This is an optimization exercise on Yosys and OpenROAD, whose aim is small area, a short achievable clock period and few clock cycles, not a production implementation.
Function was checked by simulation only, so behaviour that the tests miss may differ from the original.
Not every run is shown, and edits may drop behaviour that the tests do not exercise.
Power figures rest on the tool's default switching activity, not on a simulated workload.

`run.sh`:
```
#!/bin/bash
# synth_recipe.tcl (not shown) runs the flow's synth.tcl, then flattens the netlist and writes it again
# the make line also repeats each setting of config.mk as NAME=value (left out here)
make -C /OpenROAD-flow-scripts/flow DESIGN_CONFIG=/design/flow/config.mk WORK_HOME=/design/flow/orfs CLKGATE_MAP_FILE= SYNTH_SCRIPT=/design/flow/synth_recipe.tcl finish
```
`config.mk`:
```
export PLATFORM = sky130hd
export DESIGN_NAME = Mips_core
export DESIGN_NICKNAME = Mips_core
export VERILOG_FILES = /design/flow/design.v
export SDC_FILE = /design/flow/constraint.sdc
export NUM_CORES = 4
export LEC_CHECK = 0
export CAP_MARGIN = 20
export CORE_MARGIN = 2
export CORE_UTILIZATION = 40
export PLACE_DENSITY = 0.6
export SLEW_MARGIN = 20
```
`constraint.sdc`:
```
create_clock -name core_clock -period 9.0 [get_ports {clock}]
set_input_delay 1.8000 -clock core_clock [delete_from_list [all_inputs] [get_ports {clock}]]
set_output_delay 1.8000 -clock core_clock [all_outputs]
set_load 0.01 [all_outputs]
```
`design.v`:
```
`timescale 1ns / 1ps
module clock_divider(clock_in, reset, counter, last_phase
    );
	input clock_in;
	input reset;
	output reg [1:0] counter;
	output last_phase;
	parameter [1:0] DIVISOR = 2'd3;
always @(posedge clock_in or posedge reset)
	begin
 if (reset)
  counter <= 2'd0;
 else if(counter>=DIVISOR)
  counter <= 2'd0;
 else
  counter <= counter + 2'd1;
	end
assign last_phase = (counter == DIVISOR);
endmodule
`timescale 1ns / 1ps
module adder( input [31:0] inp , output wire [31:0] out
    );
        assign out = inp + 1  ;
endmodule
`timescale 1ns / 1ps
module adder32( input [31:0] a , input [31:0] b , output [31:0] c 
    );
	assign c = (a + b ) ;
endmodule
`timescale 1ns / 1ps
module mux2_1( input [31:0] a , input [31:0] b ,  input s ,  output [31:0] out
    );
	 assign out = (s) ? b : a ; 
endmodule
`timescale 1ns / 1ps
module sign_extend(input [15:0] a , input zero_ext , input clock , input en , output reg [31:0] b
    );
	 always @ (posedge clock ) begin
	  if (en)
	  b <=  (a[15] & ~zero_ext) ? {{16{1'b1}} , a } : {{16{1'b0}} , a };
		end
endmodule
`timescale 1ns / 1ps
module Latch_alu_reg( input [31:0] result_alu , input zero , input clock , input en , input reset , output reg[31:0] funal_alu , output reg z );
	always @(posedge clock or posedge reset) begin
		if (reset) begin
		funal_alu <= 32'd0 ;
		z <= 1'b0 ;
		end
		else if (en) begin
		funal_alu <= result_alu ;
		z <= zero ;
		end
	end
endmodule
`timescale 1ns / 1ps
module bank_reg(input [4:0] src1 , input [4:0] src2 ,  input [4:0] dst , input [31:0] Data , input reg_write , input clock ,
                  output [31:0] data1 , output [31:0] data2
    );
	 reg [31:0] Bank [31:1] ;
	 assign data1 = (src1 == 5'd0) ? 32'd0 : Bank[src1] ;
	 assign data2 = (src2 == 5'd0) ? 32'd0 : Bank[src2] ;
	 always @ (posedge clock) begin
	 if (reg_write && dst != 5'd0)
	   Bank[dst] <= Data ;
	 end
endmodule
`timescale 1ns / 1ps
module alu(
      input          [31:0]     a,           
      input          [31:0]     b,           
      input          [3:0]     alu_control,      
      output     reg     [31:0]     result,           
      output zero
   );
		always @ (*)
		begin
			case (alu_control)
	   4'b0000: result = a & b;
      4'b0001: result = a | b;
      4'b0010: result = a + b;
      4'b0110: result = a - b;
		 4'b0111: result = (a > b ) ?  b : a ;
		 4'b1100: result =  ~ (a ^ b ) ;
		 4'b0011: result =  a ;     
      default: result = a + b;
			endcase
		end
		assign zero = (result == 0  ) ? 1'b1 : 1'b0 ;
endmodule
`timescale 1ns / 1ps
module ALU_control(
input [1:0]ALU_op,
input [5:0]inst,
input opc0,
output reg [3:0]op,
output reg JR
 );
always @(*)
begin
JR = 0 ;
op = 4'b0010 ;
	if(ALU_op == 2'b00)
	begin
	op = 4'b0010 ;
	end
	else if(ALU_op == 2'b01)
	begin
	op = 4'b0110 ;
	end
	else if(ALU_op == 2'b11) 
	begin
	op = opc0 ? 4'b0001 : 4'b0000 ;
	end
	else if(ALU_op == 2'b10)
	begin
		if(inst == 6'b100000)
		op = 4'b0010 ;
		if(inst == 6'b011000)
		op = 4'b0010 ;
		if(inst == 6'b100010)
		op = 4'b0110 ;
		if(inst == 6'b100100)
		op = 4'b0000 ;
		if(inst == 6'b100101)
		op = 4'b0001 ;
		if(inst == 6'b101010)
		op = 4'b0111 ;
		if(inst == 6'b001100)
		op = 4'b0000 ;
		if(inst == 6'b001101)
		op = 4'b0001 ;
		if(inst == 6'b001000) 
		begin
		JR = 1 ;
		op = 4'b0011 ;
		end
	end
end
endmodule
`timescale 1ns / 1ps
module control(
    input [5:0] inst_in,
    output reg RegDst,
	 output reg Branch,
    output reg MemRead,
    output reg MemtoReg,
    output reg [1:0] ALUop,
    output reg MemWrite,
    output reg ALUsrc,
    output reg RegWrite,
	 output reg Jump ,
	 output reg JAL
    );
always @(*)
begin
	RegDst = 0;
	ALUsrc = 0;
	MemtoReg = 0;
	RegWrite = 0;
	MemRead = 0;
	MemWrite = 0;
	Branch = 0;
	Jump = 0 ;
	JAL = 0 ;
	ALUop = 2'b00;
   if(inst_in == 6'b000000) 
	begin
	RegDst = 1;
	RegWrite = 1;
	ALUop = 2'b10;
	end
	else if(inst_in == 6'b100011) 
	begin
	ALUsrc = 1;
	MemtoReg = 1;
	RegWrite = 1;
	MemRead = 1;
	ALUop = 2'b00;
	end
	else if(inst_in == 6'b001000) 
	begin
	ALUsrc = 1;
	RegWrite = 1;
	ALUop = 2'b00;
	end
	else if(inst_in == 6'b001100) 
	begin
	ALUsrc = 1;
	RegWrite = 1;
	ALUop = 2'b11;
	end
	else if(inst_in == 6'b001101) 
	begin
	ALUsrc = 1;
	RegWrite = 1;
	ALUop = 2'b11;
	end
	else if(inst_in == 6'b000100) 
	begin
	Branch = 1;
	ALUop = 2'b01;
	end
	else if(inst_in == 6'b000010) 
	begin
	Jump = 1 ;
	ALUop = 2'b01;
	end
	else if(inst_in == 6'b000011) 
	begin
	RegWrite = 1;
	Jump = 1 ;
	JAL = 1 ;
	ALUop = 2'b01;
	end
end
endmodule
`timescale 1ns / 1ps
module Mips_core( input clock , input reset ,
	output wire [31:0] imem_addr , input [31:0] imem_data ,
	output wire [6:0] dmem_addr , input [31:0] dmem_data ,
	output wire wb_valid , output wire [4:0] wb_reg , output wire [31:0] wb_data
    );
	 reg [31:0] current_pc ;
	 wire[31:0] pc1 ;
	 wire[31:0] sign_data ;
	 wire[31:0] pc2;
	 wire[31:0] instruction ;
	 wire [1:0] phase ;
	 wire last_phase ;
	 clock_divider  clk ( clock , reset , phase , last_phase ) ;
	 wire[31:0] pc_JR ;
	 always @ (posedge clock or posedge reset)
	 begin
	 if (reset)
	 current_pc <= 0 ;
	 else if (last_phase)
	 current_pc <= pc_JR ;
	 end
	 assign imem_addr = current_pc ;
	 assign instruction = imem_data ;
    wire RegDst;
	 wire Branch;
    wire MemRead;
    wire MemtoReg;
    wire [1:0] ALUop;
    wire MemWrite;
    wire ALUsrc;
    wire RegWrite;
	 wire Jump ;
	 wire jr ;
	 wire JAL ;
	  wire [4:0]  reg_wr2 ;
	  wire[4:0] miany ;
	  wire[4:0] JAL_specefic ;
	  assign JAL_specefic = 5'd31 ;
	assign miany = (RegDst) ?   instruction[15:11] : instruction[20:16]  ;
	assign reg_wr2 = (JAL)  ?   JAL_specefic :  miany  ;
	wire[31:0] final_write_data ;
	wire[31:0] JAL_write_data ;
	mux2_1    p_JAL   ( final_write_data , pc1 , JAL , JAL_write_data ) ;
	   adder  		     pc_plus_1( current_pc ,  pc1 ) ;
	  sign_extend    sign ( instruction[15:0] , ALUop == 2'b11 , clock , phase == 2'd0 , sign_data) ;
	  adder32  		  pc_32 ( pc1 , sign_data , pc2) ;
	 control      control_unit (instruction[31:26] , RegDst , Branch , MemRead , MemtoReg , ALUop , MemWrite , ALUsrc , RegWrite , Jump , JAL) ;
	 wire [31:0] Read_data1 ;
	 wire [31:0] Read_data2 ;
	 wire do_write = RegWrite & ~jr ;
 bank_reg  Regsisters ( instruction [25:21] , instruction [20:16] , reg_wr2 , JAL_write_data  ,   do_write & last_phase , clock , Read_data1 , Read_data2 ) ;
	wire [31:0] for_src2_alu ;
	wire [31:0] Result_alu ;
	wire [31:0] result_alu ;
	wire Zero ;
	wire zero ;
	mux2_1 SRC2_ALU ( Read_data2 , sign_data , ALUsrc , for_src2_alu) ;
	wire [3:0] cont_alu ;
	alu   Alu (  Read_data1 , for_src2_alu , cont_alu , Result_alu , Zero ) ;
	Latch_alu_reg  lutch (Result_alu , Zero , clock , phase == 2'd1 , reset , result_alu ,  zero ) ;
	ALU_control contrat  ( ALUop , instruction[5:0] , instruction[26] , cont_alu , jr) ;
	 reg [31:0] data_Date_memory ;
	 assign dmem_addr = result_alu[6:0] ;
	 always @ (posedge clock)
	 if (phase == 2'd2 && MemRead)
	   data_Date_memory <= dmem_data ;
	 wire [31:0] jump_adress ;
	 wire [31:0] pc_next ;
	 wire [31:0] pc_next_j ;
	 assign jump_adress =  {6'b000000 , instruction[25:0] } ;
	 mux2_1  ff ( result_alu , data_Date_memory , MemtoReg , final_write_data ) ;
	 mux2_1  p_counter ( pc1 , pc2 , (zero & Branch ) ,  pc_next ) ;
	 mux2_1  p_jump    ( pc_next , jump_adress , Jump , pc_next_j ) ;
	 mux2_1  p_JR     ( pc_next_j , result_alu , jr , pc_JR ) ;
	 assign wb_valid = do_write & last_phase ;
	 assign wb_reg = reg_wr2 ;
	 assign wb_data = JAL_write_data ;
endmodule
```
==> run_1/ff_map.png <==
Scale: 1.5 px per µm. Other sequential cells in the stronger gray, the rest of the logic in the fainter gray.
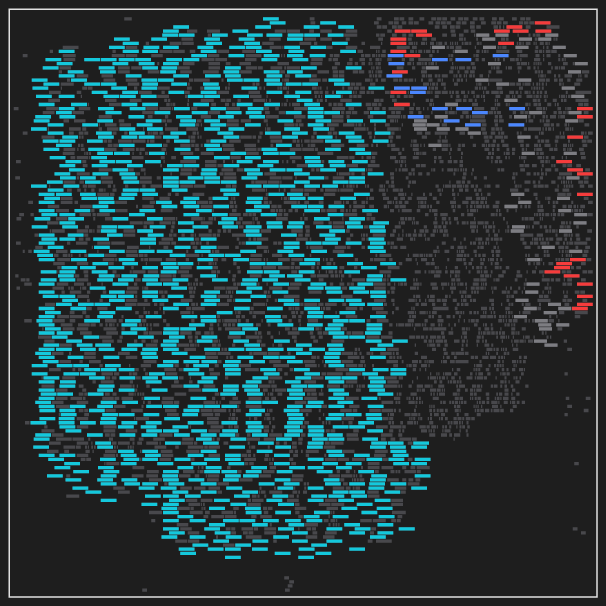
- cyan: `Regsisters.Bank` (flops 992)
- red: `data_Date_memory` (flops 32)
- blue: `sign.b` (flops 17; where top right)
Seq/total area: 47.6%
FF+latch area: 0.0329 mm²
fin util: 46.7%
P_seq: 6.49 mW

==> run_1/floorplan.png <==
Scale: 1 px per µm. Pins as bars on the die edge.
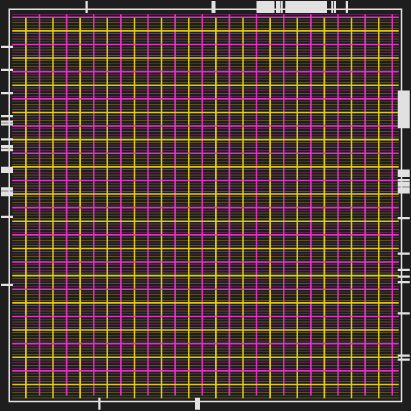
- yellow: VSS
- magenta: VDD
- met4 straps: 28
- met5 straps: 28
- signal pins: 143
- met1 rails: 142
Die W: 391 µm
area of the core: 0.148 mm²
chip height: 391 µm
VDD IR max: 0.000165 V

==> run_results.csv, run 1 <==
group,metric,value,unit
outcome,status,"timing/DRC/antenna clean",
sta,fin_crit,8070,ps
drt,first_pass_iters,5,
worst_setup_path,crit_fanout,18,
cts,cts_made_buffers,117,
die,initial_core_util,40.4,%
placement,portBuffers,142,
sta,slew_headroom,13.5,%
finish,design.final.nets,4683,
finish,area_growth,15.6,%
worst_setup_path,crit_path_start,"imem_data[29]",
logic_synthesis,yosysTopAreaCellShare,52.2,%
finish,inv_count,131,
logic_synthesis,ys_dominant_reg_cell,"edfxtp_1",
power,swShare,31.4,%
cts,clockBufferDepth,3,
grt,grt_use_total,29.1,%
cts,tritoncts,"built",
power,p_int,10.5,mW
logic_synthesis,yosysWarnings,8,
worst_setup_path,cp.depth,21,
sta,tns,0,ps
worst_setup_path,worst-path-buf-inv,3,
cts,cts-root-buf,"clkbuf_16",
worst_setup_path,crit_required,9630,ps
logic_synthesis,syn-num-nets,4430,
die,ios,143,
power,power_switching,4.80,mW
die,die_area,0.153,mm²
finish,clock_buffers,135,
logic_synthesis,synth.avg_cell_area,14.1,µm²
finish,layout_common_cells,"edfxtp_1 (1041), mux4_2 (393), buf_4 (275)",
cts,cts_resized,0,
worst_setup_path,regToRegStartpoint,"Regsisters.Bank[14][0]",
finish,drive_above_1_share,23.3,%
worst_setup_path,cp-end-kind,"register",
placement,place.gp.congestion,0.977,
drt,via_count,42600,
placement,preCtsSetupSlack,226,ps
finish,multiInputGateArea,0.0253,mm²
finish,final_common_cell,"edfxtp_1",
Testbench counts for the RTL of run 1, summed over its fixed seeds: cycles 101,656.
==> run_1/class_map.png <==
Scale: 1.5 px per µm.
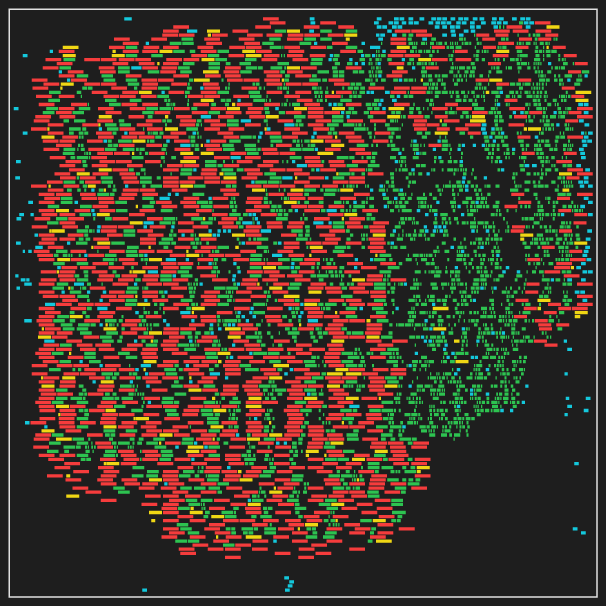
- red: registers (cells 1108; share of their area 49%)
- cyan: remaining buffers and delay cells (cells 440; share of their area 6.0%)
- green: remaining logic cells (cells 2815; share of their area 39%)
- yellow: clock drivers and dummy loads (cells 219; share of their area 6.0%)
cell area after layout: 0.0692 mm²
num rows: 141

-- run 1: registers in the layout, summed over array words and instances, names as in the netlist --
name	flops
clk.counter	2
lutch.z	1
sign.b	17
Regsisters.Bank	992
data_Date_memory	32
current_pc	32
lutch.funal_alu	32
-- run 1: power groups by stage --
| stage | Sequential [mW] | Clock [mW] | Combinational [mW] |
|---|---|---|---|
| 2_1_floorplan | 6.55 | 0 | 2.01 |
| 4_1_cts | 6.48 | 5.12 | 3.71 |
| 6_report | 6.49 | 5.07 | 3.76 |
| 3_5_place_dp | 6.59 | 0 | 3.69 |
| 3_3_place_gp | 6.59 | 0 | 3.68 |
| 5_1_grt | 6.49 | 5.33 | 4.01 |
-- run 1: metal layers --
metal  part of all wire (%)  global-route usage (%)  wire length, µm
met5                  0.031                       0               70
met3                     12                    7.32            27100
met4                    4.4                    11.4             9830
met1                     38                    39.6            86100
met2                     45                    44.7           101000
-- run 1: logic make-up after synthesis --
logic type	count (synthesis)	share of synthesized area [%]
adder cells (fa/ha/maj)	135	2.86
flip-flops	1108	55.0
AO/OA/AOI/OAI	930	10.5
buffers and inverters	437	3.54
AND/OR/NAND/NOR	821	6.35
XOR/XNOR	86	1.26
multiplexers	712	20.4
==> run_1/cts.png <==
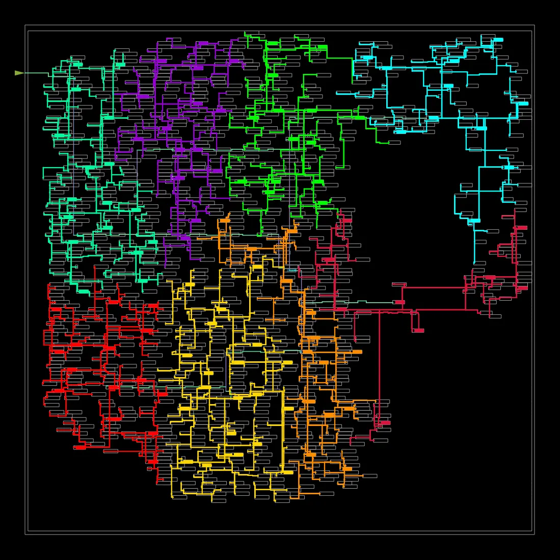

## Run 2: files that changed since run 1, shown whole
==> design.v <==
`timescale 1ns / 1ps
module clock_divider(clock_in, reset, counter, last_phase
    );
	input clock_in;
	input reset;
	output reg [1:0] counter;
	output last_phase;
	parameter [1:0] DIVISOR = 2'd3;
always @(posedge clock_in or posedge reset)
	begin
 if (reset)
  counter <= 2'd0;
 else if(counter>=DIVISOR)
  counter <= 2'd0;
 else
  counter <= counter + 2'd1;
	end
assign last_phase = (counter == DIVISOR);
endmodule
`timescale 1ns / 1ps
module adder( input [31:0] inp , output wire [31:0] out
    );
        assign out = inp + 1  ;
endmodule
`timescale 1ns / 1ps
module adder32( input [31:0] a , input [31:0] b , output [31:0] c 
    );
	assign c = (a + b ) ;
endmodule
`timescale 1ns / 1ps
module mux2_1( input [31:0] a , input [31:0] b ,  input s ,  output [31:0] out
    );
	 assign out = (s) ? b : a ; 
endmodule
`timescale 1ns / 1ps
module sign_extend(input [15:0] a , input zero_ext , input clock , input en , output reg [31:0] b
    );
	 always @ (posedge clock ) begin
	  if (en)
	  b <=  (a[15] & ~zero_ext) ? {{16{1'b1}} , a } : {{16{1'b0}} , a };
		end
endmodule
`timescale 1ns / 1ps
module Latch_alu_reg( input [31:0] result_alu , input zero , input clock , input en , input reset , output reg[31:0] funal_alu , output reg z );
	always @(posedge clock or posedge reset) begin
		if (reset) begin
		funal_alu <= 32'd0 ;
		z <= 1'b0 ;
		end
		else if (en) begin
		funal_alu <= result_alu ;
		z <= zero ;
		end
	end
endmodule
`timescale 1ns / 1ps
module bank_reg(input [4:0] src1 , input [4:0] src2 ,  input [4:0] dst , input [31:0] Data , input reg_write , input clock ,
                  output [31:0] data1 , output [31:0] data2
    );
	 reg [31:0] Bank [31:1] ;
	 assign data1 = (src1 == 5'd0) ? 32'd0 : Bank[src1] ;
	 assign data2 = (src2 == 5'd0) ? 32'd0 : Bank[src2] ;
	 always @ (posedge clock) begin
	 if (reg_write && dst != 5'd0)
	   Bank[dst] <= Data ;
	 end
endmodule
`timescale 1ns / 1ps
module alu(
      input          [31:0]     a,           
      input          [31:0]     b,           
      input          [3:0]     alu_control,      
      output     reg     [31:0]     result,           
      output zero
   );
		always @ (*)
		begin
			case (alu_control)
	   4'b0000: result = a & b;
      4'b0001: result = a | b;
      4'b0010: result = a + b;
      4'b0110: result = a - b;
		 4'b0111: result = (a > b ) ?  b : a ;
		 4'b1100: result =  ~ (a ^ b ) ;
		 4'b0011: result =  a ;     
      default: result = a + b;
			endcase
		end
		assign zero = (result == 0  ) ? 1'b1 : 1'b0 ;
endmodule
`timescale 1ns / 1ps
module ALU_control(
input [1:0]ALU_op,
input [5:0]inst,
input opc0,
output reg [3:0]op,
output reg JR
 );
always @(*)
begin
JR = 0 ;
op = 4'b0010 ;
	if(ALU_op == 2'b00)
	begin
	op = 4'b0010 ;
	end
	else if(ALU_op == 2'b01)
	begin
	op = 4'b0110 ;
	end
	else if(ALU_op == 2'b11) 
	begin
	op = opc0 ? 4'b0001 : 4'b0000 ;
	end
	else if(ALU_op == 2'b10)
	begin
		if(inst == 6'b100000)
		op = 4'b0010 ;
		if(inst == 6'b011000)
		op = 4'b0010 ;
		if(inst == 6'b100010)
		op = 4'b0110 ;
		if(inst == 6'b100100)
		op = 4'b0000 ;
		if(inst == 6'b100101)
		op = 4'b0001 ;
		if(inst == 6'b101010)
		op = 4'b0111 ;
		if(inst == 6'b001100)
		op = 4'b0000 ;
		if(inst == 6'b001101)
		op = 4'b0001 ;
		if(inst == 6'b001000) 
		begin
		JR = 1 ;
		op = 4'b0011 ;
		end
	end
end
endmodule
`timescale 1ns / 1ps
module control(
    input [5:0] inst_in,
    output reg RegDst,
	 output reg Branch,
    output reg MemRead,
    output reg MemtoReg,
    output reg [1:0] ALUop,
    output reg MemWrite,
    output reg ALUsrc,
    output reg RegWrite,
	 output reg Jump ,
	 output reg JAL
    );
always @(*)
begin
	RegDst = 0;
	ALUsrc = 0;
	MemtoReg = 0;
	RegWrite = 0;
	MemRead = 0;
	MemWrite = 0;
	Branch = 0;
	Jump = 0 ;
	JAL = 0 ;
	ALUop = 2'b00;
   if(inst_in == 6'b000000) 
	begin
	RegDst = 1;
	RegWrite = 1;
	ALUop = 2'b10;
	end
	else if(inst_in == 6'b100011) 
	begin
	ALUsrc = 1;
	MemtoReg = 1;
	RegWrite = 1;
	MemRead = 1;
	ALUop = 2'b00;
	end
	else if(inst_in == 6'b001000) 
	begin
	ALUsrc = 1;
	RegWrite = 1;
	ALUop = 2'b00;
	end
	else if(inst_in == 6'b001100) 
	begin
	ALUsrc = 1;
	RegWrite = 1;
	ALUop = 2'b11;
	end
	else if(inst_in == 6'b001101) 
	begin
	ALUsrc = 1;
	RegWrite = 1;
	ALUop = 2'b11;
	end
	else if(inst_in == 6'b000100) 
	begin
	Branch = 1;
	ALUop = 2'b01;
	end
	else if(inst_in == 6'b000010) 
	begin
	Jump = 1 ;
	ALUop = 2'b01;
	end
	else if(inst_in == 6'b000011) 
	begin
	RegWrite = 1;
	Jump = 1 ;
	JAL = 1 ;
	ALUop = 2'b01;
	end
end
endmodule
`timescale 1ns / 1ps
module Mips_core( input clock , input reset ,
	output wire [31:0] imem_addr , input [31:0] imem_data ,
	output wire [6:0] dmem_addr , input [31:0] dmem_data ,
	output reg wb_valid , output reg [4:0] wb_reg , output reg [31:0] wb_data
    );
	reg [31:0] pc ;
	assign imem_addr = pc ;
	wire [31:0] ins = imem_data ;
	wire [5:0] op = ins[31:26] ;
	wire [5:0] fn = ins[5:0] ;
	wire [4:0] rs = ins[25:21] ;
	wire [4:0] rt = ins[20:16] ;
	wire [4:0] rd = ins[15:11] ;
	wire is_r    = (op == 6'b000000) ;
	wire is_lw   = (op == 6'b100011) ;
	wire is_addi = (op == 6'b001000) ;
	wire is_andi = (op == 6'b001100) ;
	wire is_ori  = (op == 6'b001101) ;
	wire is_beq  = (op == 6'b000100) ;
	wire is_j    = (op == 6'b000010) ;
	wire is_jal  = (op == 6'b000011) ;
	wire is_jr   = is_r & (fn == 6'b001000) ;
	reg [31:0] bank [1:31] ;
	wire [31:0] a = (rs == 5'd0) ? 32'd0 : bank[rs] ;
	wire [31:0] b = (rt == 5'd0) ? 32'd0 : bank[rt] ;
	wire [31:0] simm = {{16{ins[15]}}, ins[15:0]} ;
	wire [31:0] zimm = {16'd0, ins[15:0]} ;
	wire r_sub = (fn == 6'b100010) ;
	wire r_and = (fn == 6'b100100) | (fn == 6'b001100) ;
	wire r_or  = (fn == 6'b100101) | (fn == 6'b001101) ;
	wire r_min = (fn == 6'b101010) ;
	wire [31:0] add_b = is_r ? (r_sub ? ~b : b) : simm ;
	wire [31:0] sum = a + add_b + {31'd0, is_r & r_sub} ;
	wire [31:0] min_ab = (a > b) ? b : a ;
	reg [31:0] res ;
	always @(*) begin
		if (is_r) begin
			if (r_and)      res = a & b ;
			else if (r_or)  res = a | b ;
			else if (r_min) res = min_ab ;
			else            res = sum ;
		end
		else if (is_andi) res = a & zimm ;
		else if (is_ori)  res = a | zimm ;
		else              res = sum ;
	end
	wire [31:0] pc1 = pc + 32'd1 ;
	assign dmem_addr = a[6:0] + ins[6:0] ;
	wire we = (is_r & ~is_jr) | is_lw | is_addi | is_andi | is_ori | is_jal ;
	wire [4:0] wreg = is_jal ? 5'd31 : (is_r ? rd : rt) ;
	wire [31:0] wdata = is_lw ? dmem_data : (is_jal ? pc1 : res) ;
	always @(posedge clock) begin
		if (we && wreg != 5'd0)
			bank[wreg] <= wdata ;
	end
	wire [31:0] pc_br = pc1 + simm ;
	reg [31:0] pc_n ;
	always @(*) begin
		if (is_j | is_jal)           pc_n = {6'd0, ins[25:0]} ;
		else if (is_jr)              pc_n = a ;
		else if (is_beq && a == b)   pc_n = pc_br ;
		else                         pc_n = pc1 ;
	end
	always @(posedge clock or posedge reset) begin
		if (reset) begin
			pc <= 32'd0 ;
			wb_valid <= 1'b0 ;
		end
		else begin
			pc <= pc_n ;
			wb_valid <= we ;
		end
	end
	always @(posedge clock) begin
		wb_reg <= wreg ;
		wb_data <= wdata ;
	end
endmodule
==> run_2/cts.png <==
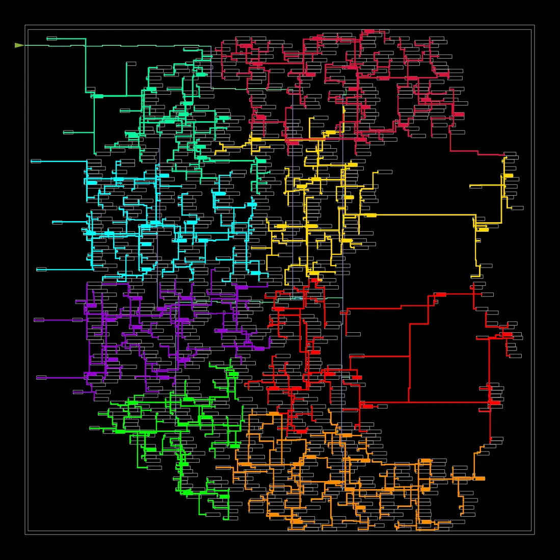
Num CTS Buffers: 110
sequential cells: 1062
clk sinks: 1062
H-tree depth: 3

==> run_2/class_map.png <==
Scale: 1.5 px per µm.
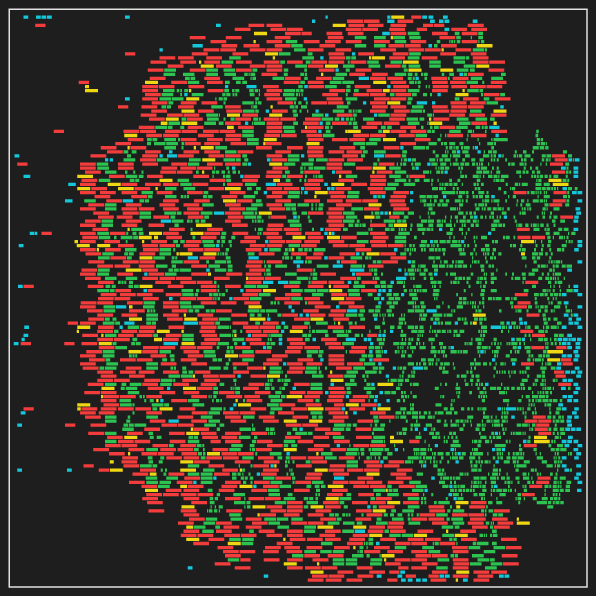
cell area after layout: 0.0665 mm²
num rows: 139

==> run_2/ff_map.png <==
Scale: 1.5 px per µm. Other sequential cells in the stronger gray, the rest of the logic in the fainter gray.
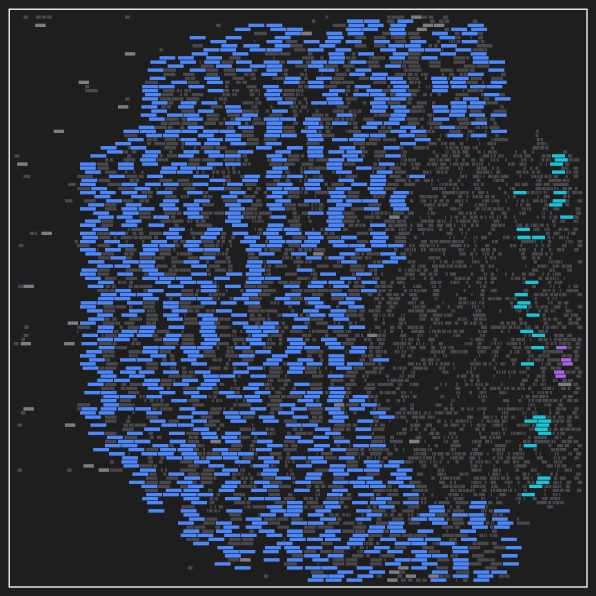
FF+latch area: 0.0314 mm²
Seq/total area: 47.1%

==> run_2/floorplan.png <==
Scale: 1 px per µm. Pins as bars on the die edge.
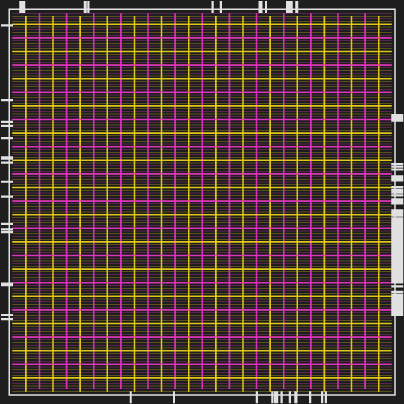
- magenta: VDD
- yellow: VSS
- rows: 139
- signal pins: 143
- met5 straps: 27
- met1 rails: 140
- met4 straps: 27
chip height: 384 µm
Die W: 384 µm

==> run 2 against run 1 <==
Die area down 3.3%. Count of clock-buffer cells in the layout grew 9. Cell area down 3.8%. Global-route usage is 1.8 points lower. Utilization is 0.31 points lower. Via count shrank 6.1%. Critical path depth decreased by 3. Synthesized cell count fell by 5.2%.
==> run_results.csv, run 2 <==
group,metric,value,unit
logic_synthesis,yosysMostFrequentCell,"edfxtp_1",
finish,design.final.nets,4449,
grt,grt_use_total,27.3,%
finish,layout_common_cells,"edfxtp_1 (992), mux4_2 (419), mux2i_1 (279)",
drt,drt-met1-wl,81.0,mm
placement,place.gp.congestion,0.977,
sta,slew_headroom,22.7,%
logic_synthesis,synth.avg_cell_area,14.4,µm²
logic_synthesis,syn-num-nets,4251,
drt,wl_met2,92.4,mm
worst_setup_path,cpMostUsedCell,"a21oi_1",
power,ir_drop,0.000187,V
outcome,status,"timing/DRC/antenna clean",
worst_setup_path,worst-path-buf-inv,6,
die,initial_core_util,40.3,%
drt,first_pass_iters,6,
grt,grt.busiest_layer,"met2",
logic_synthesis,yosysWarnings,1,
drt,via_count,40000,
placement,portBuffers,142,
die,ios,143,
finish,final_core_util,46.4,%
cts,tritoncts,"built",
logic_synthesis,synth_compound_area_share,10.5,%
finish,nFillCells,12400,
drt,top_layer_used,"met5",
finish,drive_above_1_share,21.8,%
logic_synthesis,synth_fa_ha_area_share,3.86,%
sta,fin_crit,7970,ps
worst_setup_path,cp-end-kind,"primary output",
logic_synthesis,yosysTopAreaCellShare,51.5,%
cts,cts_resized,0,
logic_synthesis,synth_top_family_by_area,"multiplexers",
cts,cts-root-buf,"clkbuf_16",
sta,tns,0,ps
die,die_area,0.148,mm²
power,p_total,14.0,mW
finish,area_growth,15.0,%
worst_setup_path,crit_required,7200,ps
placement,place_area,0.0627,mm²
placement,preCtsSetupSlack,768,ps
finish,multiInputGateArea,0.0250,mm²
grt,use_met2,42.3,%
worst_setup_path,crit_fanout,33,
Testbench counts for the RTL of run 2, summed over its fixed seeds: cycles 25,478.
## run 2: cell type report
class | count | share of cell area (%)
flip-flops and latches | 1062 | 47.1
multi-input cells | 2548 | 37.6
repair buffers | 368 | 5.32
clock buffers | 144 | 4.48
well taps | 1903 | 3.58
clock inverters | 64 | 1.23
inverters | 117 | 0.660
diodes | 1 | 0.00376
## run 2: power breakdown
| group | internal [mW] | total, mW | switching (mW) |
|---|---|---|---|
| clock | 2.78 | 4.82 | 2.04 |
| combinational | 1.15 | 3.13 | 1.97 |
| sequential | 5.98 | 6.09 | 0.108 |
| total | 9.91 | 14.0 | 4.12 |
## run 2: tightest hold or removal path, cell delays in order (launching register included)
cell and delay, ps:
dfrtp_1 360, xnor2_1 140, nor2_1 110, mux2i_1 80, nand2_1 50
## run 2: worst paths after layout
path	from	endpoint	slack, ps	cells after the start
hold / removal	pc[31]	pc[31]	770	4
setup reg to reg	bank[7][1]	bank[29][25]	2990	19
max in group asynchronous	reset	pc[2]	7190	3
hold reg to reg	pc[31]	pc[31]	770	4
min in group asynchronous	reset	pc[15]	1440	3
setup / recovery	imem_data[21]	dmem_addr[6]	1030	18
--- run 3 (diff from run 2) ---
--- a/design.v
+++ b/design.v
@@ -25,5 +25,27 @@
 `timescale 1ns / 1ps
-module adder32( input [31:0] a , input [31:0] b , output [31:0] c 
+module adder32 #( parameter W = 32 , parameter L = 5 ) ( input [W-1:0] a , input [W-1:0] b , input cin , output [W-1:0] c , output cout
     );
-	assign c = (a + b ) ;
+	wire [W-1:0] p0 = a ^ b ;
+	wire [W-1:0] g0 = a & b ;
+	wire [W-1:0] g [0:L] ;
+	wire [W-1:0] p [0:L] ;
+	assign g[0] = {g0[W-1:1], g0[0] | (p0[0] & cin)} ;
+	assign p[0] = p0 ;
+	genvar k , i ;
+	generate
+		for (k = 0 ; k < L ; k = k + 1) begin : lvl
+			for (i = 0 ; i < W ; i = i + 1) begin : bitk
+				if (i >= (1 << k)) begin : comb
+					assign g[k+1][i] = g[k][i] | (p[k][i] & g[k][i - (1 << k)]) ;
+					assign p[k+1][i] = p[k][i] & p[k][i - (1 << k)] ;
+				end
+				else begin : pass
+					assign g[k+1][i] = g[k][i] ;
+					assign p[k+1][i] = p[k][i] ;
+				end
+			end
+		end
+	endgenerate
+	assign c = p0 ^ {g[L][W-2:0], cin} ;
+	assign cout = g[L][W-1] ;
 endmodule
@@ -240,7 +262,33 @@
 	wire is_jr   = is_r & (fn == 6'b001000) ;
-	reg [31:0] bank [1:31] ;
-	wire [31:0] a = (rs == 5'd0) ? 32'd0 : bank[rs] ;
-	wire [31:0] b = (rt == 5'd0) ? 32'd0 : bank[rt] ;
+	wire same_rs_rt = (rs == rt) ;
 	wire [31:0] simm = {{16{ins[15]}}, ins[15:0]} ;
 	wire [31:0] zimm = {16'd0, ins[15:0]} ;
+	reg [31:0] e_A , e_B , e_tgt ;
+	reg [4:0] e_wreg ;
+	reg e_we , e_beq ;
+	reg e_neg , e_and , e_or , e_min , e_lw ;
+	reg [6:0] d_addr ;
+	wire [31:0] res ;
+	wire redirect ;
+	reg [31:0] bank [1:31] ;
+	reg [31:0] rA , rB ;
+	integer ri ;
+	always @(*) begin
+		rA = 32'd0 ;
+		rB = 32'd0 ;
+		for (ri = 1 ; ri < 32 ; ri = ri + 1) begin
+			rA = rA | (bank[ri] & {32{rs == ri[4:0]}}) ;
+			rB = rB | (bank[ri] & {32{rt == ri[4:0]}}) ;
+		end
+	end
+	wire fwdA_sel = e_we & (e_wreg == rs) & (rs != 5'd0) ;
+	wire fwdB_sel = e_we & (e_wreg == rt) & (rt != 5'd0) ;
+	wire [31:0] fA = fwdA_sel ? res : rA ;
+	wire [31:0] fB = fwdB_sel ? res : rB ;
+	wire [31:0] pc1 , br_tgt ;
+	adder32 pc_inc ( pc , 32'd0 , 1'b1 , pc1 , ) ;
+	adder32 br_add ( pc , simm , 1'b1 , br_tgt , ) ;
+	wire [6:0] lw_addr ;
+	adder32 #(7, 3) da_add ( rA[6:0] , ins[6:0] , 1'b0 , lw_addr , ) ;
+	wire stall = is_lw & fwdA_sel ;
 	wire r_sub = (fn == 6'b100010) ;
@@ -249,47 +297,65 @@
 	wire r_min = (fn == 6'b101010) ;
-	wire [31:0] add_b = is_r ? (r_sub ? ~b : b) : simm ;
-	wire [31:0] sum = a + add_b + {31'd0, is_r & r_sub} ;
-	wire [31:0] min_ab = (a > b) ? b : a ;
-	reg [31:0] res ;
-	always @(*) begin
-		if (is_r) begin
-			if (r_and)      res = a & b ;
-			else if (r_or)  res = a | b ;
-			else if (r_min) res = min_ab ;
-			else            res = sum ;
+	wire dec_we = (is_r & ~is_jr) | is_lw | is_addi | is_andi | is_ori | is_jal ;
+	always @(posedge clock or posedge reset) begin
+		if (reset) begin
+			e_we <= 1'b0 ;
+			e_beq <= 1'b0 ;
+			d_addr <= 7'd0 ;
+		end
+		else begin
+			e_we <= dec_we & ~redirect & ~stall ;
+			e_beq <= is_beq & ~same_rs_rt & ~redirect ;
+			d_addr <= lw_addr ;
 		end
-		else if (is_andi) res = a & zimm ;
-		else if (is_ori)  res = a | zimm ;
-		else              res = sum ;
-	end
-	wire [31:0] pc1 = pc + 32'd1 ;
-	assign dmem_addr = a[6:0] + ins[6:0] ;
-	wire we = (is_r & ~is_jr) | is_lw | is_addi | is_andi | is_ori | is_jal ;
-	wire [4:0] wreg = is_jal ? 5'd31 : (is_r ? rd : rt) ;
-	wire [31:0] wdata = is_lw ? dmem_data : (is_jal ? pc1 : res) ;
+	end
 	always @(posedge clock) begin
-		if (we && wreg != 5'd0)
-			bank[wreg] <= wdata ;
+		e_A <= is_jal ? 32'd0 : fA ;
+		e_B <= is_jal ? pc1 : (is_lw | is_addi) ? simm : (is_andi | is_ori) ? zimm :
+		       (is_r & (r_sub | r_min)) ? ~fB : fB ;
+		e_tgt <= br_tgt ;
+		e_wreg <= is_jal ? 5'd31 : (is_r ? rd : rt) ;
+		e_neg <= is_r & (r_sub | r_min) ;
+		e_and <= (is_r & r_and) | is_andi ;
+		e_or  <= (is_r & r_or) | is_ori ;
+		e_min <= is_r & r_min ;
+		e_lw  <= is_lw ;
 	end
-	wire [31:0] pc_br = pc1 + simm ;
 	reg [31:0] pc_n ;
 	always @(*) begin
-		if (is_j | is_jal)           pc_n = {6'd0, ins[25:0]} ;
-		else if (is_jr)              pc_n = a ;
-		else if (is_beq && a == b)   pc_n = pc_br ;
-		else                         pc_n = pc1 ;
+		if (redirect)                   pc_n = e_tgt ;
+		else if (is_j | is_jal)         pc_n = {6'd0, ins[25:0]} ;
+		else if (stall)                 pc_n = pc ;
+		else if (is_jr)                 pc_n = fA ;
+		else if (is_beq & same_rs_rt)   pc_n = br_tgt ;
+		else                            pc_n = pc1 ;
 	end
 	always @(posedge clock or posedge reset) begin
-		if (reset) begin
+		if (reset)
 			pc <= 32'd0 ;
-			wb_valid <= 1'b0 ;
-		end
-		else begin
+		else
 			pc <= pc_n ;
-			wb_valid <= we ;
-		end
+	end
+	assign dmem_addr = d_addr ;
+	wire [31:0] sum ;
+	wire cout ;
+	adder32 alu_add ( e_A , e_B , e_neg , sum , cout ) ;
+	wire [31:0] min_ab = cout ? ~e_B : e_A ;
+	assign res = e_lw ? dmem_data :
+	             e_and ? (e_A & e_B) :
+	             e_or ? (e_A | e_B) :
+	             e_min ? min_ab : sum ;
+	assign redirect = e_beq & (e_A == e_B) ;
+	always @(posedge clock) begin
+		if (e_we && e_wreg != 5'd0)
+			bank[e_wreg] <= res ;
+	end
+	always @(posedge clock or posedge reset) begin
+		if (reset)
+			wb_valid <= 1'b0 ;
+		else
+			wb_valid <= e_we ;
 	end
 	always @(posedge clock) begin
-		wb_reg <= wreg ;
-		wb_data <= wdata ;
+		wb_reg <= e_wreg ;
+		wb_data <= res ;
 	end
==> run_3/cts.png <==
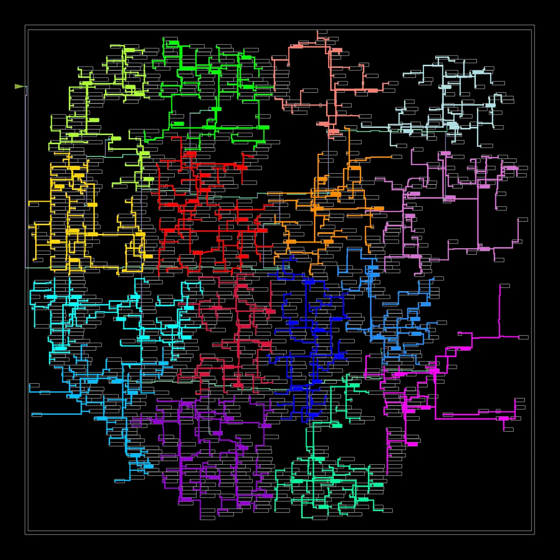
CTS Root Cell: clkbuf_16
clk sinks: 1177

==> run_3/floorplan.png <==
Scale: 1 px per µm. Pins as bars on the die edge.
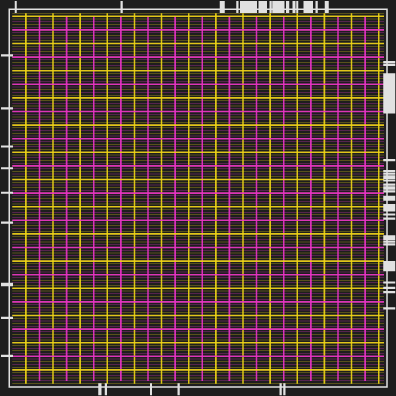
- magenta: VDD
- yellow: VSS
- rows: 136
- met4 straps: 27
- met1 rails: 137

==> run_3/class_map.png <==
Scale: 2 px per µm.
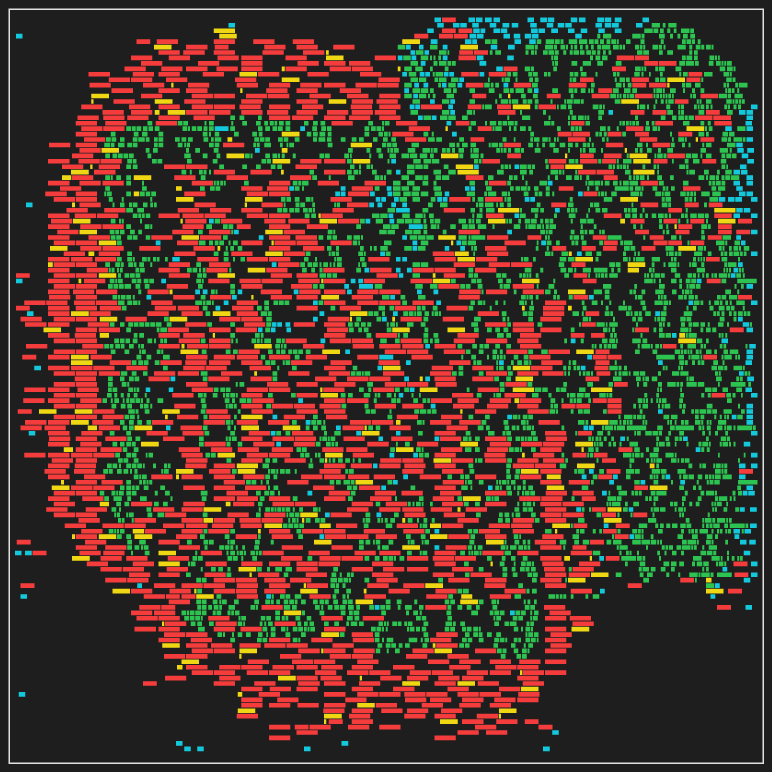
- green: remaining logic cells (cells 3191; share of their area 34%)
- red: registers (cells 1177; share of their area 54%)
- yellow: clock drivers and dummy loads (cells 243; share of their area 7.0%)
- cyan: remaining buffers and delay cells (cells 354; share of their area 4.9%)
Seq/total area: 52.0%
cell area after layout: 0.0649 mm²

==> run_3/ff_map.png <==
Scale: 2 px per µm. Other sequential cells in the stronger gray, the rest of the logic in the fainter gray.
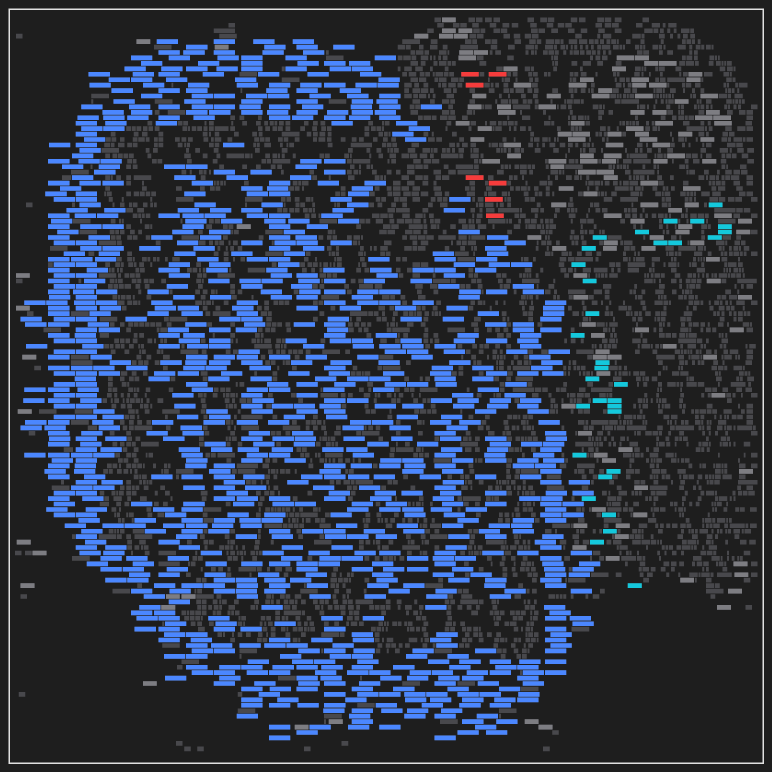
fin util: 47.2%
FF+latch area: 0.0337 mm²

==> run 3 against run 2 <==
Total power rose by 18%. Global-route usage is 12 points higher. Largest cell class unchanged. Sequential share of layout area grew 4.8 points. Via count is 25% higher.
==> run_results.csv, run 3 <==
group,metric,value,unit
logic_synthesis,syn-num-nets,4861,
drt,via_count,49900,
finish,largest_reg_flops,992,
sta,fin_crit,6020,ps
worst_hold_path,min_path_cells,2,
die,die_area,0.142,mm²
power,powerSeq,7.22,mW
cts,tritoncts,"built",
power,ir_drop,0.000165,V
worst_setup_path,crit_required,9660,ps
placement,portBuffers,142,
grt,grt.busiest_layer,"met2",
logic_synthesis,synth_fa_ha_area_share,2.47,%
placement,place.gp.congestion,1.01,
logic_synthesis,synth.avg_cell_area,11.8,µm²
die,die_x,376,µm
worst_setup_path,ff2ff_setup_slack,3120,ps
die,core_area,0.137,mm²
logic_synthesis,yosysTopAreaCellShare,53.8,%
outcome,status,"timing/DRC/antenna clean",
sta,tns,0,ps
power,seq_power_share,43.8,%
worst_setup_path,reg2reg_to,"pc[17]",
worst_setup_path,regToRegStartpoint,"e_B[0]",
grt,grt_use_total,39.6,%
logic_synthesis,yosysMostFrequentCell,"edfxtp_1",
logic_synthesis,synth_top_family_by_area,"compound AO/OA/AOI/OAI gates",
logic_synthesis,yosys.area_share.simple,10.3,%
worst_setup_path,crit_path_start,"imem_data[22]",
power,p_clk_share,33.4,%
drt,wl_met2,116,mm
finish,final_common_cell,"edfxtp_1",
logic_synthesis,ys_dominant_reg_cell,"edfxtp_1",
power,p_int,11.2,mW
cts,ctsHtreeMaxLevel,4,
cts,clockBufferDepth,3,
die,num_rows,136,
worst_setup_path,r2r_cells,17,
cts,cts_resized,0,
drt,drt-met1-wl,96.8,mm
power,pwr-share-comb,22.9,%
cts,cts_made_buffers,133,
worst_setup_path,worst-path-buf-inv,4,
finish,multiInputGateArea,0.0211,mm²
power,p_total,16.5,mW
die,ios,143,
Testbench counts for the RTL of run 3, summed over its fixed seeds: cycles 26,702.
## run 3: worst min-delay path by stage
stage | start | to
3_5_place_dp | e_tgt[12] | pc[12]
6_report | e_tgt[28] | pc[28]
2_1_floorplan | e_wreg[2] | wb_reg[2]
4_1_cts | e_tgt[28] | pc[28]
3_3_place_gp | e_tgt[28] | pc[28]
5_1_grt | e_tgt[28] | pc[28]
## run 3: through the flow
stage	utilization, %	instances	cell area, µm²
5_1_grt	47.2	6759	64800
2_1_floorplan	-	4688	55400
4_1_cts	47.1	6756	64800
3_3_place_gp	43.9	6512	60400
6_report	47.2	6765	64900
3_5_place_dp	43.9	6513	60400
## run 3: kinds of logic (layout without fill, tap and decap cells)
group / count (synthesis) / in the layout
AOI/OAI and AO/OA: 1609 / 1609
DFF: 1177 / 1177
buffers and inverters: 422 / 699
other: 0 / 6
adders and majority gates: 107 / 107
xor gates and xnor gates: 108 / 108
muxes: 47 / 47
and+or+nand+nor: 1218 / 1218
## run 3: area by class of cell
type                       count  share of cell area, %
antenna                        6                 0.0231
tap                         1794                   3.46
timing repair buffer         354                   4.75
inverter                     102                  0.592
sequential                  1177                   52.0
clock inverter                75                   1.26
clock buffer                 168                   5.49
multi-input combinational   3089                   32.5
--- run 4 (diff from run 3) ---
--- a/config.mk
+++ b/config.mk
@@ -11,2 +11,3 @@
 export PLACE_DENSITY = 0.6
+export SETUP_SLACK_MARGIN = 5
 export SLEW_MARGIN = 20
==> run_4/cts.png <==
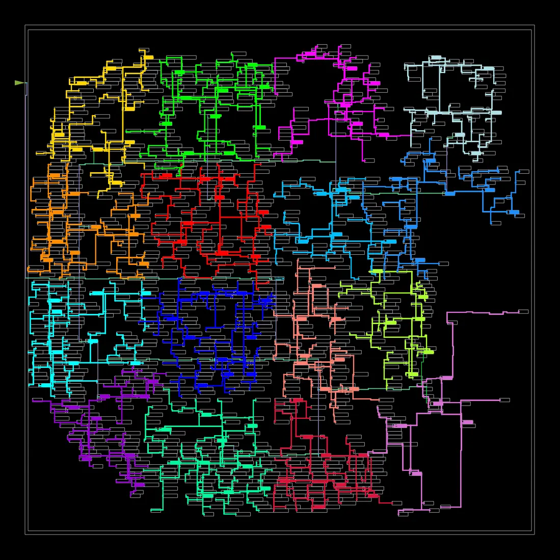
H-tree depth: 4
Num CTS Buffers: 130
sequential cells: 1177

==> run_4/ff_map.png <==
Scale: 2 px per µm. Other sequential cells in the stronger gray, the rest of the logic in the fainter gray.
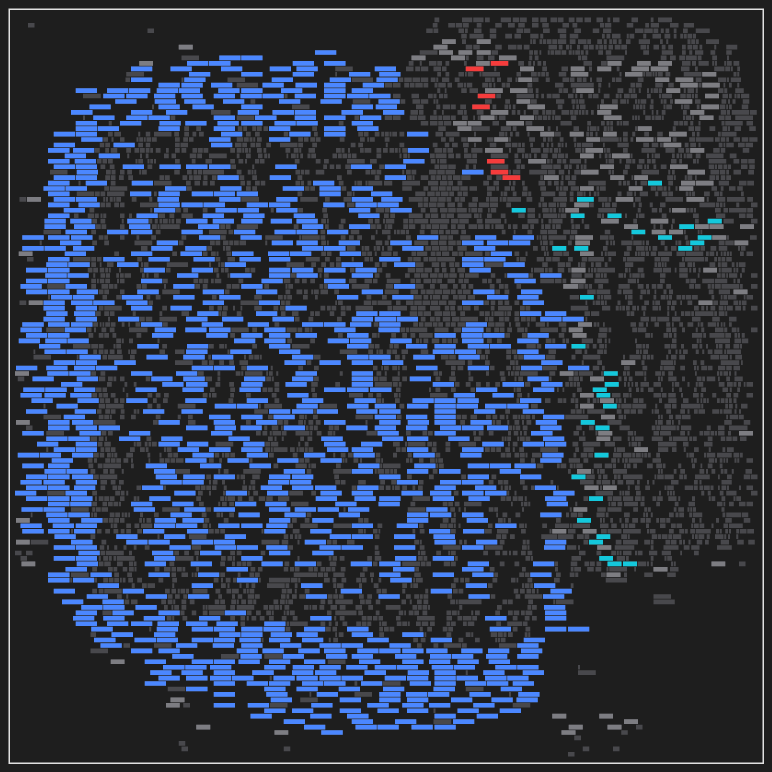
- red: `d_addr` (flops 7)
- cyan: `e_B` (flops 32)
- blue: `bank` (flops 992)

==> run_4/class_map.png <==
Scale: 2 px per µm.
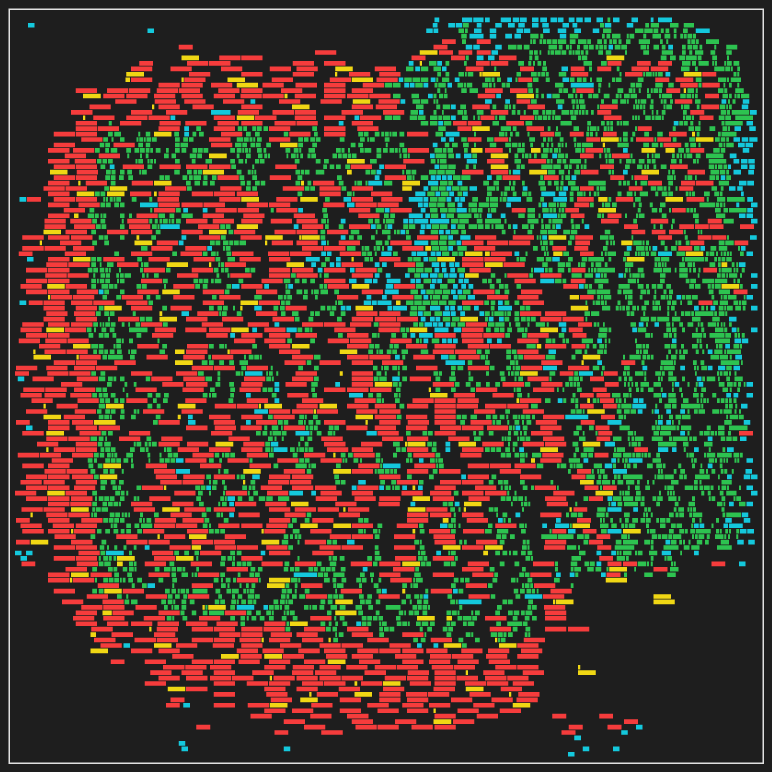
- green: remaining logic cells (cells 3202; share of their area 35%)
- yellow: clock drivers and dummy loads (cells 235; share of their area 6.4%)
- cyan: remaining buffers and delay cells (cells 530; share of their area 8.1%)
- red: registers (cells 1177; share of their area 51%)
area of the core: 0.137 mm²
Seq/total area: 49.3%
fin util: 49.8%
num rows: 136
cell area after layout: 0.0684 mm²

==> run_4/floorplan.png <==
Scale: 1 px per µm. Pins as bars on the die edge.
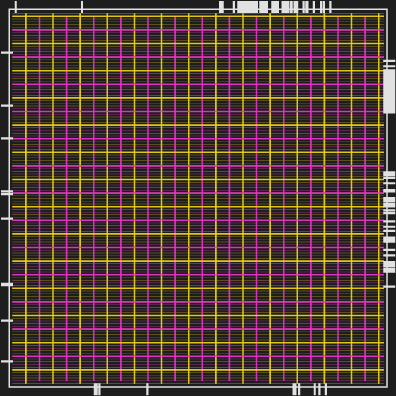
- magenta: VDD
- yellow: VSS
- rows: 136
- signal pins: 143
- met1 rails: 137
chip height: 376 µm
Die W: 376 µm

==> run 4 against run 3 <==
Non-clock buffer count increased by 176. Register-to-register slack improved by 1900 ps. Hold slack improved by 3.9 ps. Still clean. Highest routed layer unchanged. Via count increased by 4.7%. Die area unchanged. Area after synthesis unchanged. Routed wire length increased by 6.4%.
==> run_results.csv, run 4 <==
group,metric,value,unit
worst_setup_path,cp-end-kind,"register",
finish,nFillCells,12000,
sta,slew_headroom,9.47,%
power,p_clk_share,31.1,%
power,swShare,32.9,%
finish,design.final.nets,5214,
finish,clockNetworkAreaShare,6.16,%
worst_setup_path,crit_fanout,18,
placement,place_area,0.0603,mm²
worst_setup_path,cp-endpoint,"e_B[31]",
finish,multiInputGateArea,0.0225,mm²
worst_hold_path,holdCritStartpoint,"e_tgt[28]",
finish,layout_common_cells,"edfxtp_1 (992), a22oi_1 (897), nand2_1 (388)",
logic_synthesis,synthMuxAreaShare,0.865,%
logic_synthesis,synth_top_family_by_area,"compound AO/OA/AOI/OAI gates",
logic_synthesis,yosysMostFrequentCell,"edfxtp_1",
cts,tritoncts,"built",
power,p_total,17.3,mW
worst_setup_path,r2r_cells,9,
die,ios,143,
logic_synthesis,syn-num-nets,4861,
placement,portBuffers,142,
worst_hold_path,holdPathEnd,"pc[28]",
power,seq_power_share,41.7,%
logic_synthesis,ys_dominant_reg_cell,"edfxtp_1",
cts,clock_sinks,1177,
die,num_tap_cells,1794,
cts,cts_resized,288,
worst_hold_path,min_path_cells,2,
outcome,status,"timing/DRC/antenna clean",
drt,first_pass_iters,17,
placement,place.gp.congestion,1.01,
power,p_int,11.6,mW
logic_synthesis,synth_xor_area_share,1.71,%
sta,fin_crit,4180,ps
power,power_switching,5.69,mW
die,die_area,0.142,mm²
finish,area_growth,23.5,%
logic_synthesis,synth.avg_cell_area,11.8,µm²
power,ir_drop,0.000183,V
logic_synthesis,synth_compound_area_share,20.9,%
worst_setup_path,reg2reg_to,"pc[15]",
## run 4: kinds of logic (layout without fill, tap and decap cells)
family                   count (synthesis)  in the layout
AO/OA/AOI/OAI                         1609           1614
AND/OR/NAND/NOR                       1218           1224
flip-flops                            1177           1177
buffers and inverters                  422            867
XOR/XNOR                               108            108
adder cells (fa/ha/maj)                107            107
multiplexers                            47             47
other                                    0             17
## run 4: critical path, stage by stage
cell and delay (ps):
clkbuf_4 200, or3b_4 360, nor2_4 60, buf_12 140
buf_4 290, a222oi_1 560, nand3_1 140, nor3_1 270
nand3_2 270, o21ai_0 230, mux2i_2 370, nor3_1 100
## run 4: layer usage
metal  track usage [%]  wire length, µm  vias up
met2              56.8           119000     5671
met1              49.3           102000    25100
li1                  -                -    19500
met4              31.0            30400       34
met3              21.6            53300     1945
met5              2.47              756        -
## run 4: metrics by stage
| step | cells | hold slack (ps) | utilization [%] |
|---|---|---|---|
| final | 6955 | 469 | 49.8 |
| after CTS | 6873 | 469 | 48.7 |
| after global routing | 6940 | 488 | 49.7 |
| after floorplan | 4688 | 329 | - |
| after detailed placement | 6469 | 451 | 43.9 |
| after global placement | 6467 | 450 | 43.8 |
--- run 5 (diff from run 4) ---
==> flow/run.sh (new file) <==
#!/bin/bash
# The standard layout (standard.sh: unchanged synthesis, the design's clock
# and constraints), with two settings changed for the later steps:
#  - the port buffers are buf_4 cells instead of the default delay buffers.
# Each step's full output goes to its own log file in this folder.
set -euo pipefail
MARGIN=5.5
sed "s|CLKGATE_MAP_FILE= |CLKGATE_MAP_FILE= SETUP_SLACK_MARGIN=$MARGIN 'BUFFER_PORTS_ARGS=-buffer_cell sky130_fd_sc_hd__buf_4' |" standard.sh > standard_tuned.sh
bash standard.sh synth > synth.log 2>&1
bash standard_tuned.sh floorplan > floorplan.log 2>&1
bash standard_tuned.sh place > place.log 2>&1
bash standard_tuned.sh cts > cts.log 2>&1
bash standard_tuned.sh route > route.log 2>&1
bash standard_tuned.sh finish > finish.log 2>&1
test -f out/final.def
==> standard.sh (new file) <==
#!/bin/bash
# synth_recipe.tcl (not shown) runs the flow's synth.tcl, then flattens the netlist and writes it again
# the make line also repeats each setting of config.mk as NAME=value (left out here)
make -C /OpenROAD-flow-scripts/flow DESIGN_CONFIG=/design/flow/config.mk WORK_HOME=/design/flow/orfs CLKGATE_MAP_FILE= SYNTH_SCRIPT=/design/flow/synth_recipe.tcl "${@:-finish}"
--- a/config.mk
+++ b/config.mk
@@ -11,3 +11,2 @@
 export PLACE_DENSITY = 0.6
-export SETUP_SLACK_MARGIN = 5
 export SLEW_MARGIN = 20
removed: run.sh
==> run_5/class_map.png <==
Scale: 2 px per µm.
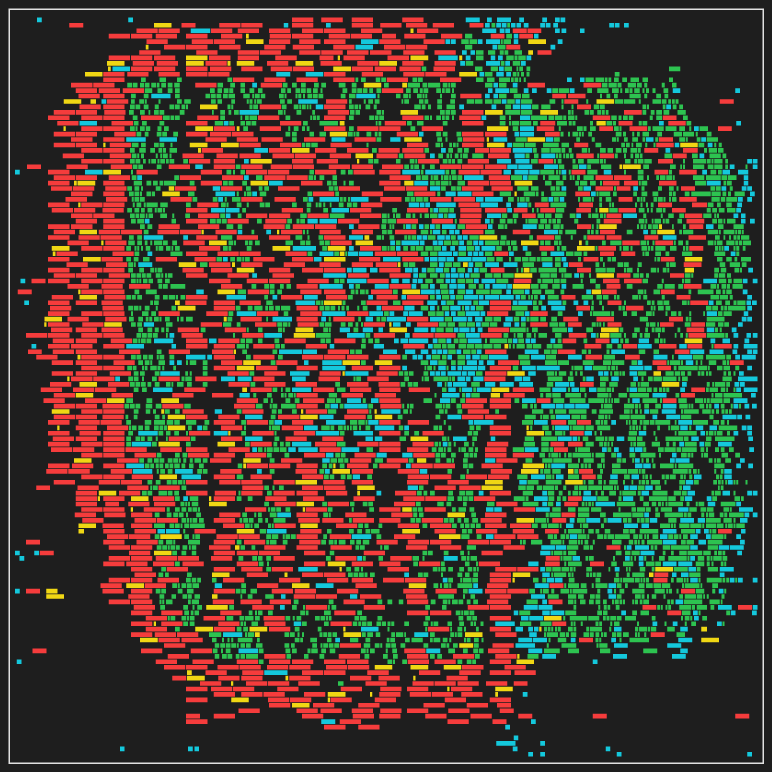
- yellow: clock drivers and dummy loads (cells 230; share of their area 5.5%)
- green: remaining logic cells (cells 3208; share of their area 34%)
- cyan: remaining buffers and delay cells (cells 853; share of their area 15%)
- red: registers (cells 1177; share of their area 46%)

==> run_5/floorplan.png <==
Scale: 1 px per µm. Pins as bars on the die edge.
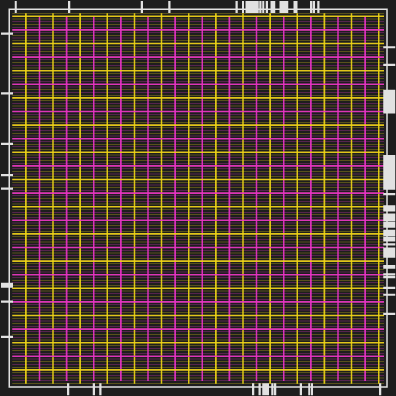
- yellow: VSS
- magenta: VDD
- met5 straps: 27
- met4 straps: 27
- signal pins: 143
- rows: 136
VDD IR max: 0.000183 V

==> run_5/cts.png <==
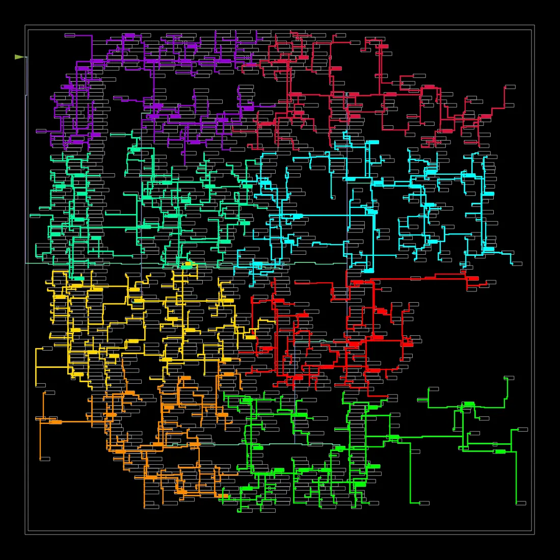
Num CTS Buffers: 121
H-tree depth: 3

==> run_5/ff_map.png <==
Scale: 2 px per µm. Other sequential cells in the stronger gray, the rest of the logic in the fainter gray.
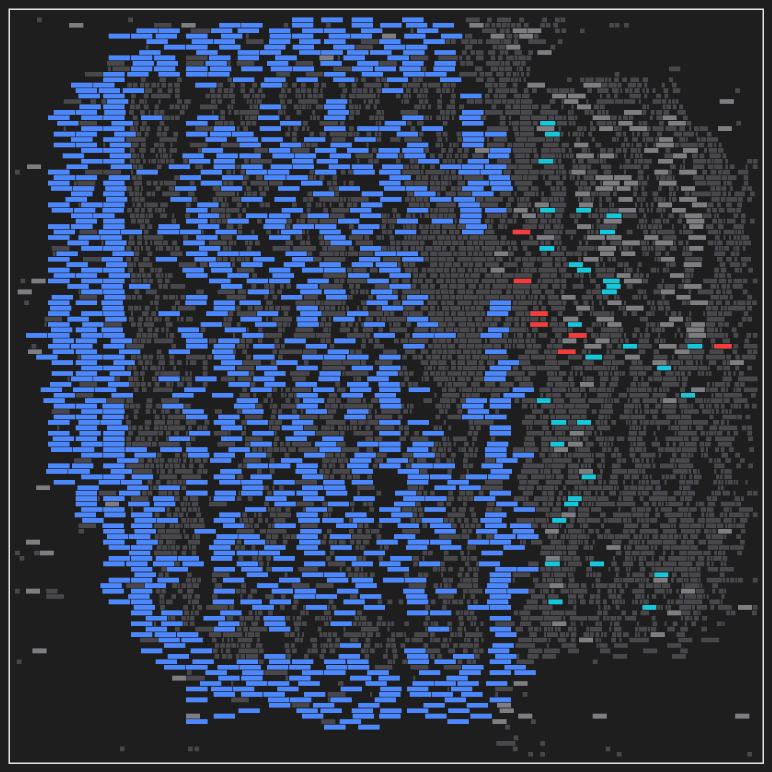
- blue: `bank` (flops 992)
- cyan: `e_B` (flops 32)
- red: `d_addr` (flops 7)
P_seq: 7.25 mW
Seq/total area: 44.2%
FF+latch area: 0.0337 mm²
fin util: 55.5%

==> run 5 against run 4 <==
Critical path depth increased by 5. Via count increased by 7.2%. Setup slack improved by 45 ps. Die area unchanged. Global-route usage increased by 2.7 points. Utilization increased by 5.7 points. Total power increased by 16%. Clock power decreased by 2%. Maximum frequency increased by 1.1%. Register-to-register slack improved by 140 ps. Clock skew decreased by 8.8 ps. Critical path type unchanged. Largest power group is now combinational logic. Highest routed layer unchanged.
==> run_results.csv, run 5 <==
group,metric,value,unit
finish,finish.instance_area,0.0763,mm²
worst_hold_path,holdCritStartpoint,"e_tgt[28]",
drt,met3_length,63.5,mm
placement,placed_cells,6483,
drt,via_count,56000,
finish,final_common_cell,"edfxtp_1",
placement,preCtsSetupSlack,3090,ps
logic_synthesis,ys_dominant_reg_cell,"edfxtp_1",
finish,layout_common_cells,"edfxtp_1 (992), a22oi_1 (875), buf_4 (428)",
power,p_total,20.0,mW
grt,use_met2,59.0,%
drt,wl_met2,125,mm
logic_synthesis,synthMuxAreaShare,0.865,%
logic_synthesis,yosysTopAreaCellShare,53.8,%
logic_synthesis,yosys.area_share.simple,10.3,%
die,initial_core_util,40.3,%
worst_setup_path,crit_fanout,22,
worst_setup_path,regToRegStartpoint,"e_B[0]",
finish,instances_no_fill,7280,
logic_synthesis,synth_top_family_by_area,"compound AO/OA/AOI/OAI gates",
logic_synthesis,synth_fa_ha_area_share,2.47,%
die,die_y,376,µm
worst_setup_path,reg2reg_to,"pc[27]",
worst_setup_path,crit_path_start,"imem_data[24]",
power,p_int,13.2,mW
placement,place.gp.congestion,0.997,
cts,cts-root-buf,"clkbuf_16",
power,seq_power_share,36.2,%
outcome,status,"timing/DRC/antenna clean",
worst_setup_path,ff2ff_setup_slack,5150,ps
placement,portBuffers,142,
finish,design.final.nets,5534,
cts,clockBufferDepth,3,
power,p_clk_share,26.3,%
drt,first_pass_iters,15,
drt,drt-met1-wl,104,mm
grt,grt_use_total,44.3,%
power,swShare,34.1,%
worst_setup_path,r2r_cells,18,
grt,grt.busiest_layer,"met2",
die,num_rows,136,
finish,area_growth,37.6,%
drt,top_layer_used,"met5",
logic_synthesis,yosysWarnings,3,
worst_hold_path,min_path_cells,2,
logic_synthesis,synth_compound_area_share,20.9,%
power,top_power_group,"combinational logic",
logic_synthesis,synth.avg_cell_area,11.8,µm²
finish,drive_above_1_share,31.4,%
logic_synthesis,yosysMostFrequentCell,"edfxtp_1",
worst_setup_path,crit_required,9730,ps
placement,place_area,0.0604,mm²
power,pwr-share-comb,37.5,%
power,pg_clk,5.27,mW
sta,tns,0,ps
die,die_x,376,µm
logic_synthesis,syn-num-nets,4861,
cts,clock_sinks,1177,
logic_synthesis,synth_xor_area_share,1.71,%
[run 5: cell count changes in the layout (fill, tap and decap cells not counted), sizes merged, moves of 6 or more]
cell and delta:
buf +430, bufbuf +7, dlygate4sd2 -8, clkdlybuf4s50 -113
clkbuf -6, clkinv +14
[run 5: area by class of cell]
class	count	area, µm²
Fill cell	11100	61200
Sequential cell	1177	33700
Multi-Input combinational cell	3104	24800
Timing Repair Buffer	853	10900
Clock buffer	159	3380
Tap cell	1794	2240
Clock inverter	71	718
Inverter	102	433
Antenna cell	18	45.0
Timing Repair inverter	2	27.5
[run 5: timing repair]
action | CTS | global route
gates resized for setup | 851 | 373
gates cloned | 69 | 27
setup buffers | 338 | 111
setup endpoints to repair | 1132 | 1069
pin swaps | 249 | 233
hold buffers | 0 | 0
[run 5: critical path: stages]
cell	delay [ps]
buf_12	130
nand3b_1	140
buf_6	170
nor2_4	60
buf_6	230
a22oi_1	210
nand4_1	130
nor2_1	140
or4b_4	570
buf_6	160
buf_6	110
ha_4	200
a21o_1	180
a21oi_2	160
o21bai_1	90
a21oi_1	170
xnor2_1	140
--- run 6 (diff from run 5) ---
==> flow/run.sh (replaced) <==
#!/bin/bash
# The standard layout (standard.sh: unchanged synthesis, the design's clock
# and constraints), with some settings changed for the later steps:
#  - the port buffers are buf_4 cells instead of the default delay buffers;
#  - the clock tree is built from clkbuf_8 cells.
# Each step's full output goes to its own log file in this folder.
set -euo pipefail
MARGIN=5
sed "s|CLKGATE_MAP_FILE= |CLKGATE_MAP_FILE= SETUP_SLACK_MARGIN=$MARGIN 'BUFFER_PORTS_ARGS=-buffer_cell sky130_fd_sc_hd__buf_4' 'CTS_BUF_LIST=sky130_fd_sc_hd__clkbuf_8' |" standard.sh > standard_tuned.sh
bash standard.sh synth > synth.log 2>&1
bash standard_tuned.sh floorplan > floorplan.log 2>&1
bash standard_tuned.sh place > place.log 2>&1
bash standard_tuned.sh cts > cts.log 2>&1
bash standard_tuned.sh route > route.log 2>&1
bash standard_tuned.sh finish > finish.log 2>&1
test -f out/final.def
==> run_6/cts.png <==
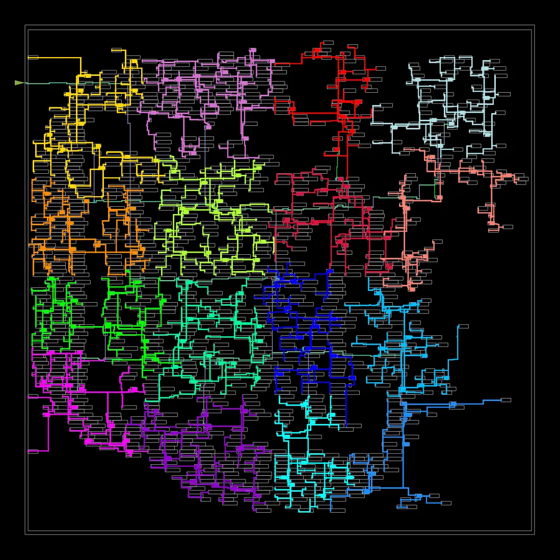
CTS Root Cell: clkbuf_8
Num CTS Buffers: 192
H-tree depth: 4

==> run_6/class_map.png <==
Scale: 2 px per µm.
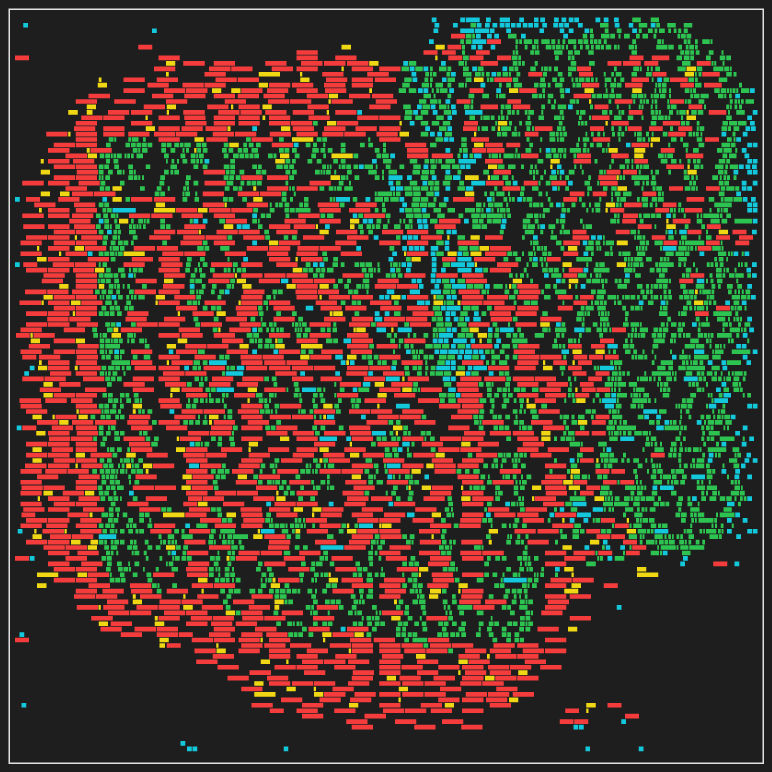
cell area after layout: 0.0667 mm²
fin util: 48.5%

==> run_6/ff_map.png <==
Scale: 2 px per µm. Other sequential cells in the stronger gray, the rest of the logic in the fainter gray.
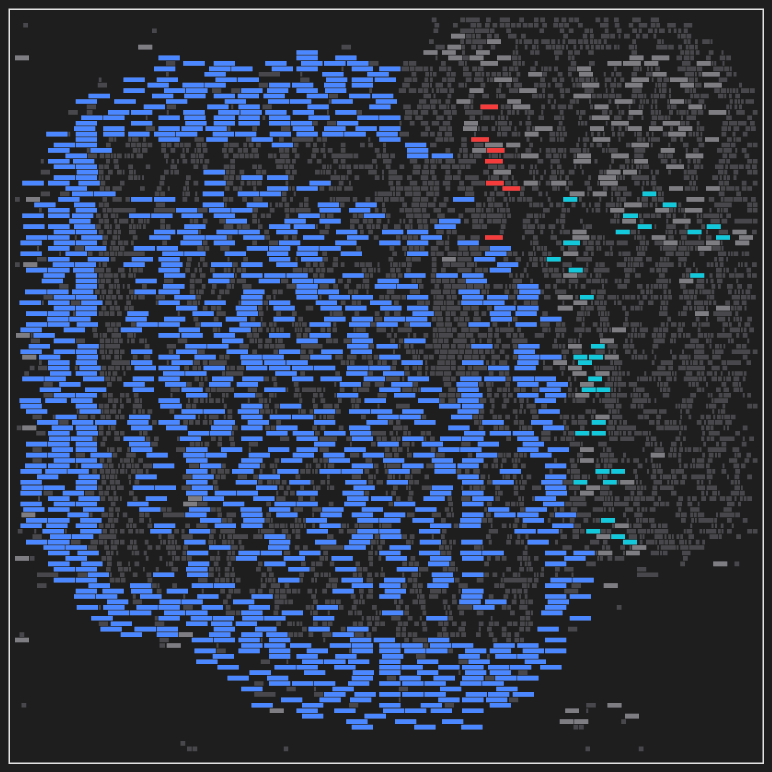
- blue: `bank` (flops 992)
- red: `d_addr` (flops 7)
- cyan: `e_B` (flops 32)
Seq/total area: 50.5%
P_seq: 7.23 mW
FF+latch area: 0.0337 mm²

==> run 6 against run 5 <==
Still clean. Register-to-register slack worse by 200 ps. Global-route usage down 4.2 points. First-iteration DRC count down 5.6%. Total power down 18%. Area after synthesis unchanged. Synthesized cell count unchanged. Cell area down 13%. Routed wire length down 10%. Cell count down 3.2%. Largest cell class unchanged. Highest routed layer unchanged.
==> run_results.csv, run 6 <==
group,metric,value,unit
outcome,status,"timing/DRC/antenna clean",
power,comb_power,4.37,mW
cts,tritoncts,"built",
worst_setup_path,cp-end-kind,"register",
grt,use_met2,55.9,%
power,pg_clk,4.73,mW
die,die_y,376,µm
die,num_rows,136,
power,power_switching,5.57,mW
die,die_x,376,µm
grt,met3_usage,19.3,%
drt,met3_length,52.7,mm
placement,placed_cells,6472,
worst_setup_path,r2r_cells,17,
grt,grt_use_total,40.2,%
worst_hold_path,min_path_cells,2,
sta,whs,463,ps
logic_synthesis,yosysTopAreaCellShare,53.8,%
worst_setup_path,cp-endpoint,"e_B[10]",
drt,top_layer_used,"met5",
power,p_total,16.3,mW
power,ir_drop,0.000158,V
finish,instances_no_fill,7044,
power,pwr-share-comb,26.8,%
finish,design.final.nets,5240,
drt,wl_met2,117,mm
power,top_power_group,"sequential cells",
finish,nFillCells,12200,
logic_synthesis,synth.avg_cell_area,11.8,µm²
drt,via_count,52100,
-- run 6: changes by cell type in the layout (fill, tap and decap cells not counted), moves of 35 or more --
cell	previous run	this run
buf_6	139	33
clkbuf_8	9	203
o21ai_4	40	4
o21ai_0	68	121
buf_8	44	9
clkbuf_16	152	7
buf_16	50	0
buf_12	155	37
inv_1	89	156
-- run 6: cell families after synthesis --
group	after synthesis	share of synthesized area, %
buffers and inverters	422	2.91
AND/OR/NAND/NOR	1218	10.3
adder cells (fa/ha/maj)	107	2.47
XOR/XNOR	108	1.71
AO/OA/AOI/OAI	1609	20.9
flip-flops	1177	60.8
multiplexers	47	0.865
-- run 6: worst max-delay path, delay by kind of cell --
kind / cells / cell delay, ps
buf+inv: 2 / 860
compound gates: 4 / 640
xor+xnor: 1 / 380
simple gates: 5 / 1230
-- run 6: cell type report --
type	count	area, µm²	share of cell area [%]
Clock buffer	201	2770	4.14
Antenna cell	24	60.1	0.0900
Inverter	102	407	0.609
Multi-Input combinational cell	3100	22000	32.9
Sequential cell	1177	33700	50.5
Timing Repair inverter	1	8.76	0.0131
Clock inverter	152	1010	1.52
Tap cell	1794	2240	3.36
Timing Repair Buffer	493	4570	6.84
--- run 7 (diff from run 6) ---
--- a/flow/run.sh
+++ b/flow/run.sh
@@ -7,3 +7,3 @@
 set -euo pipefail
-MARGIN=5
+MARGIN=4.75
 sed "s|CLKGATE_MAP_FILE= |CLKGATE_MAP_FILE= SETUP_SLACK_MARGIN=$MARGIN 'BUFFER_PORTS_ARGS=-buffer_cell sky130_fd_sc_hd__buf_4' 'CTS_BUF_LIST=sky130_fd_sc_hd__clkbuf_8' |" standard.sh > standard_tuned.sh
==> run_7/floorplan.png <==
Scale: 1 px per µm. Pins as bars on the die edge.
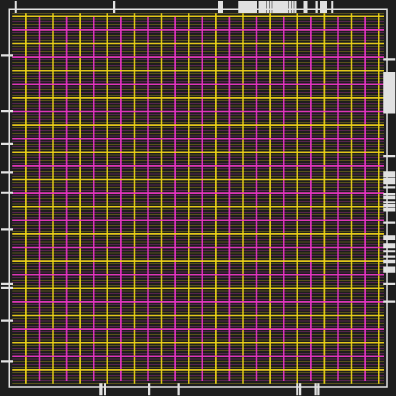
VDD IR max: 0.000142 V

==> run_7/class_map.png <==
Scale: 2 px per µm.
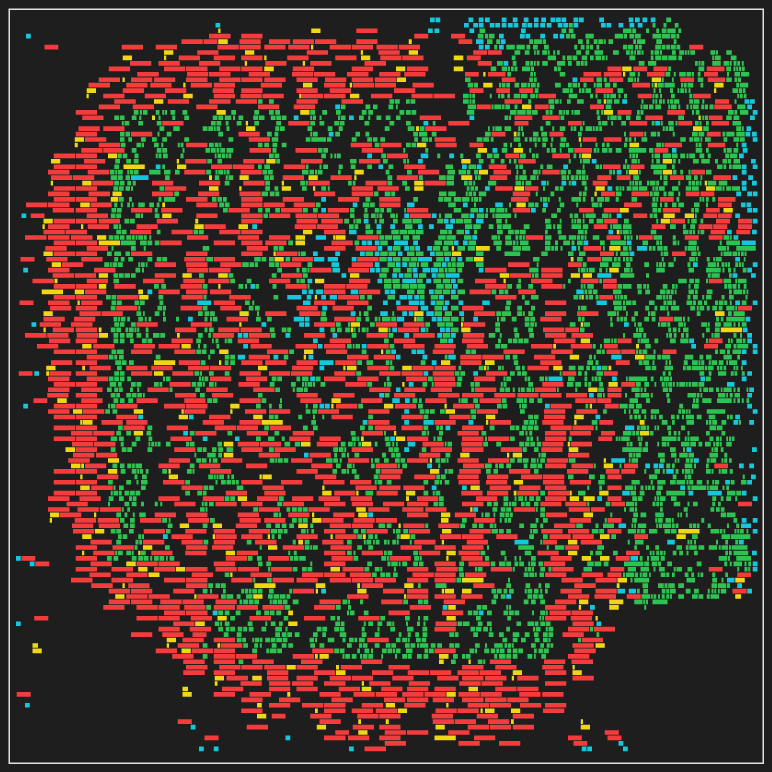
- red: registers (cells 1177; share of their area 53%)
- yellow: clock drivers and dummy loads (cells 376; share of their area 6.4%)
- green: remaining logic cells (cells 3196; share of their area 35%)
- cyan: remaining buffers and delay cells (cells 413; share of their area 5.5%)

==> run 7 against run 6 <==
Highest routed layer unchanged. Global-route usage up 0.62 points. Sequential share of layout area up 0.92 points. Critical path type unchanged. Still clean on timing, DRC and antenna. Register-to-register slack worse by 240 ps. Routed wire length down 0.19%. Via count down 2.0%. Synthesized cell count unchanged. Count of clock-buffer cells in the layout up 13.
==> run_results.csv, run 7 <==
group,metric,value,unit
finish,design.final.nets,5162,
logic_synthesis,yosysTopAreaCellShare,53.8,%
worst_setup_path,worst_path_dominant_cell_family,"simple AND/OR/NAND/NOR gates",
cts,postCtsHoldBufs,0,
die,die_area,0.142,mm²
logic_synthesis,yosysWarnings,3,
placement,portBuffers,142,
sta,fin_crit,4370,ps
die,die_y,376,µm
power,swShare,34.1,%
sta,slew_headroom,12.5,%
worst_setup_path,ff2ff_setup_slack,4710,ps
sta,whs,458,ps
logic_synthesis,synth_xor_area_share,1.71,%
worst_hold_path,holdCritStartpoint,"e_tgt[28]",
worst_setup_path,cp_slowest_cell,"or3b_2",
power,p_clk_share,30.5,%
logic_synthesis,synth_fa_ha_area_share,2.47,%
worst_setup_path,crit_fanout,24,
placement,place.gp.congestion,1.02,
logic_synthesis,synth.avg_cell_area,11.8,µm²
drt,first_pass_iters,10,
finish,area_growth,18.3,%
outcome,status,"timing/DRC/antenna clean",
worst_setup_path,crit_chain,"buf_4, or3b_2, nor2_4, buf_6, a22oi_1, nand4_1, nor3_1, nand2_1, mux2_2, a21oi_1, o2111ai_1, o21ai_0",
placement,placed_cells,6474,
die,num_rows,136,
==> run_7/ff_map.png <==
Scale: 2 px per µm. Other sequential cells in the stronger gray, the rest of the logic in the fainter gray.
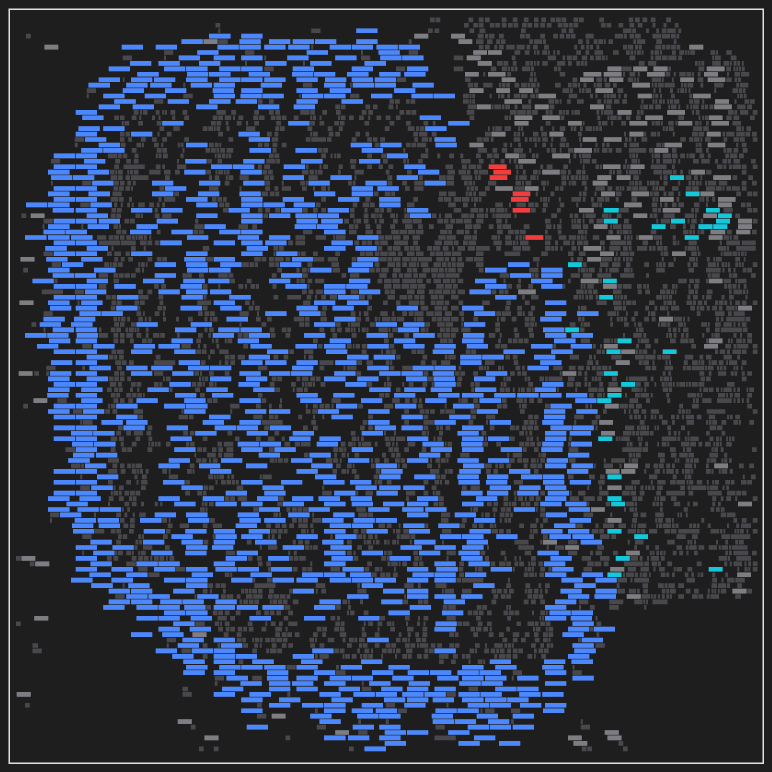
- red: `d_addr` (flops 7)
- blue: `bank` (flops 992)
- cyan: `e_B` (flops 32)
- not colored: 146
FF+latch area: 0.0337 mm²
Seq/total area: 51.4%
P_seq: 7.22 mW
fin util: 47.7%

==> run_7/cts.png <==
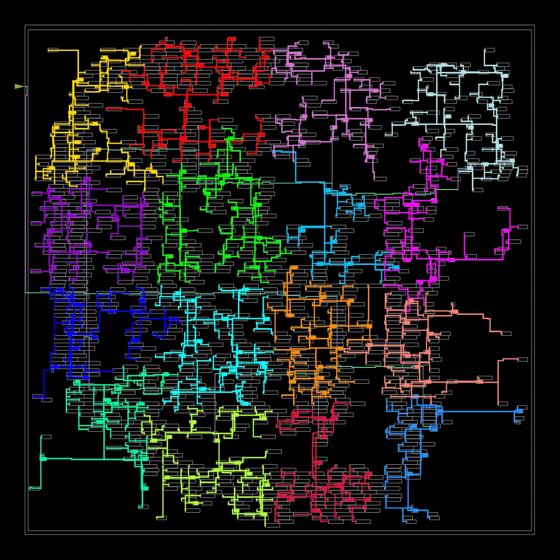
Num CTS Buffers: 201

==> run 7: area by class of cell <==
type | instances | area share, %
Sequential cell | 1177 | 51.4
Antenna cell | 15 | 0.0573
Inverter | 102 | 0.596
Multi-Input combinational cell | 3094 | 33.0
Tap cell | 1794 | 3.43
Clock inverter | 162 | 1.66
Clock buffer | 214 | 4.49
Timing Repair Buffer | 413 | 5.34
==> run 7: per-layer routing <==
layer	up-vias	track usage (%)	part of all wire [%]
met1	24700	49.3	34
met2	5368	57.7	40
met4	20	28.6	9.3
met3	1667	18.2	16
met5	-	2.06	0.13
li1	19400	-	-
==> run 7: through the flow <==
step	area (µm²)	total power, mW	worst slack, ps
final	65500	16.3	4630
after global routing	65500	16.7	4630
after CTS	64800	15.9	4600
after detailed placement	59800	10.9	3220
after global placement	59800	10.9	3170
after floorplan	55900	9.13	4360
==> run 7: power by group through the flow <==
stage	logic, mW	registers [mW]	clock network [mW]
after floorplan	1.83	7.30	0
after global placement	3.56	7.32	0
after detailed placement	3.58	7.32	0
after CTS	3.77	7.21	4.95
after global routing	4.23	7.23	5.20
final	4.09	7.22	4.95
--- run 8 (diff from run 7) ---
--- a/flow/run.sh
+++ b/flow/run.sh
@@ -7,3 +7,3 @@
 set -euo pipefail
-MARGIN=4.75
+MARGIN=5
 sed "s|CLKGATE_MAP_FILE= |CLKGATE_MAP_FILE= SETUP_SLACK_MARGIN=$MARGIN 'BUFFER_PORTS_ARGS=-buffer_cell sky130_fd_sc_hd__buf_4' 'CTS_BUF_LIST=sky130_fd_sc_hd__clkbuf_8' |" standard.sh > standard_tuned.sh
--- a/config.mk
+++ b/config.mk
@@ -9,4 +9,4 @@
 export CORE_MARGIN = 2
-export CORE_UTILIZATION = 40
-export PLACE_DENSITY = 0.6
+export CORE_UTILIZATION = 52
+export PLACE_DENSITY = 0.68
 export SLEW_MARGIN = 20
==> run_8/class_map.png <==
Scale: 2 px per µm.
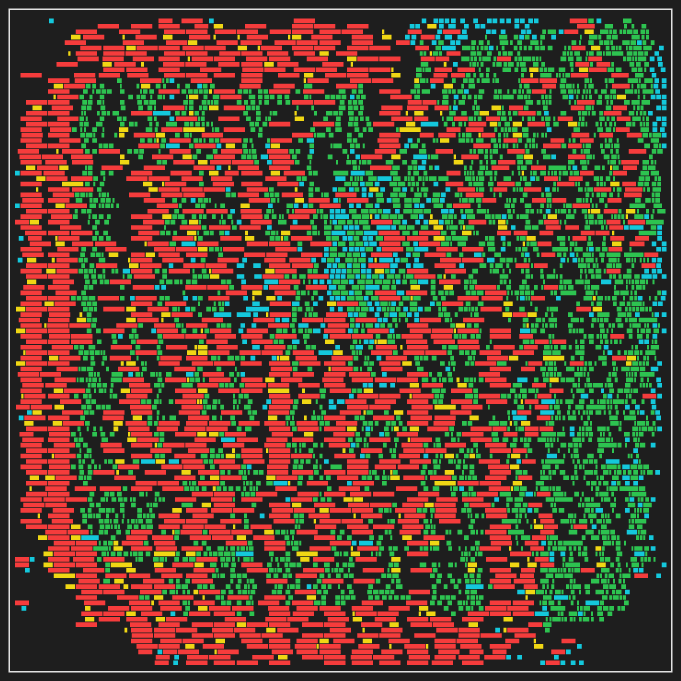
- yellow: clock drivers and dummy loads (cells 344; share of their area 5.9%)
- green: remaining logic cells (cells 3192; share of their area 35%)
- red: registers (cells 1177; share of their area 53%)
- cyan: remaining buffers and delay cells (cells 486; share of their area 6.8%)
cell area after layout: 0.0658 mm²
area of the core: 0.106 mm²
num rows: 119

==> run_8/ff_map.png <==
Scale: 2 px per µm. Other sequential cells in the stronger gray, the rest of the logic in the fainter gray.
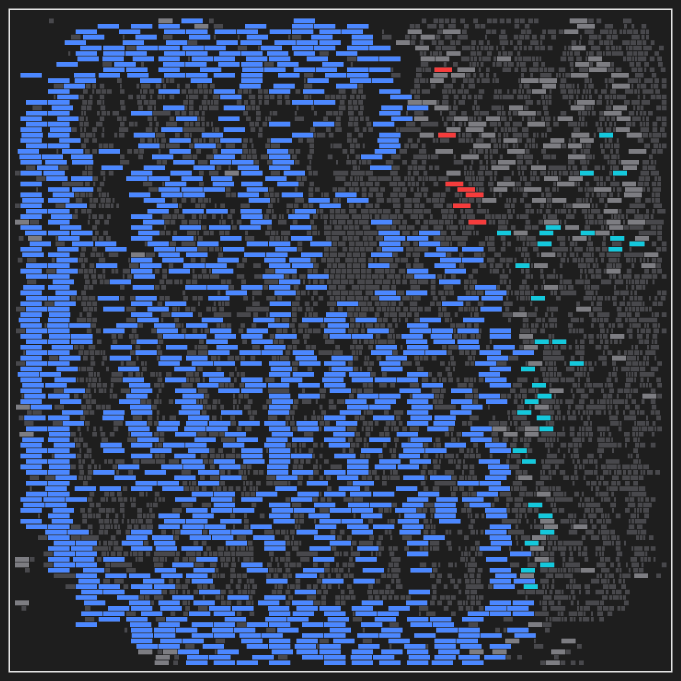
- red: `d_addr` (flops 7)
- cyan: `e_B` (flops 32)
- blue: `bank` (flops 992)
- not colored: 146

==> run 8 against run 7 <==
Clock power decreased by 5.3%. Die area decreased by 23%. Sequential power about the same. Cell area increased by 0.44%. Setup slack improved by 170 ps. Clock skew decreased by 66 ps. Critical path depth increased by 1. Utilization increased by 15 points. Via count increased by 2.3%.
==> run_results.csv, run 8 <==
group,metric,value,unit
placement,place.gp.congestion,1.05,
finish,multiInputGateArea,0.0218,mm²
finish,dominant_cells,"sequential cells",
worst_setup_path,worst_path_dominant_cell_family,"compound AO/OA/AOI/OAI gates",
worst_setup_path,r2r_cells,16,
worst_setup_path,crit_chain,"buf_8, or3b_4, nor2_4, buf_4, buf_12, a22oi_1, nand2_1, nor3_1, a21oi_1, nor2_1, a21oi_1, o21ai_0, a31oi_1",
logic_synthesis,syn-num-nets,4861,
finish,instances_no_fill,6610,
logic_synthesis,yosysTopAreaCellShare,53.8,%
outcome,status,"timing/DRC/antenna clean",
cts,ctsHtreeMaxLevel,4,
cts,tritoncts,"built",
finish,multi_input_cells,3090,
worst_setup_path,cp-endpoint,"pc[22]",
power,swShare,33.4,%
logic_synthesis,yosysWarnings,3,
worst_setup_path,worst-path-buf-inv,3,
power,pwr-share-comb,26.0,%
finish,buffers_excl_clock,486,
finish,clock_buffers,205,
cts,clock_sinks,1177,
finish,drive_above_1_share,20.1,%
finish,multi_input_area_share,33.1,%
sta,layout_setup_ws,4800,ps
finish,final-nonclk-buf-share,6.63,%
worst_setup_path,regToRegStartpoint,"e_A[23]",
power,comb_power,4.19,mW
placement,placed_cells,6068,
worst_setup_path,cp.depth,13,
finish,seq-cell-share,51.2,%
worst_hold_path,min_path_cells,2,
finish,inv_count,102,
power,seq_power_share,44.9,%
worst_hold_path,holdPathEnd,"pc[28]",
die,die_area,0.109,mm²
worst_hold_path,holdCritStartpoint,"e_tgt[28]",
worst_setup_path,cpMostUsedCell,"a21oi_1",
power,p_clk_share,29.1,%
finish,final-seq-area,0.0337,mm²
sta,tns,0,ps
placement,preCtsSetupSlack,3090,ps
finish,final_common_cell,"edfxtp_1",
finish,design.final.nets,5218,
sta,fin_crit,4200,ps
finish,antenna_cells,20,
worst_setup_path,cp-end-kind,"register",
power,power_switching,5.38,mW
power,top_power_group,"sequential cells",
placement,portBuffers,142,
cts,postCtsHoldBufs,0,
==> run_8/floorplan.png <==
Scale: 1.5 px per µm. Pins as bars on the die edge.
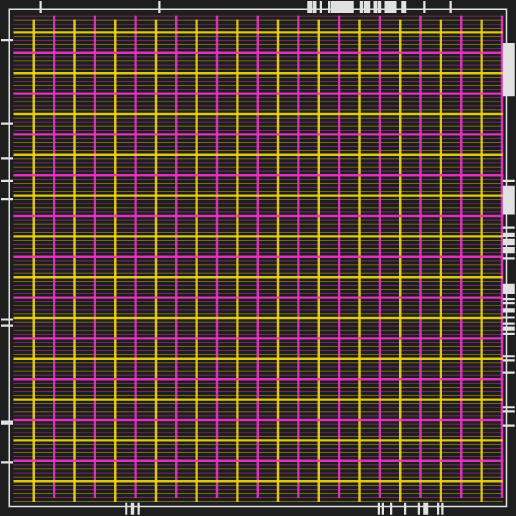
chip height: 330 µm
Die W: 330 µm

==> run_8/cts.png <==
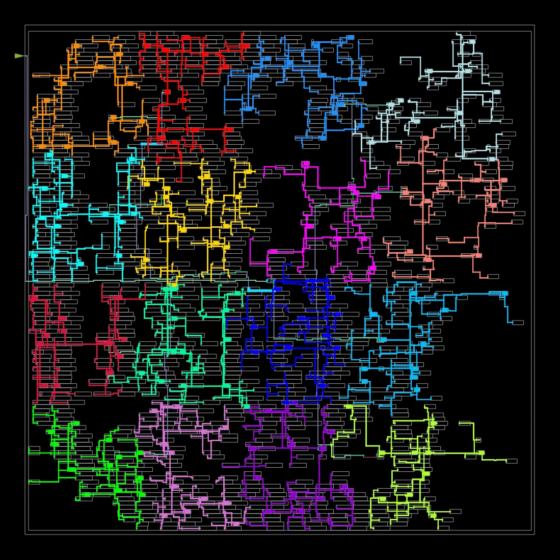
Num CTS Buffers: 188

-- run 8: logic make-up (layout without fill, tap and decap cells) --
kind of cell	Yosys count	after routing	share of synthesized area, %
fa+ha+maj	107	107	2.47
xor+xnor	108	108	1.71
mux	47	47	0.865
other cells	0	20	0
simple gates	1218	1219	10.3
compound gates	1609	1609	20.9
flops	1177	1177	60.8
buf+inv	422	932	2.91
-- run 8: worst reg2reg max path: cells and delay by family, from the launching register on --
| family | cells | cell delay [ps] |
|---|---|---|
| AOI/OAI and AO/OA | 7 | 1760 |
| buffers and inverters | 4 | 710 |
| and+or+nand+nor | 3 | 430 |
| DFF | 1 | 390 |
| adders and majority gates | 1 | 390 |
| muxes | 1 | 170 |
-- run 8: what timing repair did --
action,CTS,global route
gates cloned,3,6
hold endpoints to repair,0,0
gates resized for setup,161,120
pin swaps,65,37
endpoints found under the setup margin,574,193
buffers inserted,107,61
-- run 8: per-layer routing --
layer / wire length [µm] / share of wire [%] / vias up / GRT usage [%]
li1: - / - / 19500 / -
met2: 111000 / 39 / 6171 / 69.6
met5: 954 / 0.33 / - / 3.61
met3: 53700 / 19 / 2015 / 26.5
met1: 89200 / 31 / 24600 / 60.1
met4: 30800 / 11 / 28 / 37.7

==> re-timing with driven ports <==
Ports are ideal in the flow. The routed layouts listed here were re-timed in OpenROAD.
Step 1: set_driving_cell puts a clkbuf_16 on clock and a buf_2 on each other input, an assumption about the parent block.
Step 2 adds t to the input delays and takes it off the output delays; t is the mean of the earliest and latest rising clock arrival at the registers after step 1. Input paths then give back, and output paths get back, about the clock's delay inside the block.
a / b / c = ideal ports / drivers / drivers and shift; a / b = the first two.
| run | shift t [ns] | slack for setup (ns) | hold slack, ns |
|---|---|---|---|
| run 1 | 0.850 | 0.934 / 0.987 / 0.137 | 0.511 / 0.511 / 0.511 |
| run 2 | 0.828 | 1.034 / 0.968 / 0.778 | 0.769 / 0.769 / 0.769 |
| run 3 | 0.871 | 2.976 / 3.026 / 2.155 | 0.466 / 0.466 / 0.466 |
| run 4 | 0.865 | 4.825 / 4.876 / 4.011 | 0.469 / 0.469 / 0.469 |
| run 5 | 0.869 | 4.870 / 4.826 / 3.957 | 0.460 / 0.460 / 0.460 |
| run 6 | 1.032 | 4.871 / 4.923 / 3.890 | 0.463 / 0.463 / 0.463 |
| run 7 | 1.046 | 4.629 / 4.675 / 3.630 | 0.458 / 0.458 / 0.458 |
| run 8 | 0.991 | 4.801 / 4.778 / 3.787 | 0.456 / 0.456 / 0.456 |
After both steps every run listed still meets setup and hold. For run 8, which loses most, drivers alone change the setup slack by -0.023 ns; drivers and shift together by -1.014 ns.
